This is an optimization exercise on Yosys and OpenROAD, whose aim is small area, not a production implementation. RTL that was checked went through simulation tests only; none was proved equivalent to the original. Not every run is shown, and edits may drop behaviour that the tests do not exercise. Function not checked in runs 3 to 5: the RTL went through the layout flow alone.

## design/flow/design.v

```verilog
module reset_gen (
    input   wire    i_clk,
    input   wire    i_res_n,
    output  wire    o_res_n
);
    reg r_ff1;
    reg r_ff2;
    always @(posedge i_clk or negedge i_res_n) begin
        if (~i_res_n) begin
            r_ff1 <= 1'b0;
            r_ff2 <= 1'b0;
        end else begin
            r_ff1 <= 1'b1;
            r_ff2 <= r_ff1;
        end
    end
    assign o_res_n = r_ff2;
endmodule
module led_ctrl (
    input   wire            i_clk,
    input   wire            i_res_n,
    input   wire            i_tx_d1,
    input   wire            i_tx_err,
    input   wire            i_rx_d1,
    input   wire            i_rx_err,
    output  wire            o_tx_led_red,
    output  wire            o_tx_led_gr,
    output  wire            o_rx_led_red,
    output  wire            o_rx_led_gr
);
    reg     [19:0]  r_cnt_boot;
    reg     [ 1:0]  r_boot_st;
    wire            w_cnt_max_boot = (r_cnt_boot == 20'd599999);    
    always @(posedge i_clk or negedge i_res_n) begin
        if (~i_res_n) begin
            r_cnt_boot <= 20'd0;
            r_boot_st <= 2'd0;
        end else begin
            if (w_cnt_max_boot) begin
                r_cnt_boot <= 20'd0;
                if (r_boot_st != 2'b11) begin
                    r_boot_st <= r_boot_st + 2'd1;
                end
            end else begin
                r_cnt_boot <= r_cnt_boot + 20'd1;
            end
        end
    end
    reg     [16:0]  r_cnt_flash;
    wire            w_cnt_max_flash = (r_cnt_flash == 17'd119999);   
    reg             r_flash_en;
    always @(posedge i_clk or negedge i_res_n) begin
        if (~i_res_n) begin
            r_cnt_flash <= 17'd0;
            r_flash_en <= 1'b0;
        end else begin
            if (w_cnt_max_flash) begin
                r_cnt_flash <= 17'd0;
                r_flash_en <= ~r_flash_en;
            end else begin
                r_cnt_flash <= r_cnt_flash + 17'd1;
            end
        end
    end
    assign o_tx_led_red =   (r_boot_st == 2'd0) ? 1'b1 :
                            (r_boot_st == 2'd1) ? 1'b0 :
                            (i_tx_err) ? r_flash_en :
                            1'b1;
    assign o_tx_led_gr =    (r_boot_st == 2'd0) ? 1'b1 :
                            (r_boot_st == 2'd1) ? 1'b0 :
                            i_tx_d1;
    assign o_rx_led_red =   (r_boot_st == 2'd0) ? 1'b1 :
                            (r_boot_st == 2'd1) ? 1'b0 :
                            (i_rx_err) ? r_flash_en :
                            1'b1;
    assign o_rx_led_gr =    (r_boot_st == 2'd0) ? 1'b1 :
                            (r_boot_st == 2'd1) ? 1'b0 :
                            i_rx_d1;
endmodule
module cdr (
    input   wire            i_clk,
    input   wire            i_res_n,
    input   wire            i_SerialData,
    output  reg             o_RecoveryData,
    output  reg             o_DataEn
);
    reg     [2:0]   r_syncFF;
    always @(posedge i_clk or negedge i_res_n) begin
        if (~i_res_n) begin
            r_syncFF <= 3'd0;
        end else begin
            r_syncFF <= {r_syncFF[1:0], i_SerialData};
        end
    end
    wire            w_ts = r_syncFF[2] ^ r_syncFF[1];
    reg     [2:0]   r_rcvState;
    always @(posedge i_clk or negedge i_res_n) begin
        if (~i_res_n) begin
            r_rcvState <= 3'b001;
            o_RecoveryData <= 1'b0;
            o_DataEn <= 1'b0;
        end else begin
            if (w_ts) begin
                r_rcvState <= 3'b001;
            end else begin
                r_rcvState <= {r_rcvState[1:0], r_rcvState[2]};
            end
            if (r_rcvState[1]) begin
                o_RecoveryData <= r_syncFF[2];
                o_DataEn <= 1'b1;
            end else begin
                o_DataEn <= 1'b0;
            end
        end
    end
endmodule
module encode_8b10b (datain, dispin, dataout, dispout) ;
  input [8:0]   datain ;
  input 	dispin ;   
  output [9:0]	dataout ;
  output	dispout ;
  wire ai = datain[0] ;
  wire bi = datain[1] ;
  wire ci = datain[2] ;
  wire di = datain[3] ;
  wire ei = datain[4] ;
  wire fi = datain[5] ;
  wire gi = datain[6] ;
  wire hi = datain[7] ;
  wire ki = datain[8] ;
  wire aeqb = (ai & bi) | (!ai & !bi) ;
  wire ceqd = (ci & di) | (!ci & !di) ;
  wire l22 = (ai & bi & !ci & !di) |
	     (ci & di & !ai & !bi) |
	     ( !aeqb & !ceqd) ;
  wire l40 = ai & bi & ci & di ;
  wire l04 = !ai & !bi & !ci & !di ;
  wire l13 = ( !aeqb & !ci & !di) |
	     ( !ceqd & !ai & !bi) ;
  wire l31 = ( !aeqb & ci & di) |
	     ( !ceqd & ai & bi) ;
  wire ao = ai ;
  wire bo = (bi & !l40) | l04 ;
  wire co = l04 | ci | (ei & di & !ci & !bi & !ai) ;
  wire do_ = di & ! (ai & bi & ci) ;
  wire eo = (ei | l13) & ! (ei & di & !ci & !bi & !ai) ;
  wire io = (l22 & !ei) |
	    (ei & !di & !ci & !(ai&bi)) |   
	    (ei & l40) |
	    (ki & ei & di & ci & !bi & !ai) |  
	    (ei & !di & ci & !bi & !ai) ;
  wire pd1s6 = (ei & di & !ci & !bi & !ai) | (!ei & !l22 & !l31) ;
  wire nd1s6 = ki | (ei & !l22 & !l13) | (!ei & !di & ci & bi & ai) ;
  wire ndos6 = pd1s6 ;
  wire pdos6 = ki | (ei & !l22 & !l13) ;
  wire alt7 = fi & gi & hi & (ki | 
			      (dispin ? (!ei & di & l31) : (ei & !di & l13))) ;
  wire fo = fi & ! alt7 ;
  wire go = gi | (!fi & !gi & !hi) ;
  wire ho = hi ;
  wire jo = (!hi & (gi ^ fi)) | alt7 ;
  wire nd1s4 = fi & gi ;
  wire pd1s4 = (!fi & !gi) | (ki & ((fi & !gi) | (!fi & gi))) ;
  wire ndos4 = (!fi & !gi) ;
  wire pdos4 = fi & gi & hi ;
  wire illegalk = ki & 
		  (ai | bi | !ci | !di | !ei) &  
		  (!fi | !gi | !hi | !ei | !l31) ;  
  wire compls6 = (pd1s6 & !dispin) | (nd1s6 & dispin) ;
  wire disp6 = dispin ^ (ndos6 | pdos6) ;
  wire compls4 = (pd1s4 & !disp6) | (nd1s4 & disp6) ;
  assign dispout = disp6 ^ (ndos4 | pdos4) ;
  assign dataout = {(ao ^ compls6), (bo ^ compls6),
		    (co ^ compls6), (do_ ^ compls6),
		    (eo ^ compls6), (io ^ compls6),
		    (fo ^ compls4), (go ^ compls4),
		    (ho ^ compls4), (jo ^ compls4)};
endmodule
module decode_8b10b (datain, dispin, dataout, dispout, code_err, disp_err) ;
  input [9:0]   datain ;
  input		dispin ;
  output [8:0]	dataout ;
  output	dispout ;
  output	code_err ;
  output	disp_err ;
  wire ai = datain[9] ;
  wire bi = datain[8] ;
  wire ci = datain[7] ;
  wire di = datain[6] ;
  wire ei = datain[5] ;
  wire ii = datain[4] ;
  wire fi = datain[3] ;
  wire gi = datain[2] ;
  wire hi = datain[1] ;
  wire ji = datain[0] ;
  wire aeqb = (ai & bi) | (!ai & !bi) ;
  wire ceqd = (ci & di) | (!ci & !di) ;
  wire p22 = (ai & bi & !ci & !di) |
	     (ci & di & !ai & !bi) |
	     ( !aeqb & !ceqd) ;
  wire p13 = ( !aeqb & !ci & !di) |
	     ( !ceqd & !ai & !bi) ;
  wire p31 = ( !aeqb & ci & di) |
	     ( !ceqd & ai & bi) ;
  wire p40 = ai & bi & ci & di ;
  wire p04 = !ai & !bi & !ci & !di ;
  wire disp6a = p31 | (p22 & dispin) ;  
   wire disp6a2 = p31 & dispin ;   
   wire disp6a0 = p13 & ! dispin ;  
  wire disp6b = (((ei & ii & ! disp6a0) | (disp6a & (ei | ii)) | disp6a2 |
		  (ei & ii & di)) & (ei | ii | di)) ;
  wire p22bceeqi = p22 & bi & ci & (ei == ii) ;
  wire p22bncneeqi = p22 & !bi & !ci & (ei == ii) ;
  wire p13in = p13 & !ii ;
  wire p31i = p31 & ii ;
  wire p13dei = p13 & di & ei & ii ;
  wire p22aceeqi = p22 & ai & ci & (ei == ii) ;
  wire p22ancneeqi = p22 & !ai & !ci & (ei == ii) ;
  wire p13en = p13 & !ei ;
  wire anbnenin = !ai & !bi & !ei & !ii ;
  wire abei = ai & bi & ei & ii ;
  wire cdei = ci & di & ei & ii ;
  wire cndnenin = !ci & !di & !ei & !ii ;
  wire p22enin = p22 & !ei & !ii ;
  wire p22ei = p22 & ei & ii ;
  wire p31dnenin = p31 & !di & !ei & !ii ;
  wire p31e = p31 & ei ;
  wire compa = p22bncneeqi | p31i | p13dei | p22ancneeqi | 
		p13en | abei | cndnenin ;
  wire compb = p22bceeqi | p31i | p13dei | p22aceeqi | 
		p13en | abei | cndnenin ;
  wire compc = p22bceeqi | p31i | p13dei | p22ancneeqi | 
		p13en | anbnenin | cndnenin ;
  wire compd = p22bncneeqi | p31i | p13dei | p22aceeqi |
		p13en | abei | cndnenin ;
  wire compe = p22bncneeqi | p13in | p13dei | p22ancneeqi | 
		p13en | anbnenin | cndnenin ;
  wire ao = ai ^ compa ;
  wire bo = bi ^ compb ;
  wire co = ci ^ compc ;
  wire do_ = di ^ compd ;
  wire eo = ei ^ compe ;
  wire feqg = (fi & gi) | (!fi & !gi) ;
  wire heqj = (hi & ji) | (!hi & !ji) ;
  wire fghj22 = (fi & gi & !hi & !ji) |
		(!fi & !gi & hi & ji) |
		( !feqg & !heqj) ;
  wire fghjp13 = ( !feqg & !hi & !ji) |
		 ( !heqj & !fi & !gi) ;
  wire fghjp31 = ( (!feqg) & hi & ji) |
		 ( !heqj & fi & gi) ;
  wire dispout = (fghjp31 | (disp6b & fghj22) | (hi & ji)) & (hi | ji) ;
  wire ko = ( (ci & di & ei & ii) | ( !ci & !di & !ei & !ii) |
		(p13 & !ei & ii & gi & hi & ji) |
		(p31 & ei & !ii & !gi & !hi & !ji)) ;
  wire alt7 =   (fi & !gi & !hi &  
		 ((dispin & ci & di & !ei & !ii) | ko |
		  (dispin & !ci & di & !ei & !ii))) |
		(!fi & gi & hi &  
		 (( !dispin & !ci & !di & ei & ii) | ko |
		  ( !dispin & ci & !di & ei & ii))) ;
  wire k28 = (ci & di & ei & ii) | ! (ci | di | ei | ii) ;
  wire k28p = ! (ci | di | ei | ii) ;
  wire fo = (ji & !fi & (hi | !gi | k28p)) |
	    (fi & !ji & (!hi | gi | !k28p)) |
	    (k28p & gi & hi) |
	    (!k28p & !gi & !hi) ;
  wire go = (ji & !fi & (hi | !gi | !k28p)) |
	    (fi & !ji & (!hi | gi |k28p)) |
	    (!k28p & gi & hi) |
	    (k28p & !gi & !hi) ;
  wire ho = ((ji ^ hi) & ! ((!fi & gi & !hi & ji & !k28p) | (!fi & gi & hi & !ji & k28p) | 
			    (fi & !gi & !hi & ji & !k28p) | (fi & !gi & hi & !ji & k28p))) |
	    (!fi & gi & hi & ji) | (fi & !gi & !hi & !ji) ;
  wire disp6p = (p31 & (ei | ii)) | (p22 & ei & ii) ;
  wire disp6n = (p13 & ! (ei & ii)) | (p22 & !ei & !ii) ;
  wire disp4p = fghjp31 ;
  wire disp4n = fghjp13 ;
  assign code_err = p40 | p04 | (fi & gi & hi & ji) | (!fi & !gi & !hi & !ji) |
		    (p13 & !ei & !ii) | (p31 & ei & ii) | 
		    (ei & ii & fi & gi & hi) | (!ei & !ii & !fi & !gi & !hi) | 
		    (ei & !ii & gi & hi & ji) | (!ei & ii & !gi & !hi & !ji) |
		    (!p31 & ei & !ii & !gi & !hi & !ji) |
		    (!p13 & !ei & ii & gi & hi & ji) |
		    (((ei & ii & !gi & !hi & !ji) | 
		      (!ei & !ii & gi & hi & ji)) &
		     ! ((ci & di & ei) | (!ci & !di & !ei))) |
		    (disp6p & disp4p) | (disp6n & disp4n) |
		    (ai & bi & ci & !ei & !ii & ((!fi & !gi) | fghjp13)) |
		    (!ai & !bi & !ci & ei & ii & ((fi & gi) | fghjp31)) |
		    (fi & gi & !hi & !ji & disp6p) |
		    (!fi & !gi & hi & ji & disp6n) |
		    (ci & di & ei & ii & !fi & !gi & !hi) |
		    (!ci & !di & !ei & !ii & fi & gi & hi) ;
  assign dataout = {ko, ho, go, fo, eo, do_, co, bo, ao} ;
   assign disp_err = ((dispin & disp6p) | (disp6n & !dispin) |
		      (dispin & !disp6n & fi & gi) |
		      (dispin & ai & bi & ci) |
		      (dispin & !disp6n & disp4p) |
		      (!dispin & !disp6p & !fi & !gi) |
		      (!dispin & !ai & !bi & !ci) |
		      (!dispin & !disp6p & disp4n) |
		      (disp6p & disp4p) | (disp6n & disp4n)) ;
endmodule
module serial_tx_master (
    input   wire            i_clk,
    input   wire            i_res_n,
    input   wire            i_sfp_tx_flt,
    input   wire            i_my_lock,   
    input   wire            i_rx_lock,   
    input   wire    [3:0]   i_data,      
    input   wire            i_master,
    output  wire            o_SerialData,
    output  wire            o_drv_en,
    output  wire            o_sfp_tx_dis_n
);
    parameter DEF_SMPL_CNT = 5'd29;  
    wire    w_start = 1'b1;          
    reg             r_my_lock;
    reg             r_rx_lock;
    reg     [3:0]   r_data;
    reg             r_master;
    always @(posedge i_clk or negedge i_res_n) begin
        if (~i_res_n) begin
            r_my_lock <= 1'b0;
            r_rx_lock <= 1'b0;
            r_data <= 4'b0;
            r_master <= 1'b0;
        end else begin
            r_my_lock <= i_my_lock;
            r_rx_lock <= i_rx_lock;
            r_data <= i_data;
            r_master <= i_master;
        end
    end
    wire            w_p1 = w_start ^ r_my_lock ^ r_master ^ r_data[3] ^ r_data[2] ^ r_data[1] ^ r_data[0] ^ 1'b1;
    wire    [7:0]   w_mosi_8b = {w_start, r_my_lock, r_master, r_data[3:0], w_p1};
    reg     [4:0]   r_sample_prsc_cnt;
    wire            w_sample_prsc_en = (r_sample_prsc_cnt == DEF_SMPL_CNT); 
    always @(posedge i_clk or negedge i_res_n) begin
        if (~i_res_n) begin
            r_sample_prsc_cnt <= 5'd0;
        end else if (w_sample_prsc_en) begin
            r_sample_prsc_cnt <= 5'd0;
        end else begin
            r_sample_prsc_cnt <= r_sample_prsc_cnt + 5'd1;
        end
    end
    reg     [7:0]   r_mosi_8b;
    always @(posedge i_clk or negedge i_res_n) begin
        if (~i_res_n) begin
            r_mosi_8b <= 8'd0;
        end else if (w_sample_prsc_en) begin
            r_mosi_8b <= w_mosi_8b;
        end
    end
    reg             r_dispin;
    wire            w_dispout;
    always @(posedge i_clk or negedge i_res_n) begin
        if (~i_res_n) begin
            r_dispin <= 1'b0;
        end else begin
            if (w_sample_prsc_en) begin
                r_dispin <= w_dispout;
            end
        end
    end
    reg             r_k28_5_send_en;
    reg     [3:0]   r_k28_5_send_cnt;
    reg     [1:0]   r_k28_5_send_status;     
    always @(posedge i_clk or negedge i_res_n) begin
        if (~i_res_n) begin
            r_k28_5_send_en <= 1'b0;
            r_k28_5_send_status <= 2'd0;
            r_k28_5_send_cnt <= 4'd0;
        end else begin
            if (w_sample_prsc_en) begin
                case (r_k28_5_send_status[1:0])
                    2'd0: begin
                        if (~r_rx_lock | ~r_my_lock) begin
                            r_k28_5_send_status <= 2'd1;
                            r_k28_5_send_en <= 1'b1;
                            r_k28_5_send_cnt <= 4'd0;
                        end
                    end
                    2'd1: begin
                        if (r_k28_5_send_cnt == 4'd4) begin
                            r_k28_5_send_cnt <= 4'd0;
                            r_k28_5_send_status <= 2'd2;
                            r_k28_5_send_en <= 1'b0;
                        end else begin
                            r_k28_5_send_cnt <= r_k28_5_send_cnt + 4'd1;
                        end
                    end
                    2'd2: begin
                        if (r_k28_5_send_cnt == 4'd4) begin
                            r_k28_5_send_cnt <= 4'd0;
                            r_k28_5_send_status <= 2'd0;
                        end else begin
                            r_k28_5_send_cnt <= r_k28_5_send_cnt + 4'd1;
                        end
                    end
                endcase
            end
        end
    end
    wire    [9:0]   w_data_10b;
    encode_8b10b encode_8b10b_inst (
        .datain ( {r_k28_5_send_en, r_k28_5_send_en ? 8'hbc : r_mosi_8b[7:0]} ),
        .dispin ( r_dispin ),
        .dataout ( w_data_10b ),
        .dispout ( w_dispout )
    );
    reg     [2:0]   r_ser_prsc;
    wire            w_ser_en = r_ser_prsc[0];
    always @(posedge i_clk or negedge i_res_n) begin
        if (~i_res_n) begin
            r_ser_prsc <= 3'b001;
        end else begin
            r_ser_prsc <= {r_ser_prsc[1:0], r_ser_prsc[2]};
        end
    end
    reg             r_sample_prsc_en_ff;
    always @(posedge i_clk or negedge i_res_n) begin
        if (~i_res_n) begin
            r_sample_prsc_en_ff <= 1'b0;
        end else begin
            r_sample_prsc_en_ff <= w_sample_prsc_en;
        end
    end
    reg     [9:0]   r_tx_shiftreg;
    always @(posedge i_clk or negedge i_res_n) begin
        if (~i_res_n) begin
            r_tx_shiftreg <= 10'd0;
        end else if (w_ser_en) begin
            if (r_sample_prsc_en_ff) begin
                r_tx_shiftreg <= w_data_10b;
            end else begin
                r_tx_shiftreg <= {r_tx_shiftreg[8:0], 1'b0};
            end
        end
    end
    reg             r_serialData;
    always @(posedge i_clk or negedge i_res_n) begin
        if (~i_res_n) begin
            r_serialData <= 1'b0;
        end else begin
            r_serialData <= r_tx_shiftreg[9] & ~i_sfp_tx_flt;
        end
    end
    assign o_SerialData = r_serialData;
    assign o_drv_en = ~i_sfp_tx_flt;
    assign o_sfp_tx_dis_n = i_sfp_tx_flt;
endmodule
module serial_rx (
    input   wire            i_clk,
    input   wire            i_res_n,
    input   wire            i_SerialData,
    input   wire            i_sfp_los,
    output  wire            o_rcv_en_n,
    input   wire    [3:0]   i_dip_sel,   
    output  wire            o_my_lock,   
    output  reg             o_rx_lock,   
    output  reg     [3:0]   o_data,      
    output  reg             o_master
);
    assign o_rcv_en_n = 1'b0;    
    wire            w_sync1bData;
    wire            w_sync1bEn;
    reg     [1:0]   r_los_syncFF;
    wire            w_sfp_los = r_los_syncFF[1];
    always @(posedge i_clk or negedge i_res_n) begin
        if (~i_res_n) begin
            r_los_syncFF <= 2'b11;
        end else begin
            r_los_syncFF <= {r_los_syncFF[0], i_sfp_los};
        end
    end
    cdr cdr_inst (
        .i_clk ( i_clk ),
        .i_res_n ( i_res_n ),
        .i_SerialData ( i_SerialData ),
        .o_RecoveryData ( w_sync1bData ),
        .o_DataEn ( w_sync1bEn )
    );
    reg     [9:0]   r_10bShift;
    always @(posedge i_clk or negedge i_res_n) begin
        if (~i_res_n) begin
            r_10bShift <= 10'd0;
        end else if (w_sync1bEn) begin
            r_10bShift <= {r_10bShift[8:0], w_sync1bData};
        end
    end
    wire            w_k28_5_det = (r_10bShift == 10'b0011111010) | 
                                  (r_10bShift == 10'b1100000101);
    reg     [3:0]   r_sym_bitCnt;
    wire            r_sym_capture = (r_sym_bitCnt == 4'd9);
    reg     [9:0]   r_sym_data;
    always @(posedge i_clk or negedge i_res_n) begin
        if (~i_res_n) begin
            r_sym_bitCnt <= 4'd0;
            r_sym_data <= 10'd0;
        end else if (w_sync1bEn) begin
            if (w_k28_5_det || r_sym_capture) begin
                r_sym_bitCnt <= 4'd0;
            end else begin
                r_sym_bitCnt <= r_sym_bitCnt + 4'd1;
            end
            if (r_sym_capture) begin
                r_sym_data <= r_10bShift;    
            end
        end
    end
    wire            w_disp;
    reg             r_disp;
    wire            w_code_err;
    reg             r_code_err;
    wire            w_disp_err;
    reg             r_disp_err;
    always @(posedge i_clk or negedge i_res_n) begin
        if (~i_res_n) begin
            r_disp <= 1'b0;
            r_code_err <= 1'b1;
            r_disp_err <= 1'b1;
        end else begin
            if (r_sym_capture) begin
                r_disp <= w_disp;
                r_code_err <= w_code_err;
                r_disp_err <= w_disp_err;
            end
        end
    end
    wire    [7:0]   w_8b_data;
    decode_8b10b decode_8b10b (
        .datain ( r_sym_data[9:0] ),
        .dispin ( r_disp ),
        .dataout ( w_8b_data[7:0] ),
        .dispout ( w_disp ),
        .code_err ( w_code_err ),
        .disp_err ( w_disp_err )
    );
    reg             r_sym_locked;
    reg     [3:0]   r_sym_lock_cnt;
    reg             r_p1_ng;
    always @(posedge i_clk or negedge i_res_n) begin
        if (~i_res_n) begin
            r_sym_locked <= 1'b0;
            r_sym_lock_cnt <= 4'd0;
        end else if (w_sfp_los | r_code_err | r_p1_ng) begin
            r_sym_locked <= 1'b0;
            r_sym_lock_cnt <= 4'd0;
        end else if (w_sync1bEn & r_sym_capture) begin
            if (w_k28_5_det) begin
                r_sym_lock_cnt <= r_sym_lock_cnt + 4'd1;
                if (r_sym_lock_cnt == 4'd4) begin
                    r_sym_locked <= 1'b1;
                end
            end else begin
                r_sym_lock_cnt <= 4'd0;
            end
        end
    end
    assign o_my_lock = r_sym_locked;     
    reg             r_sym_capture_FF;
    reg             r_k28_5_det_FF;
    wire            w_out_trig = (~r_sym_capture & r_sym_capture_FF);
    always @(posedge i_clk or negedge i_res_n) begin
        if (~i_res_n) begin
            r_sym_capture_FF <= 1'b0;
            r_k28_5_det_FF <= 1'b0;
        end else begin
            r_sym_capture_FF <= r_sym_capture;
            r_k28_5_det_FF <= w_k28_5_det;
        end
    end
    wire            w_p1_ok = ^w_8b_data[7:0];
    always @(posedge i_clk or negedge i_res_n) begin
        if (~i_res_n) begin
            o_rx_lock <= 1'b0;
            o_data <= 4'd0;
            o_master <= 1'b0;
            r_p1_ng <= 1'b0;
        end else if (~r_sym_locked) begin
            r_p1_ng <= 1'b0;
            o_data[3] <= i_dip_sel[3] ? 1'b0 : o_data[3];
            o_data[2] <= i_dip_sel[2] ? 1'b0 : o_data[2];
            o_data[1] <= i_dip_sel[1] ? 1'b0 : o_data[1];
            o_data[0] <= i_dip_sel[0] ? 1'b0 : o_data[0];
        end else if (w_out_trig) begin
            if (r_k28_5_det_FF) begin
            end else begin
                if (w_p1_ok & w_8b_data[7]) begin
                    r_p1_ng <= 1'b0;
                    o_rx_lock <= w_8b_data[6];
                    o_master <= w_8b_data[5];
                    o_data[3:0] <= w_8b_data[4:1];
                end else begin
                    r_p1_ng <= 1'b1;
                    o_data[3] <= i_dip_sel[3] ? 1'b0 : o_data[3];
                    o_data[2] <= i_dip_sel[2] ? 1'b0 : o_data[2];
                    o_data[1] <= i_dip_sel[1] ? 1'b0 : o_data[1];
                    o_data[0] <= i_dip_sel[0] ? 1'b0 : o_data[0];
                end
            end
        end
    end
endmodule
module drsstc_sfp_transceiver_top (
    input           CLK_60M,
    input           RST_N,
    input   [7:0]   IN,
    output  [7:0]   OUT,
    input   [2:0]   LV_IN,
    output  [2:0]   LV_OUT,
    input   [7:0]   DIP_SW1,         
    input   [7:0]   DIP_SW2,         
    output  [1:0]   LED_TX,          
    output  [1:0]   LED_RX,          
    input           SFP_LOSS_SIG,    
    output          SFP_RATE_SEL,    
    output          SFP_TX_DIS_N,    
    input           SFP_TX_FLT,      
    input   [2:0]   SFP_MOD_DEF,     
    input           LVDS_DAT_OUT,    
    output          LVDS_DAT_IN,     
    output          LVDS_DRV_EN,     
    output          LVDS_RCV_EN_N,   
    output          TP1,
    output          TP2
    );
    wire            w_clk = CLK_60M;
    wire            w_my_locked;         
    wire            w_rx_locked;         
    wire            w_rst_n;
    reset_gen reset_gen_inst (
        .i_clk ( w_clk ),
        .i_res_n ( RST_N ),
        .o_res_n ( w_rst_n )
    );
    led_ctrl led_ctrl_inst (
        .i_clk ( w_clk ),
        .i_res_n ( w_rst_n ),
        .i_tx_d1 ( IN[0] ),
        .i_tx_err ( SFP_MOD_DEF[0] | SFP_TX_FLT ),
        .i_rx_d1 ( OUT[0] ),
        .i_rx_err ( SFP_MOD_DEF[0] | SFP_LOSS_SIG | ~w_my_locked),
        .o_tx_led_red ( LED_TX[1] ),
        .o_tx_led_gr ( LED_TX[0] ),
        .o_rx_led_red ( LED_RX[1] ),
        .o_rx_led_gr ( LED_RX[0] )
    );
    serial_tx_master serial_tx_master_inst (
        .i_clk ( w_clk ),
        .i_res_n ( w_rst_n ),
        .i_sfp_tx_flt ( SFP_TX_FLT ),
        .i_my_lock ( w_my_locked ),          
        .i_rx_lock ( w_rx_locked ),          
        .i_data ( IN[3:0] ),
        .i_master ( ~DIP_SW2[0] ),
        .o_SerialData ( LVDS_DAT_IN ),
        .o_drv_en ( LVDS_DRV_EN ),
        .o_sfp_tx_dis_n ( SFP_TX_DIS_N )
    );
    wire    [3:0]   w_rx_data;
    wire            w_rx_master;
    serial_rx serial_rx_inst (
        .i_clk ( w_clk ),
        .i_res_n ( w_rst_n ),
        .i_SerialData ( LVDS_DAT_OUT ),
        .i_sfp_los ( SFP_LOSS_SIG ),
        .o_rcv_en_n ( LVDS_RCV_EN_N ),
        .i_dip_sel ( DIP_SW1[3:0] ),
        .o_my_lock ( w_my_locked ),      
        .o_rx_lock ( w_rx_locked ),      
        .o_data ( w_rx_data[3:0] ),
        .o_master ( w_rx_master )
    );
    assign OUT[3:0] = w_rx_data[3:0];
    assign OUT[4] = w_my_locked;
    assign OUT[5] = w_rx_locked;
    assign OUT[6] = w_rx_master;
    assign LV_OUT[2:0] = w_rx_data[2:0];
    assign OUT[7] = 1'b0;
    assign TP1 = 1'b0;
    assign TP2 = 1'b0;
    assign SFP_RATE_SEL = 1'b0;
endmodule
```

## design/flow/run.sh

```bash
#!/bin/bash
# synth_recipe.tcl (not shown) runs the flow's synth.tcl, then flattens the netlist and writes it again
# the make line also repeats each setting of config.mk as NAME=value (left out here)
make -C /OpenROAD-flow-scripts/flow DESIGN_CONFIG=/design/flow/config.mk WORK_HOME=/design/flow/orfs CLKGATE_MAP_FILE= SYNTH_SCRIPT=/design/flow/synth_recipe.tcl finish
```

## design/flow/config.mk

```make
export PLATFORM = sky130hd
export DESIGN_NAME = drsstc_sfp_transceiver_top
export DESIGN_NICKNAME = drsstc_sfp_transceiver_top
export VERILOG_FILES = /design/flow/design.v
export SDC_FILE = /design/flow/constraint.sdc
export NUM_CORES = 4
export LEC_CHECK = 0
export CAP_MARGIN = 20
export CORE_MARGIN = 2
export CORE_UTILIZATION = 40
export SLEW_MARGIN = 20
```

## design/flow/constraint.sdc

```tcl
create_clock -name core_clock -period 16.0 [get_ports {CLK_60M}]
set_input_delay 3.2000 -clock core_clock [delete_from_list [all_inputs] [get_ports {CLK_60M}]]
set_output_delay 3.2000 -clock core_clock [all_outputs]
set_load 0.01 [all_outputs]
```

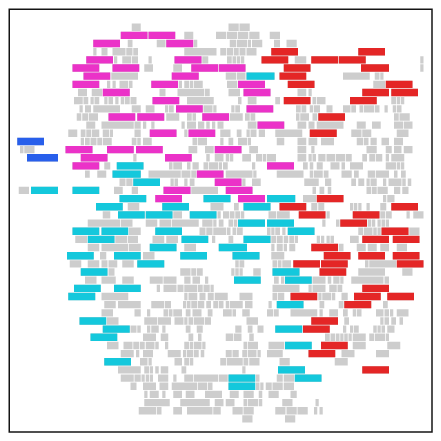
**Above:** run 1 (flops by top-level scope).
(3 px per um) Other cells in grey.
| scope | colour | flops |
|---|---|---|
| serial_rx_inst | cyan | 49 |
| led_ctrl_inst | magenta | 40 |
| reset_gen_inst | blue | 2 |
| serial_tx_master_inst | red | 43 |
Layout Utilization: 46.8%
Final Instance Count excl. Fillers: 998
die area: 19700 um2

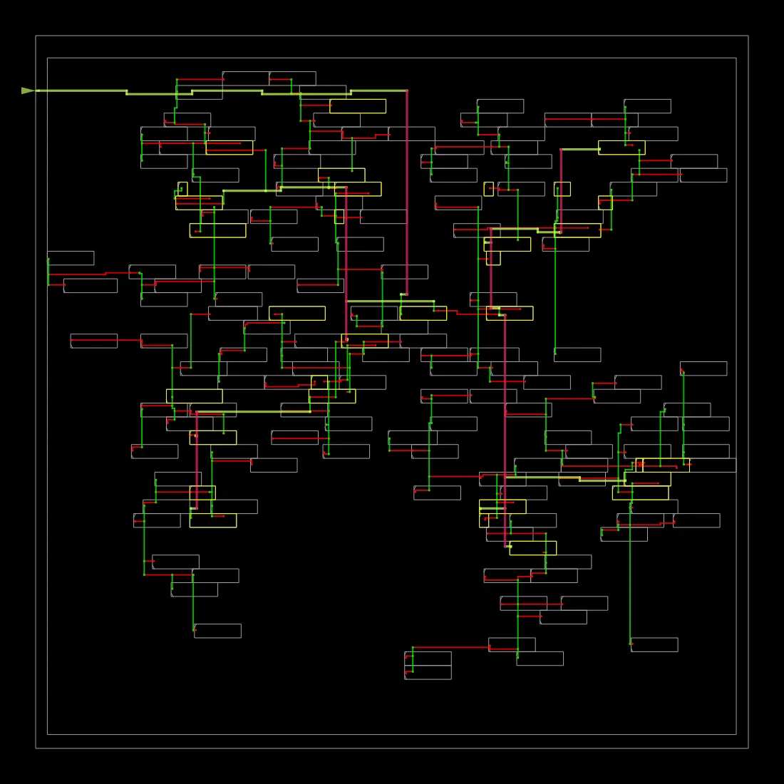
**Above:** run 1 (the clock network).
Seq cells: 134
Clock Latency Late Sink: 410 ps
Worst Skew: 6.28 ps
layout clock buffer count: 19
CTS sink cnt: 134

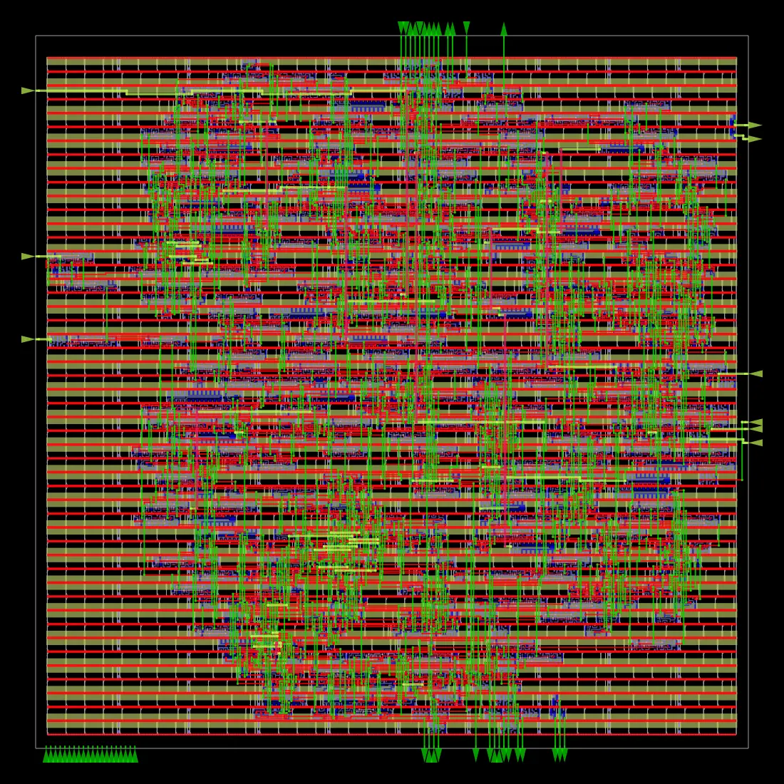
**Above:** run 1 (routing view).
gr usage total: 15.6%
wire per inst: 14.4 um

==> run_results.csv, run 1 <==
group,metric,value,unit
job,maxCapViolCount,0,
sta,timing.fmax,0.127,GHz
die,core.rowCount,49,
global_route,grt_max_degree,77,
routing,top_layer,"met4",
critical_path,startpoint_type,"primary input",
critical_path,crit_fanout,4,
clock_network,cts_tree,"yes",
critical_path,reg2reg_from,"serial_rx_inst.r_sym_data[6]$_DFFE_PN0P_",
routing,drt_first_pass_iters,5,
sta,hold_slack,346,ps
layout,reg.largest.list,"led_ctrl_inst.r_cnt_boot: 20 flops, led_ctrl_inst.r_cnt_flash: 17 flops",
synth,synth-compound-area-share,10.8,%
die,dieHeight,140,um
placement,postPlaceCellArea,7810,um2
outcome,status,"no timing/DRC/antenna violations",
layout,clock_tree_area_fraction,7.64,%
critical_path,cp-end-kind,"primary output",
synth,ys_seq_area_share,45.2,%
synth,synth_largest_area_cell,"dfrtp_1",
global_route,grt-busiest-layer,"met2",
layout,top_register,"led_ctrl_inst.r_cnt_boot",
synth,synthTopCellsByCount,"dfrtp_1, nand2_1, nor2_1",
synth,synthAdderAreaFrac,5.38,%
global_route,grt_overflow,0,
global_route,use_met2,26.5,%
layout,nNonClkInverters,36,
layout,multi_input_area,3710,um2
synth,synth_edf_count,0,
worst_hold_path,min_to,"serial_tx_master_inst.r_ser_prsc[2]$_DFF_PN0_",
sta,fin_ws,8140,ps
routing,vias,5262,
clock_network,cts_setup_buffers,0,
critical_path,cp_common_cell,"clkdlybuf4s50_1",
synth,synth_top_area_share,43.4,%
clock_network,cts_root_buf,"clkbuf_16",
clock_network,clkTransAtPathRegs,50,ps
synth,yosys.area_share.simple,19.3,%
critical_path,worst-path-buf-inv,2,
routing,wl_met2,7.11,mm
clock_network,cts.path.max_buffers,2,
die,initial_core_util,41.1,%
critical_path,r2r_cells,11,
synth,synth_mux_area_share,5.48,%
layout,layout.cells.most_common_list,"dfrtp_1, nand2_1, nor2_1, inv_1, xnor2_1",
layout,fin_nets,823,
synth,ys_ff_latch,134,
layout,drive_above_1_share,12.4,%
synth,synthTopCellsByArea,"dfrtp_1, ha_1, xnor2_1",
critical_path,slowest_delay,550,ps
synth,synth.most_common_cell,"dfrtp_1",
global_route,grtUsageMet3,3.59,%
placement,gp_congestion,0.821,
synth,syn_area,7440,um2
synth,syn_area_per_cell,10.0,um2
clock_network,cts_resized,0,
sta,hold_viol,0,
worst_hold_path,hp-start,"serial_tx_master_inst.r_ser_prsc[1]$_DFF_PN0_",
critical_path,crit_type,"primary input to primary output",
layout,largest_class,"multi-input combinational cells",
critical_path,rrSetupSlack,12340,ps
critical_path,critical_path.slowest_cell,"clkdlybuf4s50_1",
layout,mostFrequentLayoutCell,"dfrtp_1",
layout,sh_seq_area,39.8,%
synth,yosysUniqueCellTypes,80,
sta,rsz0062_at_grt,"false",
layout,largest_reg_flops,20,
worst_hold_path,hp-class,"flip-flop to flip-flop",
routing,met3_length,397,um
sta,drv_slew,0,
routing,routed_wl,14.4,mm
layout,area_delta_synth_final,13.7,%
sta,tns,0,ps
clock_network,hold_buffers,0,
routing,ant_nets,0,
worst_hold_path,hold_depth,0,
sta,relSlewSlack,36.3,%
synth,async_reset_ff_share,100,%
layout,bufAreaShareNonClock,3.76,%
global_route,grt_pass1_wl,25.3,mm
layout,multi_input_area_share,43.8,%
sta,period_needed,7860,ps
placement,hpwl,10.1,mm
critical_path,crit_start,"SFP_TX_FLT",
critical_path,crit_end,"LED_TX[1]",
clock_network,cts_buffers,17,
die,n_tap_cell,229,
layout,regArea,3360,um2
synth,synth_top_family_by_area,"simple AND/OR/NAND/NOR gates",
layout,multi_input_cells,535,
routing,drc,0,
layout,fillers,1618,
placement,placed_cells,966,
layout,buffers,32,
layout,diodes,0,
global_route,grt_util_met1,19.2,%
sta,tightest_slew,955,ps
die,pin_count,57,
synth,synth-xor-area-share,8.48,%
synth,synth_ff_type,"dfrtp_1",
critical_path,crit_arrival,4660,ps
clock_network,h-tree-depth,4,
global_route,antenna_found_initial,0,
die,core-area,18100,um2
die,die_x,140,um
placement,post-place-ws,8140,ps
routing,wl_met1,6.60,mm
sta,setup_violations,0,
critical_path,timing.rr.end,"serial_rx_inst.o_master$_DFFE_PN0P_",
layout,design_area,8460,um2
synth,yosysWarnings,6,
critical_path,cp_data_required_time,12800,ps
placement,port_buffers,31,
routing,drtIter0Drc,269,
critical_path,crit_chain,"clkdlybuf4s50_1 > or2_2 > a31oi_1 > clkdlybuf4s50_1",
global_route,grt_pass1_vias,5388,
critical_path,path_depth,4,
sta,period_share,49.1,%
synth,synth_cells,742,
critical_path,cp_top_family,"buffers and inverters",
routing,vias_per_cell,5.27,
==> run 2: a larger rewrite; changed files in full <==
==> design/flow/design.v <==
module reset_gen (
    input   wire    i_clk,
    input   wire    i_res_n,
    output  wire    o_res_n
);
    reg r_ff1;
    reg r_ff2;
    always @(posedge i_clk or negedge i_res_n) begin
        if (~i_res_n) begin
            r_ff1 <= 1'b0;
            r_ff2 <= 1'b0;
        end else begin
            r_ff1 <= 1'b1;
            r_ff2 <= r_ff1;
        end
    end
    assign o_res_n = r_ff2;
endmodule
module led_ctrl (
    input   wire            i_clk,
    input   wire            i_res_n,
    input   wire            i_tx_d1,
    input   wire            i_tx_err,
    input   wire            i_rx_d1,
    input   wire            i_rx_err,
    output  wire            o_tx_led_red,
    output  wire            o_tx_led_gr,
    output  wire            o_rx_led_red,
    output  wire            o_rx_led_gr,
    output  reg     [1:0]   o_q,
    output  reg     [3:0]   o_r
);
    reg     [11:0]  r_m;
    reg     [3:0]   r_c;
    wire            w_q2  = o_q[1];                      
    wire            w_r9  = o_r[3] & o_r[0];             
    wire            w_u29 = w_r9 & o_q[0];               
    wire            w_m_max = (&r_m[11:7]) & (&r_m[4:0]);  
    always @(posedge i_clk or negedge i_res_n) begin
        if (~i_res_n) begin
            o_q <= 2'd2;
            o_r <= 4'd9;
            r_m <= 12'd0;
            r_c <= 4'd0;
        end else begin
            o_q <= w_q2 ? 2'd0 : o_q + 2'd1;
            if (w_q2) begin
                o_r <= w_r9 ? 4'd0 : o_r + 4'd1;
            end
            if (w_u29) begin
                r_m <= w_m_max ? 12'd0 : r_m + 12'd1;
                if (w_m_max) begin
                    r_c <= (r_c[3] & r_c[1]) ? {r_c[3:1], ~r_c[0]} : r_c + 4'd1;
                end
            end
        end
    end
    wire            w_boot0 = ~r_c[3] & ~(r_c[2] & (r_c[1] | r_c[0]));   
    wire            w_boot1 = ~w_boot0 & ~(r_c[3] & r_c[1]);             
    wire            w_flash = r_c[0];
    assign o_tx_led_red = w_boot0 | (~w_boot1 & (~i_tx_err | w_flash));
    assign o_tx_led_gr  = w_boot0 | (~w_boot1 & i_tx_d1);
    assign o_rx_led_red = w_boot0 | (~w_boot1 & (~i_rx_err | w_flash));
    assign o_rx_led_gr  = w_boot0 | (~w_boot1 & i_rx_d1);
endmodule
module cdr (
    input   wire            i_clk,
    input   wire            i_res_n,
    input   wire            i_SerialData,
    output  reg             o_RecoveryData,
    output  reg             o_DataEn
);
    reg     [2:0]   r_syncFF;
    always @(posedge i_clk or negedge i_res_n) begin
        if (~i_res_n) begin
            r_syncFF <= 3'd0;
        end else begin
            r_syncFF <= {r_syncFF[1:0], i_SerialData};
        end
    end
    always @(posedge i_clk) begin
        o_RecoveryData <= r_syncFF[2];
    end
    wire            w_ts = r_syncFF[2] ^ r_syncFF[1];
    reg     [1:0]   r_rcvState;
    always @(posedge i_clk or negedge i_res_n) begin
        if (~i_res_n) begin
            r_rcvState <= 2'd0;
            o_DataEn <= 1'b0;
        end else begin
            if (w_ts | r_rcvState[1]) begin
                r_rcvState <= 2'd0;
            end else begin
                r_rcvState <= r_rcvState + 2'd1;
            end
            o_DataEn <= r_rcvState[0];
        end
    end
endmodule
module encode_8b10b (datain, dispin, dataout, dispout) ;
  input [8:0]   datain ;
  input 	dispin ;   
  output [9:0]	dataout ;
  output	dispout ;
  wire ai = datain[0] ;
  wire bi = datain[1] ;
  wire ci = datain[2] ;
  wire di = datain[3] ;
  wire ei = datain[4] ;
  wire fi = datain[5] ;
  wire gi = datain[6] ;
  wire hi = datain[7] ;
  wire ki = datain[8] ;
  wire aeqb = (ai & bi) | (!ai & !bi) ;
  wire ceqd = (ci & di) | (!ci & !di) ;
  wire l22 = (ai & bi & !ci & !di) |
	     (ci & di & !ai & !bi) |
	     ( !aeqb & !ceqd) ;
  wire l40 = ai & bi & ci & di ;
  wire l04 = !ai & !bi & !ci & !di ;
  wire l13 = ( !aeqb & !ci & !di) |
	     ( !ceqd & !ai & !bi) ;
  wire l31 = ( !aeqb & ci & di) |
	     ( !ceqd & ai & bi) ;
  wire ao = ai ;
  wire bo = (bi & !l40) | l04 ;
  wire co = l04 | ci | (ei & di & !ci & !bi & !ai) ;
  wire do_ = di & ! (ai & bi & ci) ;
  wire eo = (ei | l13) & ! (ei & di & !ci & !bi & !ai) ;
  wire io = (l22 & !ei) |
	    (ei & !di & !ci & !(ai&bi)) |   
	    (ei & l40) |
	    (ki & ei & di & ci & !bi & !ai) |  
	    (ei & !di & ci & !bi & !ai) ;
  wire pd1s6 = (ei & di & !ci & !bi & !ai) | (!ei & !l22 & !l31) ;
  wire nd1s6 = ki | (ei & !l22 & !l13) | (!ei & !di & ci & bi & ai) ;
  wire ndos6 = pd1s6 ;
  wire pdos6 = ki | (ei & !l22 & !l13) ;
  wire alt7 = fi & gi & hi & (ki | 
			      (dispin ? (!ei & di & l31) : (ei & !di & l13))) ;
  wire fo = fi & ! alt7 ;
  wire go = gi | (!fi & !gi & !hi) ;
  wire ho = hi ;
  wire jo = (!hi & (gi ^ fi)) | alt7 ;
  wire nd1s4 = fi & gi ;
  wire pd1s4 = (!fi & !gi) | (ki & ((fi & !gi) | (!fi & gi))) ;
  wire ndos4 = (!fi & !gi) ;
  wire pdos4 = fi & gi & hi ;
  wire illegalk = ki & 
		  (ai | bi | !ci | !di | !ei) &  
		  (!fi | !gi | !hi | !ei | !l31) ;  
  wire compls6 = (pd1s6 & !dispin) | (nd1s6 & dispin) ;
  wire disp6 = dispin ^ (ndos6 | pdos6) ;
  wire compls4 = (pd1s4 & !disp6) | (nd1s4 & disp6) ;
  assign dispout = disp6 ^ (ndos4 | pdos4) ;
  assign dataout = {(ao ^ compls6), (bo ^ compls6),
		    (co ^ compls6), (do_ ^ compls6),
		    (eo ^ compls6), (io ^ compls6),
		    (fo ^ compls4), (go ^ compls4),
		    (ho ^ compls4), (jo ^ compls4)};
endmodule
module decode_8b10b (datain, dispin, dataout, dispout, code_err, disp_err) ;
  input [9:0]   datain ;
  input		dispin ;
  output [8:0]	dataout ;
  output	dispout ;
  output	code_err ;
  output	disp_err ;
  wire ai = datain[9] ;
  wire bi = datain[8] ;
  wire ci = datain[7] ;
  wire di = datain[6] ;
  wire ei = datain[5] ;
  wire ii = datain[4] ;
  wire fi = datain[3] ;
  wire gi = datain[2] ;
  wire hi = datain[1] ;
  wire ji = datain[0] ;
  wire aeqb = (ai & bi) | (!ai & !bi) ;
  wire ceqd = (ci & di) | (!ci & !di) ;
  wire p22 = (ai & bi & !ci & !di) |
	     (ci & di & !ai & !bi) |
	     ( !aeqb & !ceqd) ;
  wire p13 = ( !aeqb & !ci & !di) |
	     ( !ceqd & !ai & !bi) ;
  wire p31 = ( !aeqb & ci & di) |
	     ( !ceqd & ai & bi) ;
  wire p40 = ai & bi & ci & di ;
  wire p04 = !ai & !bi & !ci & !di ;
  wire disp6a = p31 | (p22 & dispin) ;  
   wire disp6a2 = p31 & dispin ;   
   wire disp6a0 = p13 & ! dispin ;  
  wire disp6b = (((ei & ii & ! disp6a0) | (disp6a & (ei | ii)) | disp6a2 |
		  (ei & ii & di)) & (ei | ii | di)) ;
  wire p22bceeqi = p22 & bi & ci & (ei == ii) ;
  wire p22bncneeqi = p22 & !bi & !ci & (ei == ii) ;
  wire p13in = p13 & !ii ;
  wire p31i = p31 & ii ;
  wire p13dei = p13 & di & ei & ii ;
  wire p22aceeqi = p22 & ai & ci & (ei == ii) ;
  wire p22ancneeqi = p22 & !ai & !ci & (ei == ii) ;
  wire p13en = p13 & !ei ;
  wire anbnenin = !ai & !bi & !ei & !ii ;
  wire abei = ai & bi & ei & ii ;
  wire cdei = ci & di & ei & ii ;
  wire cndnenin = !ci & !di & !ei & !ii ;
  wire p22enin = p22 & !ei & !ii ;
  wire p22ei = p22 & ei & ii ;
  wire p31dnenin = p31 & !di & !ei & !ii ;
  wire p31e = p31 & ei ;
  wire compa = p22bncneeqi | p31i | p13dei | p22ancneeqi | 
		p13en | abei | cndnenin ;
  wire compb = p22bceeqi | p31i | p13dei | p22aceeqi | 
		p13en | abei | cndnenin ;
  wire compc = p22bceeqi | p31i | p13dei | p22ancneeqi | 
		p13en | anbnenin | cndnenin ;
  wire compd = p22bncneeqi | p31i | p13dei | p22aceeqi |
		p13en | abei | cndnenin ;
  wire compe = p22bncneeqi | p13in | p13dei | p22ancneeqi | 
		p13en | anbnenin | cndnenin ;
  wire ao = ai ^ compa ;
  wire bo = bi ^ compb ;
  wire co = ci ^ compc ;
  wire do_ = di ^ compd ;
  wire eo = ei ^ compe ;
  wire feqg = (fi & gi) | (!fi & !gi) ;
  wire heqj = (hi & ji) | (!hi & !ji) ;
  wire fghj22 = (fi & gi & !hi & !ji) |
		(!fi & !gi & hi & ji) |
		( !feqg & !heqj) ;
  wire fghjp13 = ( !feqg & !hi & !ji) |
		 ( !heqj & !fi & !gi) ;
  wire fghjp31 = ( (!feqg) & hi & ji) |
		 ( !heqj & fi & gi) ;
  wire dispout = (fghjp31 | (disp6b & fghj22) | (hi & ji)) & (hi | ji) ;
  wire ko = ( (ci & di & ei & ii) | ( !ci & !di & !ei & !ii) |
		(p13 & !ei & ii & gi & hi & ji) |
		(p31 & ei & !ii & !gi & !hi & !ji)) ;
  wire alt7 =   (fi & !gi & !hi &  
		 ((dispin & ci & di & !ei & !ii) | ko |
		  (dispin & !ci & di & !ei & !ii))) |
		(!fi & gi & hi &  
		 (( !dispin & !ci & !di & ei & ii) | ko |
		  ( !dispin & ci & !di & ei & ii))) ;
  wire k28 = (ci & di & ei & ii) | ! (ci | di | ei | ii) ;
  wire k28p = ! (ci | di | ei | ii) ;
  wire fo = (ji & !fi & (hi | !gi | k28p)) |
	    (fi & !ji & (!hi | gi | !k28p)) |
	    (k28p & gi & hi) |
	    (!k28p & !gi & !hi) ;
  wire go = (ji & !fi & (hi | !gi | !k28p)) |
	    (fi & !ji & (!hi | gi |k28p)) |
	    (!k28p & gi & hi) |
	    (k28p & !gi & !hi) ;
  wire ho = ((ji ^ hi) & ! ((!fi & gi & !hi & ji & !k28p) | (!fi & gi & hi & !ji & k28p) | 
			    (fi & !gi & !hi & ji & !k28p) | (fi & !gi & hi & !ji & k28p))) |
	    (!fi & gi & hi & ji) | (fi & !gi & !hi & !ji) ;
  wire disp6p = (p31 & (ei | ii)) | (p22 & ei & ii) ;
  wire disp6n = (p13 & ! (ei & ii)) | (p22 & !ei & !ii) ;
  wire disp4p = fghjp31 ;
  wire disp4n = fghjp13 ;
  assign code_err = p40 | p04 | (fi & gi & hi & ji) | (!fi & !gi & !hi & !ji) |
		    (p13 & !ei & !ii) | (p31 & ei & ii) | 
		    (ei & ii & fi & gi & hi) | (!ei & !ii & !fi & !gi & !hi) | 
		    (ei & !ii & gi & hi & ji) | (!ei & ii & !gi & !hi & !ji) |
		    (!p31 & ei & !ii & !gi & !hi & !ji) |
		    (!p13 & !ei & ii & gi & hi & ji) |
		    (((ei & ii & !gi & !hi & !ji) | 
		      (!ei & !ii & gi & hi & ji)) &
		     ! ((ci & di & ei) | (!ci & !di & !ei))) |
		    (disp6p & disp4p) | (disp6n & disp4n) |
		    (ai & bi & ci & !ei & !ii & ((!fi & !gi) | fghjp13)) |
		    (!ai & !bi & !ci & ei & ii & ((fi & gi) | fghjp31)) |
		    (fi & gi & !hi & !ji & disp6p) |
		    (!fi & !gi & hi & ji & disp6n) |
		    (ci & di & ei & ii & !fi & !gi & !hi) |
		    (!ci & !di & !ei & !ii & fi & gi & hi) ;
  assign dataout = {ko, ho, go, fo, eo, do_, co, bo, ao} ;
   assign disp_err = ((dispin & disp6p) | (disp6n & !dispin) |
		      (dispin & !disp6n & fi & gi) |
		      (dispin & ai & bi & ci) |
		      (dispin & !disp6n & disp4p) |
		      (!dispin & !disp6p & !fi & !gi) |
		      (!dispin & !ai & !bi & !ci) |
		      (!dispin & !disp6p & disp4n) |
		      (disp6p & disp4p) | (disp6n & disp4n)) ;
endmodule
module serial_tx_master (
    input   wire            i_clk,
    input   wire            i_res_n,
    input   wire            i_sfp_tx_flt,
    input   wire            i_my_lock,
    input   wire            i_rx_lock,
    input   wire    [3:0]   i_data,
    input   wire            i_master,
    input   wire    [1:0]   i_q,
    input   wire    [3:0]   i_r,
    output  wire            o_SerialData,
    output  wire            o_drv_en,
    output  wire            o_sfp_tx_dis_n
);
    wire            w_r9     = i_r[3] & i_r[0];
    wire            w_sample = w_r9 & ~i_q[1] & ~i_q[0];    
    wire            w_hold   = w_r9 & (i_q[1] | i_q[0]);    
    reg     [5:0]   r_mosi;
    always @(posedge i_clk) begin
        if (w_sample) begin
            r_mosi <= {i_my_lock, i_master, i_data[3:0]};
        end
    end
    wire            w_p1 = ^r_mosi;
    reg             r_started;
    reg             r_dispin;
    reg     [3:0]   r_k;
    wire            w_send_k = (r_k != 4'd0) & (r_k <= 4'd5);
    wire            w_dispout;
    always @(posedge i_clk or negedge i_res_n) begin
        if (~i_res_n) begin
            r_started <= 1'b0;
            r_dispin <= 1'b0;
            r_k <= 4'd0;
        end else if (w_sample) begin
            r_started <= 1'b1;
            r_dispin <= r_started & w_dispout;
            if (r_k == 4'd0) begin
                if (~i_rx_lock | ~i_my_lock) begin
                    r_k <= 4'd1;
                end
            end else if (r_k == 4'd10) begin
                r_k <= 4'd0;
            end else begin
                r_k <= r_k + 4'd1;
            end
        end
    end
    wire    [9:0]   w_data_10b;
    encode_8b10b encode_8b10b_inst (
        .datain ( w_send_k ? 9'h1bc : {1'b0, 1'b1, r_mosi, w_p1} ),
        .dispin ( r_dispin ),
        .dataout ( w_data_10b ),
        .dispout ( w_dispout )
    );
    reg             w_bit;
    always @(*) begin
        case (i_r)
            4'd0: w_bit = w_data_10b[9];
            4'd1: w_bit = w_data_10b[8];
            4'd2: w_bit = w_data_10b[7];
            4'd3: w_bit = w_data_10b[6];
            4'd4: w_bit = w_data_10b[5];
            4'd5: w_bit = w_data_10b[4];
            4'd6: w_bit = w_data_10b[3];
            4'd7: w_bit = w_data_10b[2];
            4'd8: w_bit = w_data_10b[1];
            default: w_bit = w_data_10b[0];
        endcase
    end
    reg             r_last;
    wire            w_x = r_started & (w_hold ? r_last : w_bit);
    always @(posedge i_clk) begin
        r_last <= w_x;
    end
    reg             r_serialData;
    always @(posedge i_clk or negedge i_res_n) begin
        if (~i_res_n) begin
            r_serialData <= 1'b0;
        end else begin
            r_serialData <= w_x & ~i_sfp_tx_flt;
        end
    end
    assign o_SerialData = r_serialData;
    assign o_drv_en = ~i_sfp_tx_flt;
    assign o_sfp_tx_dis_n = i_sfp_tx_flt;
endmodule
module serial_rx (
    input   wire            i_clk,
    input   wire            i_res_n,
    input   wire            i_SerialData,
    input   wire            i_sfp_los,
    output  wire            o_rcv_en_n,
    input   wire    [3:0]   i_dip_sel,   
    output  wire            o_my_lock,
    output  reg             o_rx_lock,
    output  reg     [3:0]   o_data,
    output  reg             o_master
);
    assign o_rcv_en_n = 1'b0;    
    wire            w_sync1bData;
    wire            w_sync1bEn;
    reg     [1:0]   r_los_syncFF;
    wire            w_sfp_los = r_los_syncFF[1];
    always @(posedge i_clk or negedge i_res_n) begin
        if (~i_res_n) begin
            r_los_syncFF <= 2'b11;
        end else begin
            r_los_syncFF <= {r_los_syncFF[0], i_sfp_los};
        end
    end
    cdr cdr_inst (
        .i_clk ( i_clk ),
        .i_res_n ( i_res_n ),
        .i_SerialData ( i_SerialData ),
        .o_RecoveryData ( w_sync1bData ),
        .o_DataEn ( w_sync1bEn )
    );
    reg     [9:0]   r_10bShift;
    reg             r_shift_out;
    always @(posedge i_clk or negedge i_res_n) begin
        if (~i_res_n) begin
            r_10bShift <= 10'd0;
        end else if (w_sync1bEn) begin
            r_10bShift <= {r_10bShift[8:0], w_sync1bData};
        end
    end
    always @(posedge i_clk) begin
        if (w_sync1bEn) begin
            r_shift_out <= r_10bShift[9];
        end
    end
    wire            w_k28_5_det = (r_10bShift == 10'b0011111010) |
                                  (r_10bShift == 10'b1100000101);
    reg     [3:0]   r_sym_bitCnt;
    wire            r_sym_capture = r_sym_bitCnt[3] & r_sym_bitCnt[0];   
    always @(posedge i_clk or negedge i_res_n) begin
        if (~i_res_n) begin
            r_sym_bitCnt <= 4'd0;
        end else if (w_sync1bEn) begin
            if (w_k28_5_det || r_sym_capture) begin
                r_sym_bitCnt <= 4'd0;
            end else begin
                r_sym_bitCnt <= r_sym_bitCnt + 4'd1;
            end
        end
    end
    reg             r_out_trig;
    reg             r_k28_5_det_FF;
    always @(posedge i_clk or negedge i_res_n) begin
        if (~i_res_n) begin
            r_out_trig <= 1'b0;
        end else begin
            r_out_trig <= w_sync1bEn & r_sym_capture;
        end
    end
    always @(posedge i_clk) begin
        r_k28_5_det_FF <= w_k28_5_det;
    end
    wire    [9:0]   w_sym = {r_shift_out, r_10bShift[9:1]};
    wire    [8:0]   w_dec;
    wire            w_code_err;
    decode_8b10b decode_8b10b (
        .datain ( w_sym ),
        .dispin ( 1'b0 ),
        .dataout ( w_dec ),
        .dispout ( ),
        .code_err ( w_code_err ),
        .disp_err ( )
    );
    wire    [7:0]   w_8b_data = w_dec[7:0];
    reg             r_sym_ce;
    always @(posedge i_clk or negedge i_res_n) begin
        if (~i_res_n) begin
            r_sym_ce <= 1'b1;
        end else if (r_out_trig) begin
            r_sym_ce <= w_code_err;
        end
    end
    reg             r_code_err;
    always @(posedge i_clk or negedge i_res_n) begin
        if (~i_res_n) begin
            r_code_err <= 1'b1;
        end else if (r_sym_capture) begin
            r_code_err <= r_sym_ce;
        end
    end
    reg     [2:0]   r_lock_st;
    reg             r_p1_ng;
    wire            r_sym_locked = r_lock_st[2] & r_lock_st[0];
    always @(posedge i_clk or negedge i_res_n) begin
        if (~i_res_n) begin
            r_lock_st <= 3'd0;
        end else if (w_sfp_los | r_code_err | r_p1_ng) begin
            r_lock_st <= 3'd0;
        end else if (w_sync1bEn & r_sym_capture & ~r_sym_locked) begin
            if (w_k28_5_det) begin
                r_lock_st <= r_lock_st + 3'd1;
            end else begin
                r_lock_st <= 3'd0;
            end
        end
    end
    assign o_my_lock = r_sym_locked;
    wire            w_p1_ok = ^w_8b_data[7:0];
    always @(posedge i_clk or negedge i_res_n) begin
        if (~i_res_n) begin
            o_rx_lock <= 1'b0;
            o_data <= 4'd0;
            o_master <= 1'b0;
            r_p1_ng <= 1'b0;
        end else if (~r_sym_locked) begin
            r_p1_ng <= 1'b0;
            o_data <= o_data & ~i_dip_sel;
        end else if (r_out_trig & ~r_k28_5_det_FF) begin
            if (w_p1_ok & w_8b_data[7]) begin
                r_p1_ng <= 1'b0;
                o_rx_lock <= w_8b_data[6];
                o_master <= w_8b_data[5];
                o_data[3:0] <= w_8b_data[4:1];
            end else begin
                r_p1_ng <= 1'b1;
                o_data <= o_data & ~i_dip_sel;
            end
        end
    end
endmodule
module drsstc_sfp_transceiver_top (
    input           CLK_60M,
    input           RST_N,
    input   [7:0]   IN,
    output  [7:0]   OUT,
    input   [2:0]   LV_IN,
    output  [2:0]   LV_OUT,
    input   [7:0]   DIP_SW1,         
    input   [7:0]   DIP_SW2,         
    output  [1:0]   LED_TX,          
    output  [1:0]   LED_RX,          
    input           SFP_LOSS_SIG,    
    output          SFP_RATE_SEL,    
    output          SFP_TX_DIS_N,    
    input           SFP_TX_FLT,      
    input   [2:0]   SFP_MOD_DEF,     
    input           LVDS_DAT_OUT,    
    output          LVDS_DAT_IN,     
    output          LVDS_DRV_EN,     
    output          LVDS_RCV_EN_N,   
    output          TP1,
    output          TP2
    );
    wire            w_clk = CLK_60M;
    wire            w_my_locked;
    wire            w_rx_locked;
    wire            w_rst_n;
    reset_gen reset_gen_inst (
        .i_clk ( w_clk ),
        .i_res_n ( RST_N ),
        .o_res_n ( w_rst_n )
    );
    wire    [1:0]   w_tb_q;
    wire    [3:0]   w_tb_r;
    led_ctrl led_ctrl_inst (
        .i_clk ( w_clk ),
        .i_res_n ( w_rst_n ),
        .i_tx_d1 ( IN[0] ),
        .i_tx_err ( SFP_MOD_DEF[0] | SFP_TX_FLT ),
        .i_rx_d1 ( OUT[0] ),
        .i_rx_err ( SFP_MOD_DEF[0] | SFP_LOSS_SIG | ~w_my_locked),
        .o_tx_led_red ( LED_TX[1] ),
        .o_tx_led_gr ( LED_TX[0] ),
        .o_rx_led_red ( LED_RX[1] ),
        .o_rx_led_gr ( LED_RX[0] ),
        .o_q ( w_tb_q ),
        .o_r ( w_tb_r )
    );
    serial_tx_master serial_tx_master_inst (
        .i_clk ( w_clk ),
        .i_res_n ( w_rst_n ),
        .i_sfp_tx_flt ( SFP_TX_FLT ),
        .i_my_lock ( w_my_locked ),
        .i_rx_lock ( w_rx_locked ),
        .i_data ( IN[3:0] ),
        .i_master ( ~DIP_SW2[0] ),
        .i_q ( w_tb_q ),
        .i_r ( w_tb_r ),
        .o_SerialData ( LVDS_DAT_IN ),
        .o_drv_en ( LVDS_DRV_EN ),
        .o_sfp_tx_dis_n ( SFP_TX_DIS_N )
    );
    wire    [3:0]   w_rx_data;
    wire            w_rx_master;
    serial_rx serial_rx_inst (
        .i_clk ( w_clk ),
        .i_res_n ( w_rst_n ),
        .i_SerialData ( LVDS_DAT_OUT ),
        .i_sfp_los ( SFP_LOSS_SIG ),
        .o_rcv_en_n ( LVDS_RCV_EN_N ),
        .i_dip_sel ( DIP_SW1[3:0] ),
        .o_my_lock ( w_my_locked ),
        .o_rx_lock ( w_rx_locked ),
        .o_data ( w_rx_data[3:0] ),
        .o_master ( w_rx_master )
    );
    assign OUT[3:0] = w_rx_data[3:0];
    assign OUT[4] = w_my_locked;
    assign OUT[5] = w_rx_locked;
    assign OUT[6] = w_rx_master;
    assign LV_OUT[2:0] = w_rx_data[2:0];
    assign OUT[7] = 1'b0;
    assign TP1 = 1'b0;
    assign TP2 = 1'b0;
    assign SFP_RATE_SEL = 1'b0;
endmodule
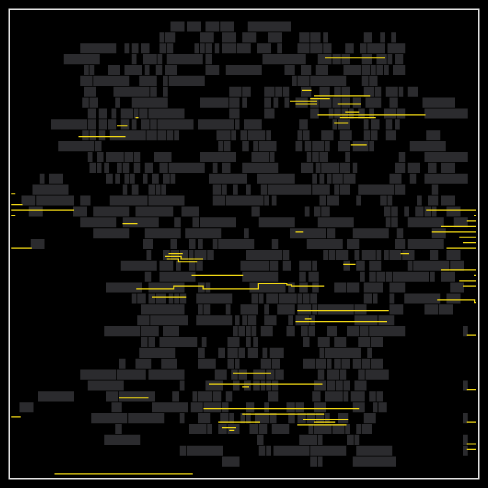
**Above:** run 2 (metal 3).
(4 px per um)
longest straight run: 38.6 um
main direction: horizontal
total wire length: 11.4 mm
vias: 4314
GR Util met3: 3.04%

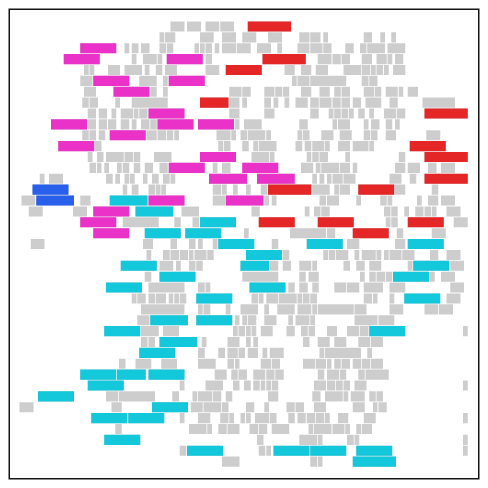
**Above:** run 2 (flops by top-level scope).
(4 px per um) Other cells in grey.
| scope | colour | flops |
|---|---|---|
| serial_rx_inst | cyan | 38 |
| reset_gen_inst | blue | 2 |
| led_ctrl_inst | magenta | 22 |
| serial_tx_master_inst | red | 14 |

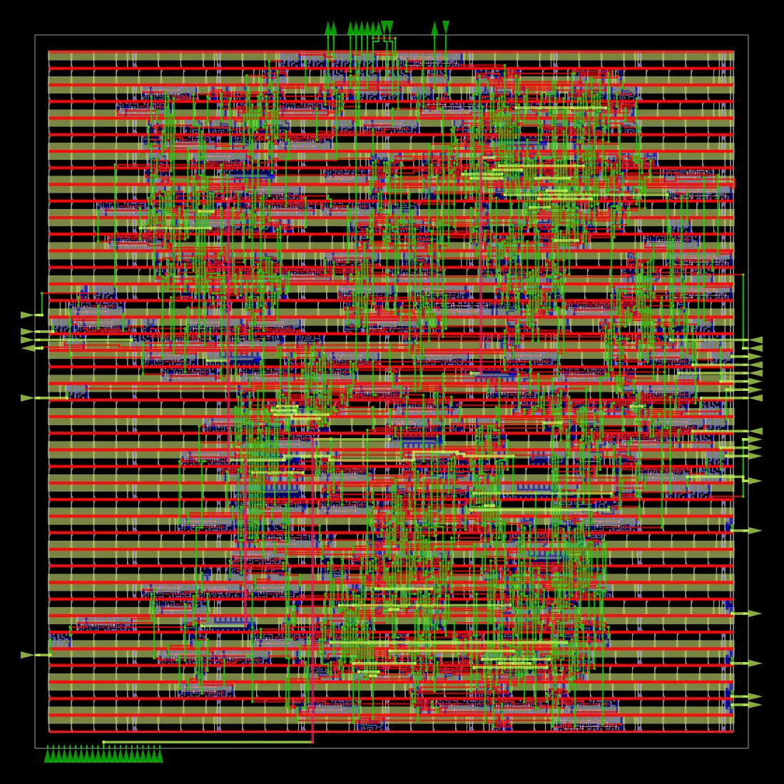
**Above:** run 2 (routing view).
wire per inst: 14.7 um
WL met2: 5.19 mm
M1 WL: 5.48 mm
DR top layer: met4

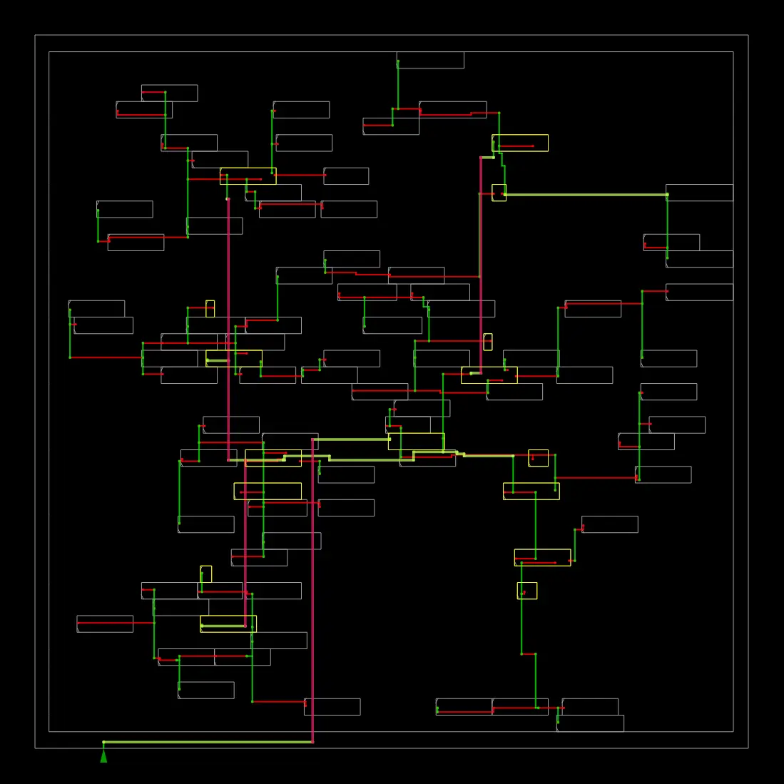
**Above:** run 2 (the clock network).
CTS sink cnt: 76
Seq cells: 76

==> run_results.csv, run 2 <==
group,metric,value,unit
layout,nClkBuffers,11,
routing,drt_first_pass_iters,4,
critical_path,crit_type,"primary input to primary output",
synth,yosysUniqueCellTypes,70,
layout,multi_input_area,2850,um2
sta,fin_ws,8200,ps
global_route,grt_pass1_vias,4031,
global_route,grt_overflow,0,
layout,regArea,1930,um2
synth,synth_largest_area_cell,"dfrtp_1",
global_route,grtUsageTotal,18.0,%
routing,vias_per_cell,5.58,
global_route,grt-busiest-layer,"met2",
routing,drc,0,
critical_path,timing.rr.end,"serial_tx_master_inst.r_serialData$_DFF_PN0_",
synth,syn_area,5110,um2
critical_path,crit_fanout,2,
die,dieArea,13700,um2
critical_path,startpoint_type,"primary input",
outcome,status,"no timing/DRC/antenna violations",
clock_network,cts_root_buf,"clkbuf_16",
layout,finalNonFillerCells,773,
layout,design_area,5730,um2
clock_network,cts_buffers,9,
critical_path,worst-path-buf-inv,2,
critical_path,cp_top_family,"buffers and inverters",
critical_path,cp-end-kind,"primary output",
clock_network,hold_buffers,0,
sta,relSlewSlack,31.9,%
critical_path,path_depth,5,
placement,gp_congestion,0.881,
synth,async_reset_ff_share,86.8,%
placement,placed_cells,757,
critical_path,reg2reg_from,"serial_tx_master_inst.r_mosi[3]$_DFFE_PP_",
layout,clock_tree_area_fraction,5.09,%
synth,synth-compound-area-share,19.8,%
layout,sh_seq_area,33.7,%
synth,synth_mux_area_share,2.57,%
placement,hpwl,8.21,mm
layout,reg.largest.list,"led_ctrl_inst.r_m: 12 flops, serial_rx_inst.r_10bShift: 10 flops, serial_tx_master_inst.r_mosi: 6 flops",
sta,tightest_slew,1010,ps
critical_path,cp_common_cell,"clkdlybuf4s50_1",
worst_hold_path,hold_depth,0,
layout,nNonClkInverters,29,
global_route,antenna_found_initial,0,
sta,rsz0062_at_grt,"false",
synth,synth_ff_type,"dfrtp_1",
global_route,grt_pass1_wl,19.5,mm
layout,mostFrequentLayoutCell,"nand2_1",
routing,met3_length,551,um
die,dieHeight,117,um
synth,synth.most_common_cell,"nand2_1",
layout,top_register,"led_ctrl_inst.r_m",
synth,synth-xor-area-share,4.70,%
layout,area_delta_synth_final,12.1,%
clock_network,h-tree-depth,3,
critical_path,slowest_delay,560,ps
clock_network,cts_resized,0,
synth,yosysWarnings,5,
global_route,grt_max_degree,65,
synth,synthTopCellsByArea,"dfrtp_1, ha_1, o21ai_0",
placement,post-place-ws,8190,ps
synth,ys_ff_latch,76,
layout,fillers,1234,
layout,buffers,33,
synth,synthAdderAreaFrac,6.61,%
synth,ys_seq_area_share,37.8,%
clock_network,cts_setup_buffers,0,
die,core.rowCount,41,
layout,fin_nets,658,
layout,multi_input_area_share,49.8,%
die,pin_count,57,
routing,ant_nets,0,
placement,postPlaceCellArea,5430,um2
critical_path,r2r_cells,12,
critical_path,crit_chain,"clkdlybuf4s50_1 > nor2_1 > a21oi_1 > o21ai_0 > clkdlybuf4s50_1",
synth,synth_top_family_by_area,"simple AND/OR/NAND/NOR gates",
clock_network,clkTransAtPathRegs,50,ps
die,core-area,12500,um2
sta,hold_viol,0,
critical_path,crit_end,"LED_RX[1]",
die,initial_core_util,40.8,%
layout,largest_reg_flops,12,
clock_network,cts_tree,"yes",
synth,yosys.area_share.simple,21.7,%
worst_hold_path,min_to,"serial_rx_inst.cdr_inst.r_syncFF[1]$_DFF_PN0_",
critical_path,crit_start,"SFP_MOD_DEF[0]",
synth,syn_area_per_cell,8.64,um2
synth,synth_edf_count,7,
critical_path,rrSetupSlack,12090,ps
layout,multi_input_cells,447,
critical_path,critical_path.slowest_cell,"clkdlybuf4s50_1",
clock_network,worst_skew_pair.late_latency,340,ps
layout,layout.cells.most_common_list,"nand2_1, dfrtp_1, o21ai_0, nor2_1, clkdlybuf4s50_1",
sta,timing.fmax,0.128,GHz
synth,synth_top_area_share,28.9,%
sta,tns,0,ps
sta,period_needed,7800,ps
worst_hold_path,hp-start,"serial_rx_inst.cdr_inst.r_syncFF[0]$_DFF_PN0_",
synth,synthTopCellsByCount,"nand2_1, dfrtp_1, o21ai_0",
layout,diodes,0,
sta,hold_slack,355,ps
layout,largest_class,"multi-input combinational cells",
sta,drv_slew,0,
sta,setup_violations,0,
die,die_x,117,um
die,n_tap_cell,172,
global_route,grt_util_met1,25.3,%
==> run 3, diff against run 2 <==
--- a/design/flow/design.v
+++ b/design/flow/design.v
@@ -68,6 +68,6 @@
     input   wire            i_res_n,
     input   wire            i_SerialData,
-    output  reg             o_RecoveryData,
-    output  reg             o_DataEn
+    output  wire            o_RecoveryData,
+    output  wire            o_DataEn
 );
     reg     [2:0]   r_syncFF;
@@ -79,7 +79,4 @@
         end
     end
-    always @(posedge i_clk) begin
-        o_RecoveryData <= r_syncFF[2];
-    end
     wire            w_ts = r_syncFF[2] ^ r_syncFF[1];
     reg     [1:0]   r_rcvState;
@@ -87,14 +84,14 @@
         if (~i_res_n) begin
             r_rcvState <= 2'd0;
-            o_DataEn <= 1'b0;
         end else begin
-            if (w_ts | r_rcvState[1]) begin
-                r_rcvState <= 2'd0;
-            end else begin
-                r_rcvState <= r_rcvState + 2'd1;
-            end
-            o_DataEn <= r_rcvState[0];
+            case (r_rcvState)
+                2'd1:    r_rcvState <= w_ts ? 2'd3 : 2'd2;
+                2'd2:    r_rcvState <= 2'd0;
+                default: r_rcvState <= w_ts ? 2'd0 : 2'd1;
+            endcase
         end
     end
+    assign o_DataEn = r_rcvState[1];
+    assign o_RecoveryData = r_syncFF[2] ^ r_rcvState[0];
 endmodule
 module encode_8b10b (datain, dispin, dataout, dispout) ;
@@ -414,35 +411,27 @@
     end
     always @(posedge i_clk) begin
-        if (w_sync1bEn) begin
-            r_shift_out <= r_10bShift[9];
-        end
+        r_shift_out <= r_10bShift[9];
     end
     wire            w_k28_5_det = (r_10bShift == 10'b0011111010) |
                                   (r_10bShift == 10'b1100000101);
     reg     [3:0]   r_sym_bitCnt;
-    wire            r_sym_capture = r_sym_bitCnt[3] & r_sym_bitCnt[0];   
+    wire            r_sym_capture = r_sym_bitCnt[3] & ~r_sym_bitCnt[1] & r_sym_bitCnt[0];   
+    wire            r_out_trig = r_sym_bitCnt[3] & r_sym_bitCnt[1];                       
+    wire            r_k28_5_det_FF = r_sym_bitCnt[0];
     always @(posedge i_clk or negedge i_res_n) begin
         if (~i_res_n) begin
             r_sym_bitCnt <= 4'd0;
         end else if (w_sync1bEn) begin
-            if (w_k28_5_det || r_sym_capture) begin
+            if (r_sym_capture) begin
+                r_sym_bitCnt <= {3'b101, w_k28_5_det};
+            end else if (w_k28_5_det) begin
                 r_sym_bitCnt <= 4'd0;
             end else begin
                 r_sym_bitCnt <= r_sym_bitCnt + 4'd1;
             end
+        end else if (r_out_trig) begin
+            r_sym_bitCnt <= 4'd0;
         end
     end
-    reg             r_out_trig;
-    reg             r_k28_5_det_FF;
-    always @(posedge i_clk or negedge i_res_n) begin
-        if (~i_res_n) begin
-            r_out_trig <= 1'b0;
-        end else begin
-            r_out_trig <= w_sync1bEn & r_sym_capture;
-        end
-    end
-    always @(posedge i_clk) begin
-        r_k28_5_det_FF <= w_k28_5_det;
-    end
     wire    [9:0]   w_sym = {r_shift_out, r_10bShift[9:1]};
     wire    [8:0]   w_dec;
@@ -474,12 +463,16 @@
     end
     reg     [2:0]   r_lock_st;
-    reg             r_p1_ng;
-    wire            r_sym_locked = r_lock_st[2] & r_lock_st[0];
+    wire            r_sym_locked = r_lock_st[2] & (r_lock_st[1] | r_lock_st[0]);
+    wire            w_bad_frame;
     always @(posedge i_clk or negedge i_res_n) begin
         if (~i_res_n) begin
             r_lock_st <= 3'd0;
-        end else if (w_sfp_los | r_code_err | r_p1_ng) begin
+        end else if (w_sfp_los | r_code_err | r_lock_st[1] & r_lock_st[2]) begin
             r_lock_st <= 3'd0;
-        end else if (w_sync1bEn & r_sym_capture & ~r_sym_locked) begin
+        end else if (r_sym_locked) begin
+            if (w_bad_frame) begin
+                r_lock_st <= 3'd6;
+            end
+        end else if (w_sync1bEn & r_sym_capture) begin
             if (w_k28_5_det) begin
                 r_lock_st <= r_lock_st + 3'd1;
@@ -491,4 +484,7 @@
     assign o_my_lock = r_sym_locked;
     wire            w_p1_ok = ^w_8b_data[7:0];
+    wire            w_frame = r_out_trig & ~r_k28_5_det_FF;
+    wire            w_good = w_p1_ok & w_8b_data[7];
+    assign          w_bad_frame = w_frame & ~w_good;
     always @(posedge i_clk or negedge i_res_n) begin
         if (~i_res_n) begin
@@ -496,18 +492,10 @@
             o_data <= 4'd0;
             o_master <= 1'b0;
-            r_p1_ng <= 1'b0;
-        end else if (~r_sym_locked) begin
-            r_p1_ng <= 1'b0;
+        end else if (~r_sym_locked | w_bad_frame) begin
             o_data <= o_data & ~i_dip_sel;
-        end else if (r_out_trig & ~r_k28_5_det_FF) begin
-            if (w_p1_ok & w_8b_data[7]) begin
-                r_p1_ng <= 1'b0;
-                o_rx_lock <= w_8b_data[6];
-                o_master <= w_8b_data[5];
-                o_data[3:0] <= w_8b_data[4:1];
-            end else begin
-                r_p1_ng <= 1'b1;
-                o_data <= o_data & ~i_dip_sel;
-            end
+        end else if (w_frame) begin
+            o_rx_lock <= w_8b_data[6];
+            o_master <= w_8b_data[5];
+            o_data[3:0] <= w_8b_data[4:1];
         end
     end
--- a/design/flow/config.mk
+++ b/design/flow/config.mk
@@ -6,6 +6,9 @@
 export NUM_CORES = 4
 export LEC_CHECK = 0
+export ABC_AREA = 1
 export CAP_MARGIN = 20
 export CORE_MARGIN = 2
 export CORE_UTILIZATION = 40
+export CTS_BUF_LIST = sky130_fd_sc_hd__clkbuf_8
+export CTS_CLUSTER_SIZE = 20
 export SLEW_MARGIN = 20
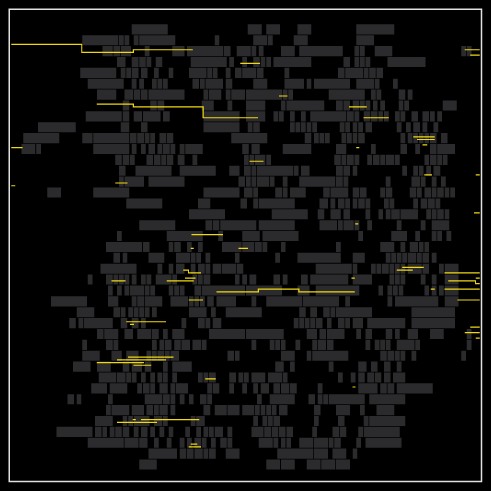
**Above:** run 3 (metal 3).
(4 px per um)
share of all routed wire: 2.9%
wire length on this layer: 329 um
nets with wire on the layer: 44
longest straight run: 17.5 um
vias: 4561
total wire length: 11.4 mm
GR Util met3: 3.29%

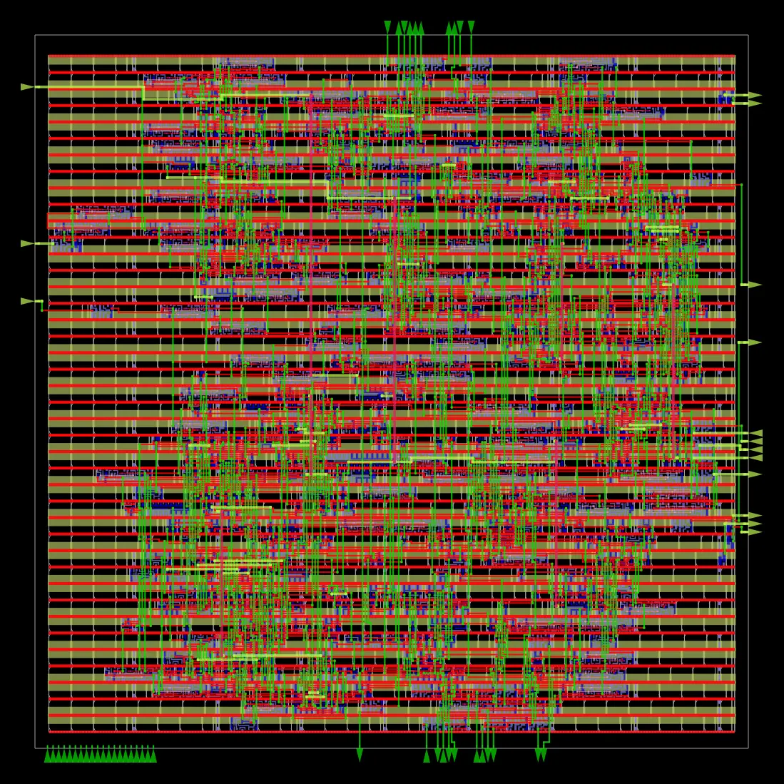
**Above:** run 3 (routing view).
wire per inst: 12.4 um
WL met2: 5.45 mm
gr usage total: 17.2%
wire length on met3: 329 um

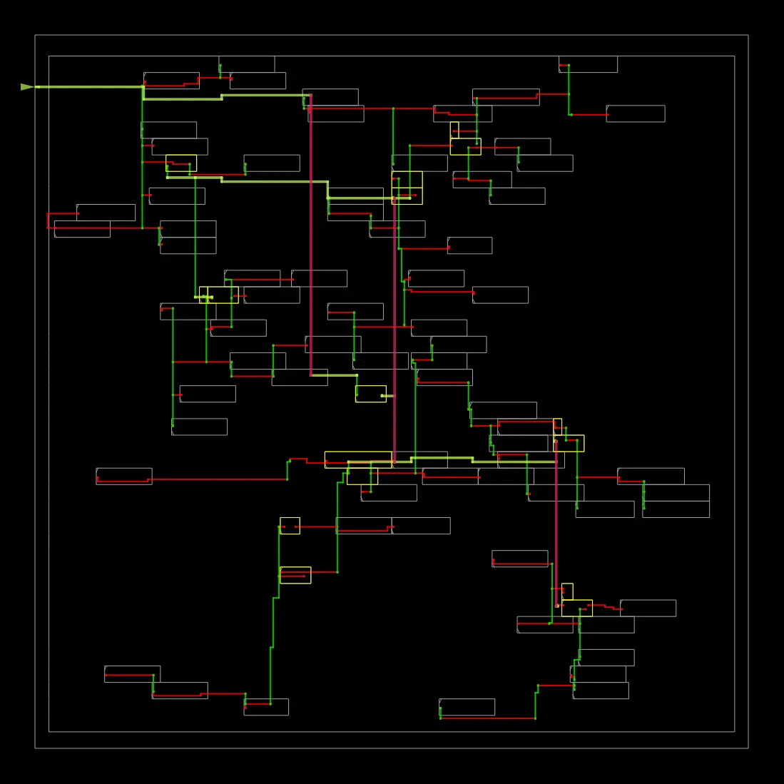
**Above:** run 3 (the clock network).
Worst Skew: 10.5 ps
total CTS buffers: 9
Clock Latency Late Sink: 360 ps
CTS sink cnt: 71

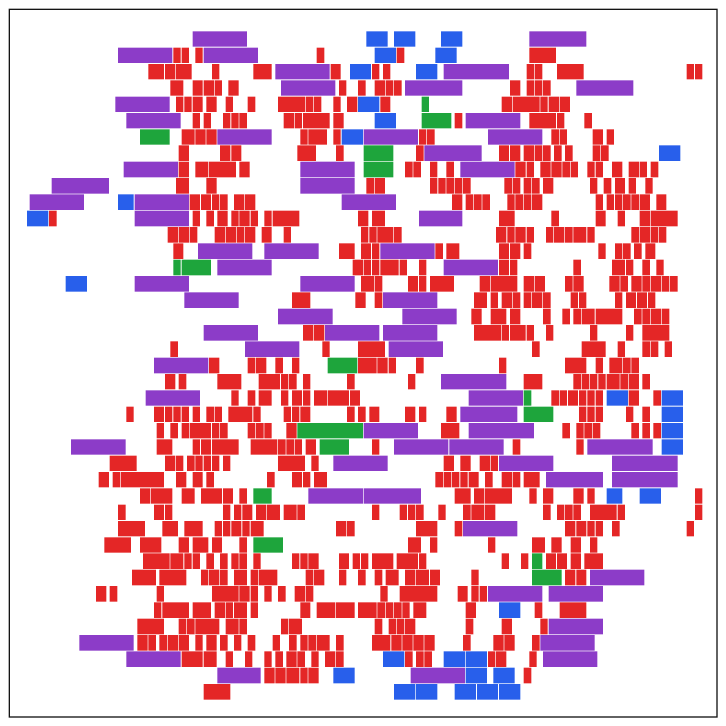
**Above:** run 3 (cells coloured by class).
(6 px per um)
| class | colour | cells | share of their area |
|---|---|---|---|
| flip-flops | purple | 71 | 33% |
| all other logic | red | 634 | 58% |
| other buffers and delay cells | blue | 33 | 5.9% |
| clock drivers and dummy loads | green | 16 | 3.5% |

==> run_results.csv, run 3 <==
group,metric,value,unit
worst_hold_path,hold_depth,0,
critical_path,slowest_delay,560,ps
synth,synth_cells,727,
critical_path,r2r_cells,16,
critical_path,cp-end-kind,"primary output",
die,pin_count,57,
die,dieHeight,118,um
sta,hold_slack,351,ps
layout,drive_above_1_share,8.75,%
critical_path,cp_common_cell,"clkdlybuf4s50_1",
clock_network,cts_root_buf,"clkbuf_8",
layout,utilization,45.4,%
layout,fin_nets,813,
routing,drt_first_pass_iters,5,
critical_path,crit_end,"LED_RX[1]",
synth,synth_largest_area_cell,"dfrtp_1",
worst_hold_path,hp-start,"serial_rx_inst.cdr_inst.r_syncFF[0]$_DFF_PN0_",
routing,ant_nets,0,
layout,top_register,"led_ctrl_inst.r_m",
critical_path,cp_data_required_time,12800,ps
synth,syn_area_per_cell,7.11,um2
placement,hpwl,8.86,mm
routing,drc,0,
synth,synth-xor-area-share,1.86,%
critical_path,crit_start,"SFP_LOSS_SIG",
layout,area_delta_synth_final,10.8,%
critical_path,crit_fanout,2,
layout,multi_input_area,2750,um2
layout,bufAreaShareNonClock,5.67,%
layout,sh_seq_area,31.5,%
critical_path,path_depth,5,
routing,wl_met1,5.46,mm
synth,syn_area,5170,um2
synth,ys_ff_latch,71,
worst_hold_path,min_to,"serial_rx_inst.cdr_inst.r_syncFF[1]$_DFF_PN0_",
die,core.rowCount,41,
sta,drv_slew,0,
placement,post-place-ws,8290,ps
layout,largest_reg_flops,12,
layout,reg.largest.list,"led_ctrl_inst.r_m: 12 flops, serial_rx_inst.r_10bShift: 10 flops, serial_tx_master_inst.r_mosi: 6 flops",
sta,fin_ws,8280,ps
clock_network,cts_setup_buffers,0,
sta,relSlewSlack,47.3,%
layout,multi_input_area_share,47.9,%
critical_path,crit_chain,"clkdlybuf4s50_1 > nor2_1 > a21oi_1 > o21ai_0 > clkdlybuf4s50_1",
critical_path,crit_type,"primary input to primary output",
sta,tns,0,ps
synth,synth-compound-area-share,10.6,%
die,dieArea,13900,um2
critical_path,reg2reg_from,"serial_rx_inst.r_10bShift[8]$_DFFE_PN0P_",
outcome,status,"no timing/DRC/antenna violations",
critical_path,timing.rr.end,"serial_rx_inst.o_data[2]$_DFFE_PN0P_",
clock_network,cts_tree,"yes",
clock_network,clkTransAtPathRegs,70,ps
synth,synthTopCellsByCount,"nand2_1, inv_1, nand3_1, nor2_1, dfrtp_1",
global_route,grt_overflow,0,
layout,seq_cells,71,
synth,synth.most_common_cell,"nand2_1",
layout,layout.cells.most_common_list,"nand2_1, inv_1, nor2_1, nand3_1, dfrtp_1",
layout,mostFrequentLayoutCell,"nand2_1",
routing,top_layer,"met4",
global_route,grt_pass1_wl,19.9,mm
placement,port_buffers,31,
sta,timing.fmax,0.129,GHz
layout,fillers,1310,
synth,async_reset_ff_share,88.7,%
synth,synth_ff_type,"dfrtp_1",
placement,placed_cells,910,
global_route,grt_max_degree,62,
sta,setup_violations,0,
die,initial_core_util,41.0,%
sta,period_share,48.3,%
layout,diodes,0,
die,n_tap_cell,172,
critical_path,startpoint_type,"primary input",
synth,synth_top_area_share,27.1,%
critical_path,cp_top_family,"buffers and inverters",
layout,regArea,1810,um2
job,maxCapViolCount,0,
synth,yosysWarnings,5,
layout,largest_class,"multi-input combinational cells",
sta,hold_viol,0,
routing,drtIter0Drc,258,
global_route,grt-busiest-layer,"met2",
global_route,antenna_found_initial,0,
global_route,grt_pass1_vias,4378,
layout,buffers,33,
synth,synth_top_family_by_area,"simple AND/OR/NAND/NOR gates",
synth,yosys.area_share.simple,33.2,%
synth,synth_edf_count,6,
routing,vias_per_cell,4.93,
synth,yosysUniqueCellTypes,53,
synth,synthAdderAreaFrac,7.01,%
clock_network,h-tree-depth,3,
global_route,use_met2,28.5,%
clock_network,cts_resized,0,
layout,nClkBuffers,10,
critical_path,rrSetupSlack,13070,ps
critical_path,crit_arrival,4520,ps
layout,design_area,5730,um2
clock_network,cts.path.max_buffers,2,
synth,synthTopCellsByArea,"dfrtp_1, nand2_1, inv_1",
synth,synth_mux_area_share,0,%
placement,postPlaceCellArea,5540,um2
critical_path,worst-path-buf-inv,2,
sta,period_needed,7720,ps
clock_network,hold_buffers,0,
placement,gp_congestion,0.873,
global_route,grt_util_met1,22.1,%
die,die_x,118,um
critical_path,critical_path.slowest_cell,"clkdlybuf4s50_1",
sta,tightest_slew,790,ps
layout,clock_tree_area_fraction,3.36,%
worst_hold_path,hp-class,"flip-flop to flip-flop",
sta,rsz0062_at_grt,"false",
layout,nNonClkInverters,118,
layout,finalNonFillerCells,926,
die,core-area,12600,um2
synth,ys_seq_area_share,34.9,%
layout,multi_input_cells,516,
==> run 4, diff against run 3 <==
--- a/design/flow/design.v
+++ b/design/flow/design.v
@@ -495,6 +495,6 @@
             o_data <= o_data & ~i_dip_sel;
         end else if (w_frame) begin
-            o_rx_lock <= w_8b_data[6];
-            o_master <= w_8b_data[5];
+            o_rx_lock <= ~(w_sym[2] ^ w_sym[1]);
+            o_master <= w_sym[3] ^ w_sym[0];
             o_data[3:0] <= w_8b_data[4:1];
         end
==> design/flow/flow/run.sh (new file) <==
#!/bin/bash
# Own layout flow: the standard flow, with
#  - synthesis mapped by an area-oriented ABC script (flow/abc_speed.script
#    stands in for ORFS's script of that name; registers are untouched),
#  - port buffers of the smallest buffer cell,
#  - clock tree without dummy loads.
# Each step's full output goes to a log file of its own in this folder.
set -euo pipefail
W=$PWD

# Scripts folder: ORFS's scripts, with the ABC script replaced.
mkdir -p "$W/scripts_own"
for f in "$FLOW_HOME"/scripts/*; do
  ln -sfn "$f" "$W/scripts_own/$(basename "$f")"
done
rm -f "$W/scripts_own/abc_speed.script"
cp "$W/flow/abc_speed.script" "$W/scripts_own/abc_speed.script"

bash standard.sh SCRIPTS_DIR="$W/scripts_own" synth > "$W/synth.log" 2>&1

CTS="-sink_clustering_enable -repair_clock_nets -buf_list sky130_fd_sc_hd__clkbuf_8 -sink_clustering_size 20 -dont_use_dummy_load"
bash standard.sh \
  BUFFER_PORTS_ARGS="-buffer_cell sky130_fd_sc_hd__buf_1" \
  CTS_ARGS="$CTS" \
  finish > "$W/layout.log" 2>&1
==> design/flow/flow/abc_speed.script (new file) <==
strash
&get -n
&deepsyn -T 20
&put
dch -f
map -a
topo
dnsize -c
==> design/flow/standard.sh (new file) <==
#!/bin/bash
# synth_recipe.tcl (not shown) runs the flow's synth.tcl, then flattens the netlist and writes it again
# the make line also repeats each setting of config.mk as NAME=value (left out here)
make -C /OpenROAD-flow-scripts/flow DESIGN_CONFIG=/design/flow/config.mk WORK_HOME=/design/flow/orfs CLKGATE_MAP_FILE= SYNTH_SCRIPT=/design/flow/synth_recipe.tcl "${@:-finish}"
--- a/design/flow/config.mk
+++ b/design/flow/config.mk
@@ -6,9 +6,6 @@
 export NUM_CORES = 4
 export LEC_CHECK = 0
-export ABC_AREA = 1
 export CAP_MARGIN = 20
 export CORE_MARGIN = 2
 export CORE_UTILIZATION = 40
-export CTS_BUF_LIST = sky130_fd_sc_hd__clkbuf_8
-export CTS_CLUSTER_SIZE = 20
 export SLEW_MARGIN = 20
removed: design/flow/run.sh
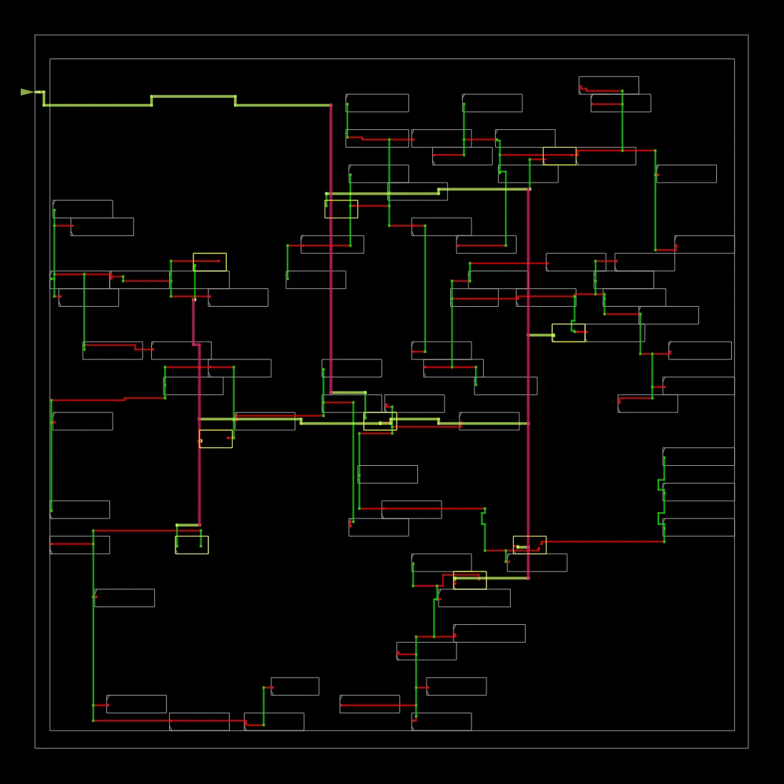
**Above:** run 4 (the clock network).
layout clock buffer count: 9
Seq cells: 71

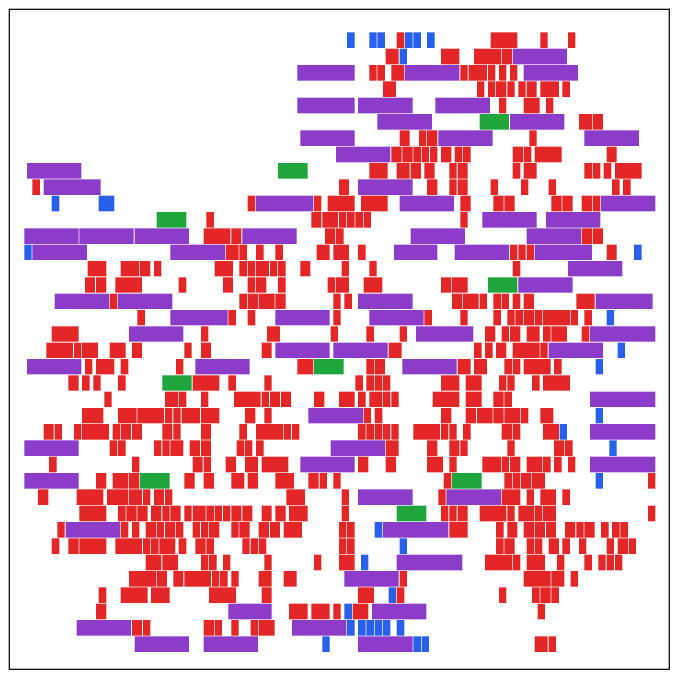
**Above:** run 4 (cells coloured by class).
(6 px per um)
| class | colour | cells | share of their area |
|---|---|---|---|
| other buffers and delay cells | blue | 32 | 2.7% |
| all other logic | red | 481 | 55% |
| cells driving clock nets | green | 9 | 2.7% |
| flip-flops | purple | 71 | 39% |

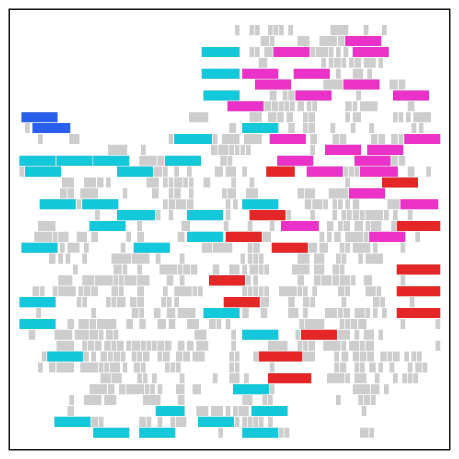
**Above:** run 4 (flops by top-level scope).
(4 px per um) Other cells in grey.
| scope | colour | flops |
|---|---|---|
| reset_gen_inst | blue | 2 |
| serial_rx_inst | cyan | 33 |
| led_ctrl_inst | magenta | 22 |
| serial_tx_master_inst | red | 14 |
Layout Utilization: 44.0%
Final Instance Count excl. Fillers: 733
die area: 12000 um2

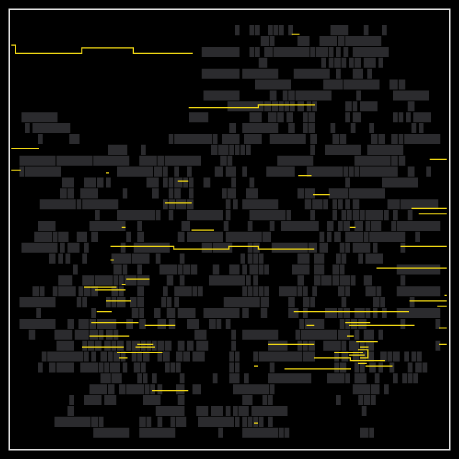
**Above:** run 4 (metal 3).
(4 px per um)
longest straight run: 28.5 um
main direction: horizontal

==> run_results.csv, run 4 <==
group,metric,value,unit
layout,mostFrequentLayoutCell,"clkinv_1",
die,core.rowCount,38,
sta,tightest_slew,905,ps
layout,clock_tree_area_fraction,2.59,%
clock_network,cts.path.max_buffers,2,
layout,fin_nets,663,
layout,diodes,0,
sta,period_needed,7160,ps
global_route,grt_overflow,0,
critical_path,crit_type,"primary input to primary output",
global_route,grt-busiest-layer,"met2",
critical_path,cp_data_required_time,12800,ps
sta,hold_viol,0,
sta,setup_violations,0,
layout,multi_input_area,2190,um2
layout,layout.cells.most_common_list,"clkinv_1, nor2_1, nand2_1, dfrtp_1, o21ai_0",
synth,ys_ff_latch,71,
critical_path,crit_end,"LED_TX[1]",
clock_network,cts_setup_buffers,0,
worst_hold_path,hp-class,"flip-flop to flip-flop",
clock_network,clkTransAtPathRegs,60,ps
critical_path,r2r_cells,19,
critical_path,worst-path-buf-inv,2,
die,core-area,10900,um2
synth,synth_top_area_share,31.3,%
synth,ys_seq_area_share,40.4,%
sta,relSlewSlack,39.2,%
placement,postPlaceCellArea,4660,um2
synth,synth.most_common_cell,"clkinv_1",
clock_network,worst_skew_pair.late_latency,360,ps
layout,drive_above_1_share,3.37,%
critical_path,rrSetupSlack,11120,ps
layout,regArea,1810,um2
synth,synth-compound-area-share,18.2,%
routing,ant_nets,0,
die,pin_count,57,
sta,tns,0,ps
clock_network,cts_tree,"yes",
layout,nNonClkInverters,97,
layout,multi_input_area_share,45.8,%
placement,placed_cells,724,
synth,yosys.area_share.simple,18.1,%
global_route,antenna_found_initial,0,
routing,vias_per_cell,5.26,
sta,timing.fmax,0.140,GHz
global_route,grtUsageTotal,18.0,%
layout,area_delta_synth_final,6.96,%
synth,synth_mux_area_share,0,%
outcome,status,"no timing/DRC/antenna violations",
sta,drv_slew,0,
global_route,grt_max_degree,62,
layout,sh_seq_area,37.8,%
clock_network,cts_root_buf,"clkbuf_8",
layout,top_register,"led_ctrl_inst.r_m",
synth,synth_top_family_by_area,"compound AO/OA/AOI/OAI gates",
placement,post-place-ws,8830,ps
critical_path,crit_fanout,4,
routing,wl_met2,4.73,mm
synth,synthTopCellsByArea,"dfrtp_1, ha_1, clkinv_1",
routing,met3_length,462,um
die,n_tap_cell,140,
worst_hold_path,hp-start,"reset_gen_inst.r_ff1$_DFF_PN0_",
worst_hold_path,hold_depth,0,
layout,largest_reg_flops,12,
layout,reg.largest.list,"led_ctrl_inst.r_m: 12 flops, serial_rx_inst.r_10bShift: 10 flops, serial_tx_master_inst.r_mosi: 6 flops",
placement,gp_congestion,0.879,
synth,syn_area_per_cell,7.92,um2
routing,drt_first_pass_iters,4,
layout,largest_class,"multi-input combinational cells",
synth,synthTopCellsByCount,"clkinv_1, nor2_1, nand2_1",
critical_path,crit_arrival,3960,ps
critical_path,startpoint_type,"primary input",
clock_network,cts_resized,0,
layout,design_area,4790,um2
layout,buffers,32,
critical_path,reg2reg_from,"serial_rx_inst.r_10bShift[8]$_DFFE_PN0P_",
clock_network,hold_buffers,0,
layout,bufAreaShareNonClock,2.59,%
global_route,grt_pass1_wl,17.0,mm
routing,wl_per_cell,13.6,um
routing,routed_wl,9.96,mm
critical_path,cp-end-kind,"primary output",
critical_path,timing.rr.end,"serial_rx_inst.o_data[1]$_DFFE_PN0P_",
routing,drtIter0Drc,137,
routing,wl_met1,4.53,mm
placement,hpwl,7.45,mm
placement,port_buffers,31,
die,dieHeight,110,um
global_route,use_met2,30.2,%
critical_path,path_depth,4,
routing,vias,3854,
synth,synthAdderAreaFrac,9.23,%
critical_path,slowest_delay,290,ps
synth,async_reset_ff_share,88.7,%
layout,fillers,1105,
layout,multi_input_cells,384,
clock_network,h-tree-depth,3,
synth,yosysWarnings,5,
sta,period_share,44.7,%
global_route,grtUsageMet3,4.09,%
synth,yosysUniqueCellTypes,38,
die,initial_core_util,41.1,%
synth,syn_area,4470,um2
job,maxCapViolCount,0,
routing,top_layer,"met4",
synth,synth_cells,565,
clock_network,cts_sinks,71,
routing,drc,0,
critical_path,crit_chain,"buf_1 > or2_2 > a31oi_1 > buf_1",
critical_path,cp_top_family,"buffers and inverters",
sta,rsz0062_at_grt,"false",
critical_path,cp_common_cell,"buf_1",
critical_path,critical_path.slowest_cell,"or2_2",
global_route,grt_util_met1,21.9,%
sta,fin_skew,22.8,ps
clock_network,cts_buffers,9,
synth,synth_largest_area_cell,"dfrtp_1",
sta,fin_ws,8840,ps
critical_path,crit_start,"SFP_TX_FLT",
die,die_x,110,um
global_route,grt_pass1_vias,3772,
sta,hold_slack,355,ps
synth,synth-xor-area-share,2.94,%
synth,synth_edf_count,6,
synth,synth_ff_type,"dfrtp_1",
worst_hold_path,min_to,"reset_gen_inst.r_ff2$_DFF_PN0_",
==> run 5, diff against run 4 <==
--- a/design/flow/flow/run.sh
+++ b/design/flow/flow/run.sh
@@ -17,5 +17,5 @@
 cp "$W/flow/abc_speed.script" "$W/scripts_own/abc_speed.script"
 
-bash standard.sh SCRIPTS_DIR="$W/scripts_own" synth > "$W/synth.log" 2>&1
+bash standard.sh SCRIPTS_DIR="$W/scripts_own" ADDER_MAP_FILE= synth > "$W/synth.log" 2>&1
 
 CTS="-sink_clustering_enable -repair_clock_nets -buf_list sky130_fd_sc_hd__clkbuf_8 -sink_clustering_size 20 -dont_use_dummy_load"
==> design/flow/flow/abc_speed.script (replaced) <==
strash
&get -n
&deepsyn -T 20
&put
&get -n
&dch -f
&nf -a -R 1000
&put
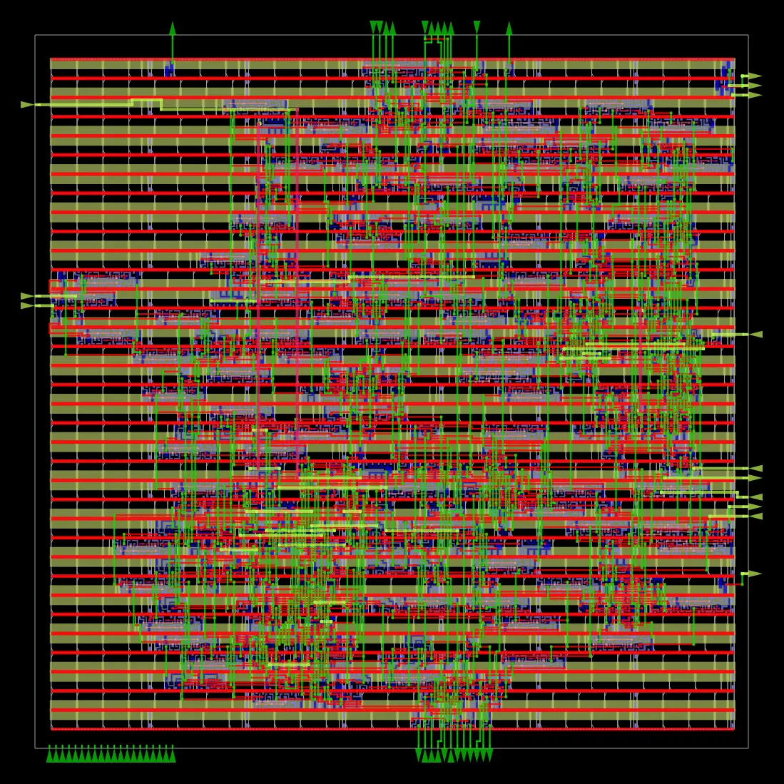
**Above:** run 5 (routing view).
wire per inst: 13.0 um
vias: 3018
WL met2: 3.57 mm
total wire length: 7.47 mm

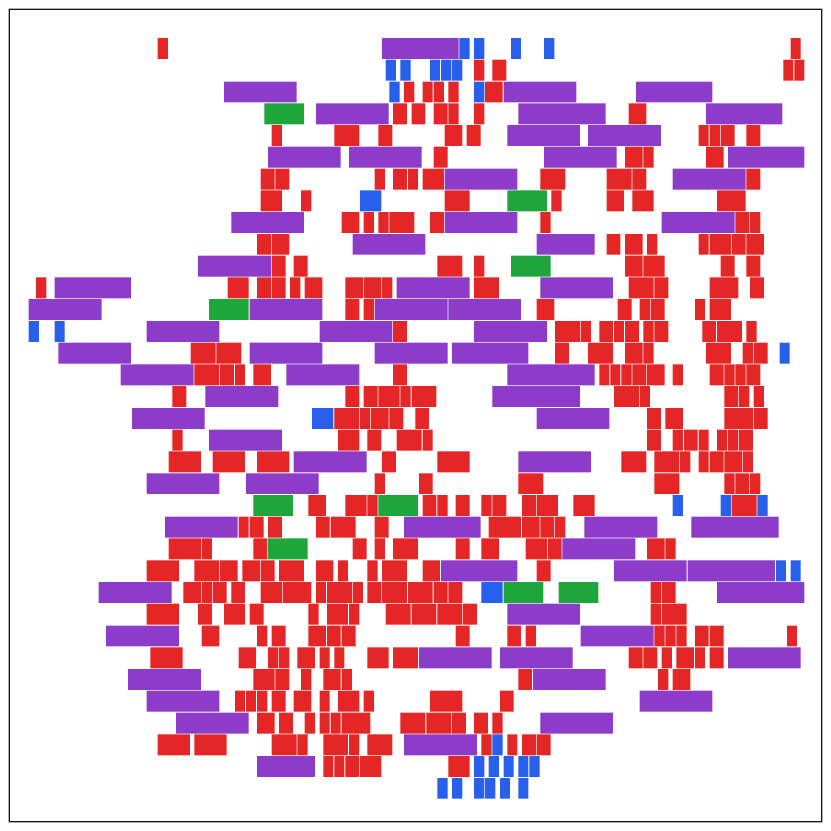
**Above:** run 5 (cells coloured by class).
(8 px per um)
| class | colour | cells | share of their area |
|---|---|---|---|
| cells driving clock nets | green | 9 | 3.1% |
| other buffers and delay cells | blue | 34 | 3.5% |
| flip-flops | purple | 71 | 46% |
| all other logic | red | 330 | 48% |

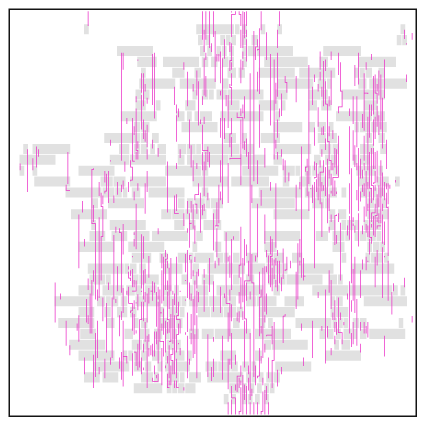
**Above:** run 5 (M2 wires).
(4 px per um)
wire length on this layer: 3570 um
main direction: vertical
share of all routed wire: 48%
longest straight run: 51.9 um
met2 Use GR: 25.7%

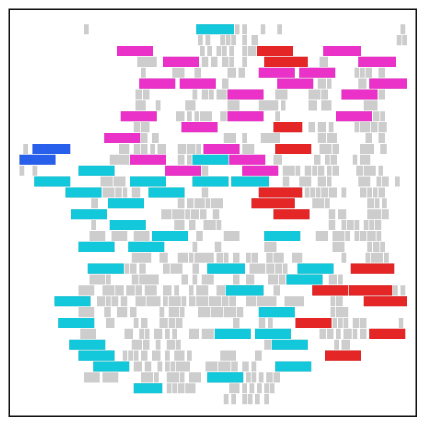
**Above:** run 5 (flops by top-level scope).
(4 px per um) Other cells in grey.
| scope | colour | flops |
|---|---|---|
| led_ctrl_inst | magenta | 22 |
| reset_gen_inst | blue | 2 |
| serial_tx_master_inst | red | 14 |
| serial_rx_inst | cyan | 33 |
Final Instance Count excl. Fillers: 573
Layout Utilization: 44.4%

==> run_results.csv, run 5 <==
group,metric,value,unit
clock_network,cts_buffers,9,
layout,drive_above_1_share,4.50,%
placement,hpwl,5.35,mm
critical_path,cp_data_required_time,12800,ps
synth,synth_largest_area_cell,"dfrtp_1",
critical_path,crit_end,"LED_RX[1]",
synth,ys_ff_latch,71,
sta,hold_slack,185,ps
clock_network,cts_sinks,71,
global_route,grt-busiest-layer,"met2",
clock_network,cts_setup_buffers,0,
sta,period_needed,6970,ps
sta,period_share,43.6,%
synth,async_reset_ff_share,88.7,%
layout,multi_input_cells,320,
routing,drc,0,
routing,top_layer,"met4",
routing,met3_length,281,um
synth,synth_top_family_by_area,"simple AND/OR/NAND/NOR gates",
worst_hold_path,hp-class,"flip-flop to async pin",
layout,largest_reg_flops,12,
die,core-area,9240,um2
die,initial_core_util,41.0,%
critical_path,rrSetupSlack,12080,ps
sta,hold_viol,0,
global_route,antenna_found_initial,0,
layout,nNonClkInverters,10,
critical_path,timing.rr.end,"serial_tx_master_inst.r_serialData$_DFF_PN0_",
synth,yosysWarnings,5,
sta,tns,0,ps
synth,synth_ff_type,"dfrtp_1",
synth,synth-compound-area-share,17.6,%
clock_network,cts_root_buf,"clkbuf_8",
die,n_tap_cell,129,
outcome,status,"no timing/DRC/antenna violations",
synth,synth_mux_area_share,3.83,%
layout,sh_seq_area,44.0,%
synth,synth_top_area_share,37.0,%
layout,regArea,1810,um2
layout,bufAreaShareNonClock,3.38,%
critical_path,cp-end-kind,"primary output",
global_route,grt_max_degree,45,
synth,synth-xor-area-share,6.70,%
routing,wl_met1,3.51,mm
clock_network,cts.path.max_buffers,2,
layout,design_area,4110,um2
sta,timing.fmax,0.143,GHz
placement,placed_cells,564,
placement,gp_congestion,0.832,
clock_network,clkTransAtPathRegs,70,ps
job,maxCapViolCount,0,
clock_network,h-tree-depth,3,
die,dieHeight,101,um
synth,synthAdderAreaFrac,0,%
layout,area_delta_synth_final,8.25,%
die,pin_count,57,
sta,drv_slew,0,
critical_path,critical_path.slowest_cell,"buf_1",
clock_network,hold_buffers,0,
die,dieArea,10300,um2
layout,top_register,"led_ctrl_inst.r_m",
layout,fillers,909,
critical_path,crit_chain,"buf_1 > nor2_1 > a21oi_1 > o21ai_0 > buf_1",
layout,multi_input_area,1840,um2
synth,ys_seq_area_share,47.6,%
routing,drtIter0Drc,94,
sta,fin_ws,9030,ps
placement,port_buffers,31,
critical_path,cp_top_family,"buffers and inverters",
synth,synth_cells,414,
synth,syn_area_per_cell,9.16,um2
synth,yosys.area_share.simple,19.7,%
critical_path,crit_start,"SFP_MOD_DEF[0]",
clock_network,cts_resized,0,
sta,fin_skew,23.6,ps
critical_path,cp_common_cell,"buf_1",
synth,yosysUniqueCellTypes,48,
synth,synthTopCellsByArea,"dfrtp_1, a21oi_1, dfstp_2",
critical_path,worst-path-buf-inv,2,
layout,fin_nets,481,
global_route,grt_pass1_vias,2779,
critical_path,crit_type,"primary input to primary output",
placement,postPlaceCellArea,3980,um2
==> run 6, diff against run 5 <==
--- a/design/flow/design.v
+++ b/design/flow/design.v
@@ -37,10 +37,9 @@
     wire            w_u29 = w_r9 & o_q[0];               
     wire            w_m_max = (&r_m[11:7]) & (&r_m[4:0]);  
-    always @(posedge i_clk or negedge i_res_n) begin
+    always @(posedge i_clk) begin
         if (~i_res_n) begin
             o_q <= 2'd2;
             o_r <= 4'd9;
             r_m <= 12'd0;
-            r_c <= 4'd0;
         end else begin
             o_q <= w_q2 ? 2'd0 : o_q + 2'd1;
@@ -50,10 +49,14 @@
             if (w_u29) begin
                 r_m <= w_m_max ? 12'd0 : r_m + 12'd1;
-                if (w_m_max) begin
-                    r_c <= (r_c[3] & r_c[1]) ? {r_c[3:1], ~r_c[0]} : r_c + 4'd1;
-                end
             end
         end
     end
+    always @(posedge i_clk or negedge i_res_n) begin
+        if (~i_res_n) begin
+            r_c <= 4'd0;
+        end else if (w_u29 & w_m_max) begin
+            r_c <= (r_c[3] & r_c[1]) ? {r_c[3:1], ~r_c[0]} : r_c + 4'd1;
+        end
+    end
     wire            w_boot0 = ~r_c[3] & ~(r_c[2] & (r_c[1] | r_c[0]));   
     wire            w_boot1 = ~w_boot0 & ~(r_c[3] & r_c[1]);             
@@ -316,8 +319,13 @@
             r_started <= 1'b0;
             r_dispin <= 1'b0;
-            r_k <= 4'd0;
         end else if (w_sample) begin
             r_started <= 1'b1;
             r_dispin <= r_started & w_dispout;
+        end
+    end
+    always @(posedge i_clk) begin
+        if (~i_res_n) begin
+            r_k <= 4'd0;
+        end else if (w_sample) begin
             if (r_k == 4'd0) begin
                 if (~i_rx_lock | ~i_my_lock) begin
@@ -419,5 +427,5 @@
     wire            r_out_trig = r_sym_bitCnt[3] & r_sym_bitCnt[1];                       
     wire            r_k28_5_det_FF = r_sym_bitCnt[0];
-    always @(posedge i_clk or negedge i_res_n) begin
+    always @(posedge i_clk) begin
         if (~i_res_n) begin
             r_sym_bitCnt <= 4'd0;
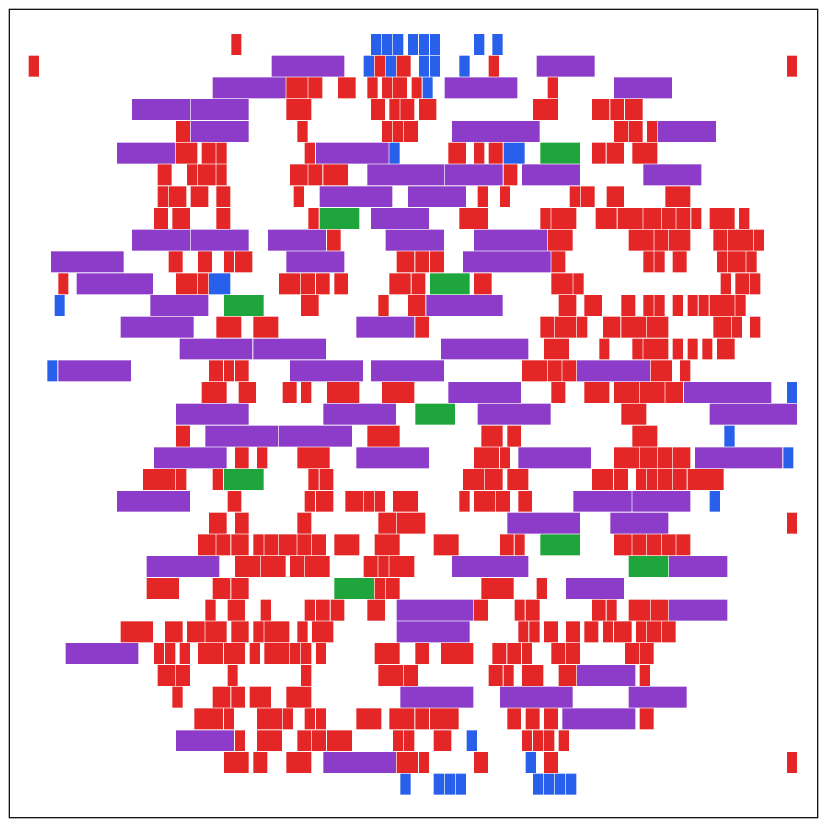
**Above:** run 6 (cells coloured by class).
(8 px per um)
| class | colour | cells | share of their area |
|---|---|---|---|
| cells driving clock nets | green | 9 | 3.2% |
| flip-flops | purple | 71 | 43% |
| other buffers and delay cells | blue | 33 | 3.4% |
| all other logic | red | 346 | 51% |

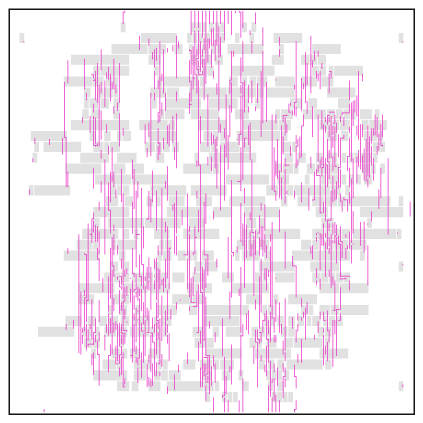
**Above:** run 6 (M2 wires).
(4 px per um)
share of all routed wire: 48%
wire length on this layer: 3700 um
vias: 3130
met2 Use GR: 27.3%
total wire length: 7.65 mm

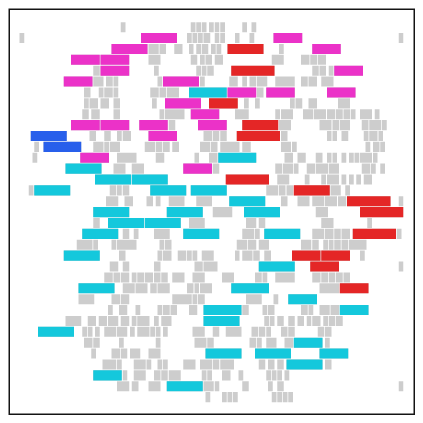
**Above:** run 6 (flops by top-level scope).
(4 px per um) Other cells in grey.
| scope | colour | flops |
|---|---|---|
| serial_rx_inst | cyan | 33 |
| reset_gen_inst | blue | 2 |
| serial_tx_master_inst | red | 14 |
| led_ctrl_inst | magenta | 22 |

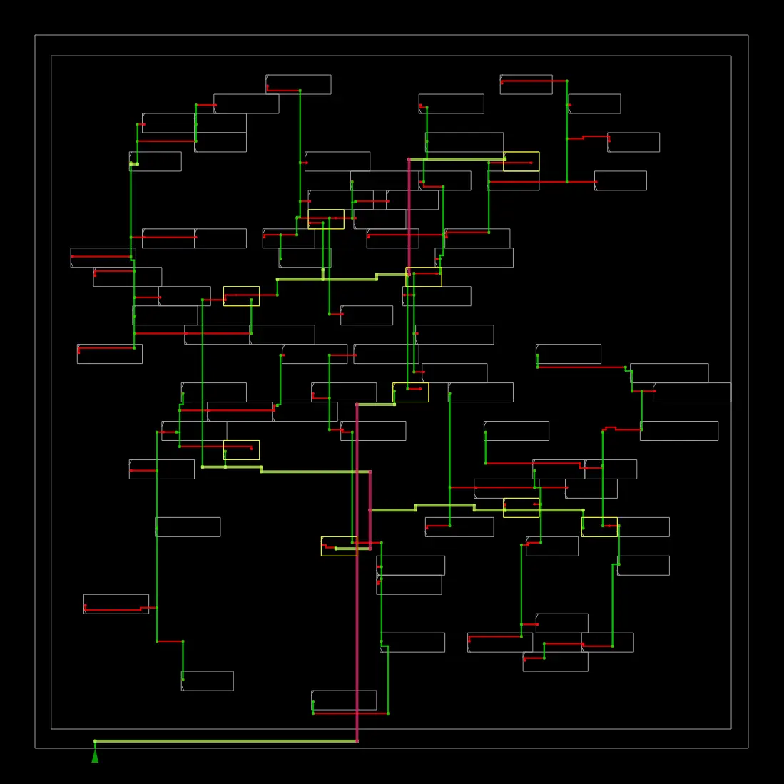
**Above:** run 6 (the clock network).
Clock Latency Late Sink: 350 ps
Worst Skew: 25.6 ps

==> run_results.csv, run 6 <==
group,metric,value,unit
synth,synthAdderAreaFrac,0,%
synth,synth_mux_area_share,2.97,%
synth,async_reset_ff_share,52.1,%
layout,largest_reg_flops,12,
routing,ant_nets,0,
synth,synth.most_common_cell,"nor2_1",
global_route,antenna_found_initial,0,
sta,hold_slack,359,ps
placement,postPlaceCellArea,3910,um2
routing,met3_length,318,um
sta,period_needed,6980,ps
outcome,status,"no timing/DRC/antenna violations",
critical_path,r2r_cells,17,
synth,yosysWarnings,5,
synth,synth_top_area_share,22.0,%
critical_path,crit_start,"SFP_MOD_DEF[0]",
placement,hpwl,5.37,mm
sta,rsz0062_at_grt,"false",
die,dieHeight,101,um
global_route,grt_pass1_vias,3012,
critical_path,crit_end,"LED_RX[1]",
synth,yosysUniqueCellTypes,47,
synth,synth-compound-area-share,19.1,%
layout,fin_nets,496,
die,dieArea,10200,um2
placement,gp_congestion,0.868,
sta,tightest_slew,847,ps
layout,utilization,44.1,%
layout,buffers,33,
placement,port_buffers,31,
layout,clock_tree_area_fraction,3.07,%
critical_path,startpoint_type,"primary input",
critical_path,worst-path-buf-inv,2,
critical_path,timing.rr.end,"serial_rx_inst.r_lock_st[2]$_DFFE_PN0P_",
layout,multi_input_cells,336,
placement,placed_cells,561,
critical_path,reg2reg_from,"serial_rx_inst.r_10bShift[7]$_DFFE_PN0P_",
job,maxCapViolCount,0,
critical_path,cp-end-kind,"primary output",
layout,area_delta_synth_final,7.67,%
synth,ys_ff_latch,71,
sta,hold_viol,0,
critical_path,cp_common_cell,"buf_1",
layout,drive_above_1_share,3.70,%
layout,seq_cells,71,
layout,design_area,4040,um2
synth,yosys.area_share.simple,21.8,%
routing,top_layer,"met4",
layout,nClkBuffers,9,
critical_path,cp_top_family,"buffers and inverters",
synth,syn_area_per_cell,8.73,um2
sta,tns,0,ps
die,pin_count,57,
layout,sh_seq_area,41.4,%
layout,mostFrequentLayoutCell,"nor2_1",
critical_path,crit_type,"primary input to primary output",
clock_network,cts_buffers,9,
worst_hold_path,hp-class,"flip-flop to flip-flop",
global_route,grt_pass1_wl,13.7,mm
routing,wl_per_cell,13.4,um
routing,drc,0,
critical_path,crit_fanout,2,
layout,regArea,1670,um2
routing,wl_met1,3.53,mm
layout,top_register,"led_ctrl_inst.r_m",
synth,synthTopCellsByArea,"dfrtp_1, dfxtp_1, nor2_1",
layout,diodes,0,
sta,drv_slew,0,
clock_network,cts_setup_buffers,0,
sta,timing.fmax,0.143,GHz
global_route,grt_util_met1,21.0,%
layout,multi_input_area,1940,um2
die,core.rowCount,35,
worst_hold_path,hold_depth,0,
synth,synth_cells,430,
sta,period_share,43.6,%
synth,syn_area,3750,um2
clock_network,cts_sinks,71,
layout,finalNonFillerCells,570,
worst_hold_path,min_to,"serial_rx_inst.cdr_inst.r_syncFF[1]$_DFF_PN0_",
worst_hold_path,hp-start,"serial_rx_inst.cdr_inst.r_syncFF[0]$_DFF_PN0_",
layout,reg.largest.list,"led_ctrl_inst.r_m: 12 flops, serial_rx_inst.r_10bShift: 10 flops, serial_tx_master_inst.r_mosi: 6 flops",
critical_path,slowest_delay,170,ps
synth,synthTopCellsByCount,"nor2_1, nand2_1, a21oi_1",
critical_path,rrSetupSlack,11390,ps
global_route,grtUsageMet3,4.92,%
clock_network,cts_resized,0,
layout,nNonClkInverters,10,
sta,relSlewSlack,42.8,%
clock_network,cts_root_buf,"clkbuf_8",
synth,synth_largest_area_cell,"dfrtp_1",
layout,largest_class,"multi-input combinational cells",
die,core-area,9150,um2
routing,wl_met2,3.70,mm
critical_path,cp_data_required_time,12800,ps
routing,drt_first_pass_iters,5,
synth,synth_top_family_by_area,"simple AND/OR/NAND/NOR gates",
critical_path,crit_arrival,3780,ps
global_route,grtUsageTotal,16.8,%
placement,post-place-ws,9020,ps
clock_network,cts_tree,"yes",

==> notes/layouts.md <==
Pictures saved along the way, in no particular order.

Metal 3.
(a)
(4 px per um)
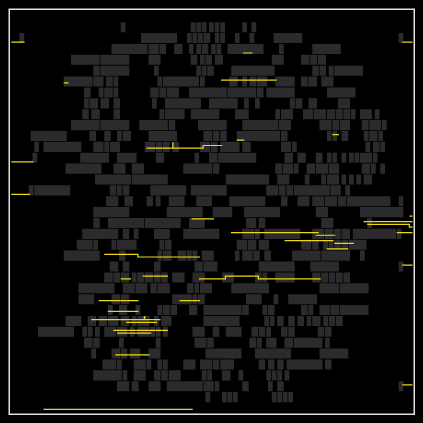
(b)
(4 px per um)
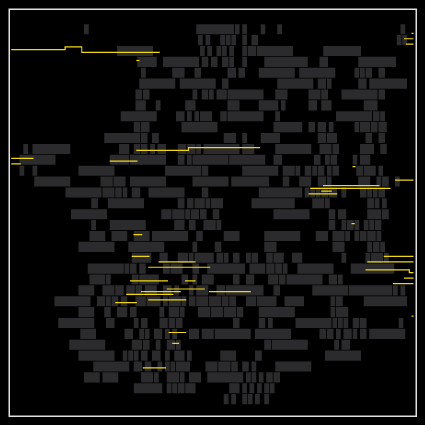
(c)
(3 px per um)
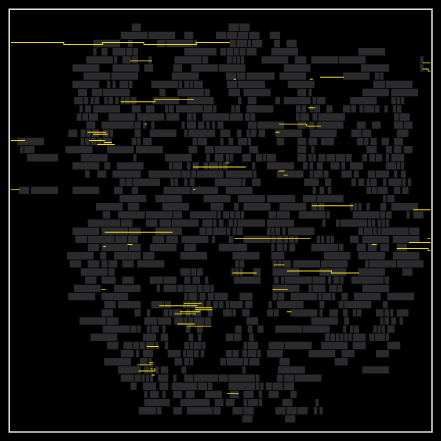
(c) comes from run 1.
(a) comes from run 6.
(b) comes from run 5.
- largest die: (c)

Key to (b):
nets with wire on the layer: 27
main direction: horizontal
longest straight run: 19.8 um


==> notes/layouts.md <==
Pictures saved along the way, in no particular order.

M2 wires.
shot_01.png
(3 px per um)
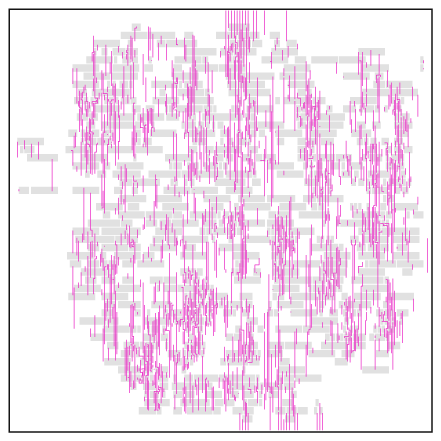
shot_02.png
(4 px per um)
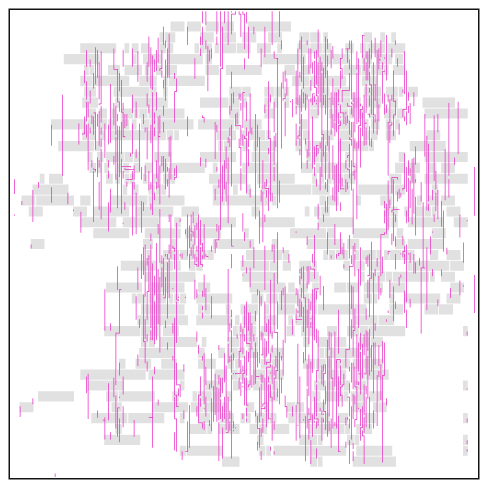
shot_03.png
(4 px per um)
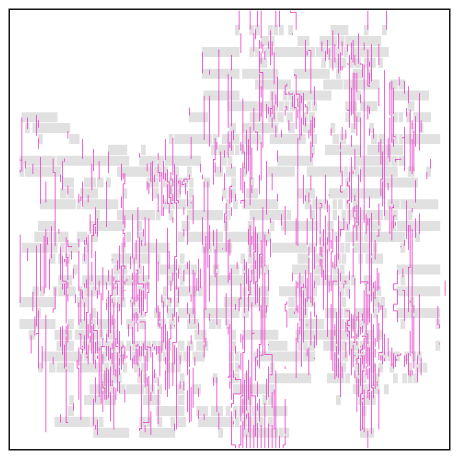
shot_04.png
(4 px per um)
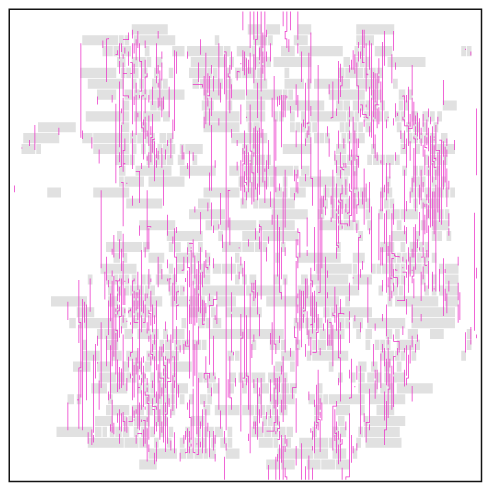
The one with the largest die is shot_01.png.
shot_01.png is run 1.
shot_02.png is run 2.
shot_03.png is run 4.
shot_04.png is run 3.

[separate check: timing with driven ports]
The results above use ideal ports. As a check the final layouts listed here were re-extracted and re-timed, cells and wires unchanged. Step 1 assumes that a clkbuf_16 drives the clock port and a buf_2 every other input. Step 2, shift: input delay + t, output delay - t, t = (earliest + latest rising clock arrival at the registers) / 2. This alone moves slack from input paths to output paths. a / b / c = ideal / step 1 / step 2; a / b = the first two.
run | shift t [ns] | setup WS [ns] | hold WS [ns] | worst setup path at the end | clock arrival spread, ns
run 1 | 0.454 | 8.139 / 8.117 / 8.117 | 0.346 / 0.346 / 0.346 | input to output | 0.007 / 0.006
run 2 | 0.375 | 8.204 / 8.180 / 8.180 | 0.355 / 0.355 / 0.355 | input to output | 0.010 / 0.010
run 3 | 0.389 | 8.276 / 8.255 / 8.255 | 0.351 / 0.351 / 0.351 | input to output | 0.011 / 0.011
run 4 | 0.384 | 8.843 / 8.822 / 8.822 | 0.355 / 0.355 / 0.355 | input to output | 0.024 / 0.023
run 5 | 0.363 | 9.028 / 9.007 / 9.007 | 0.185 / 0.185 / 0.185 | input to output | 0.030 / 0.030
run 6 | 0.370 | 9.020 / 8.998 / 8.998 | 0.359 / 0.359 / 0.359 | input to output | 0.026 / 0.026
After both steps every run listed still meets setup and hold. For run 2, which loses most, drivers alone change the setup slack by -0.024 ns; drivers and shift together by -0.024 ns.
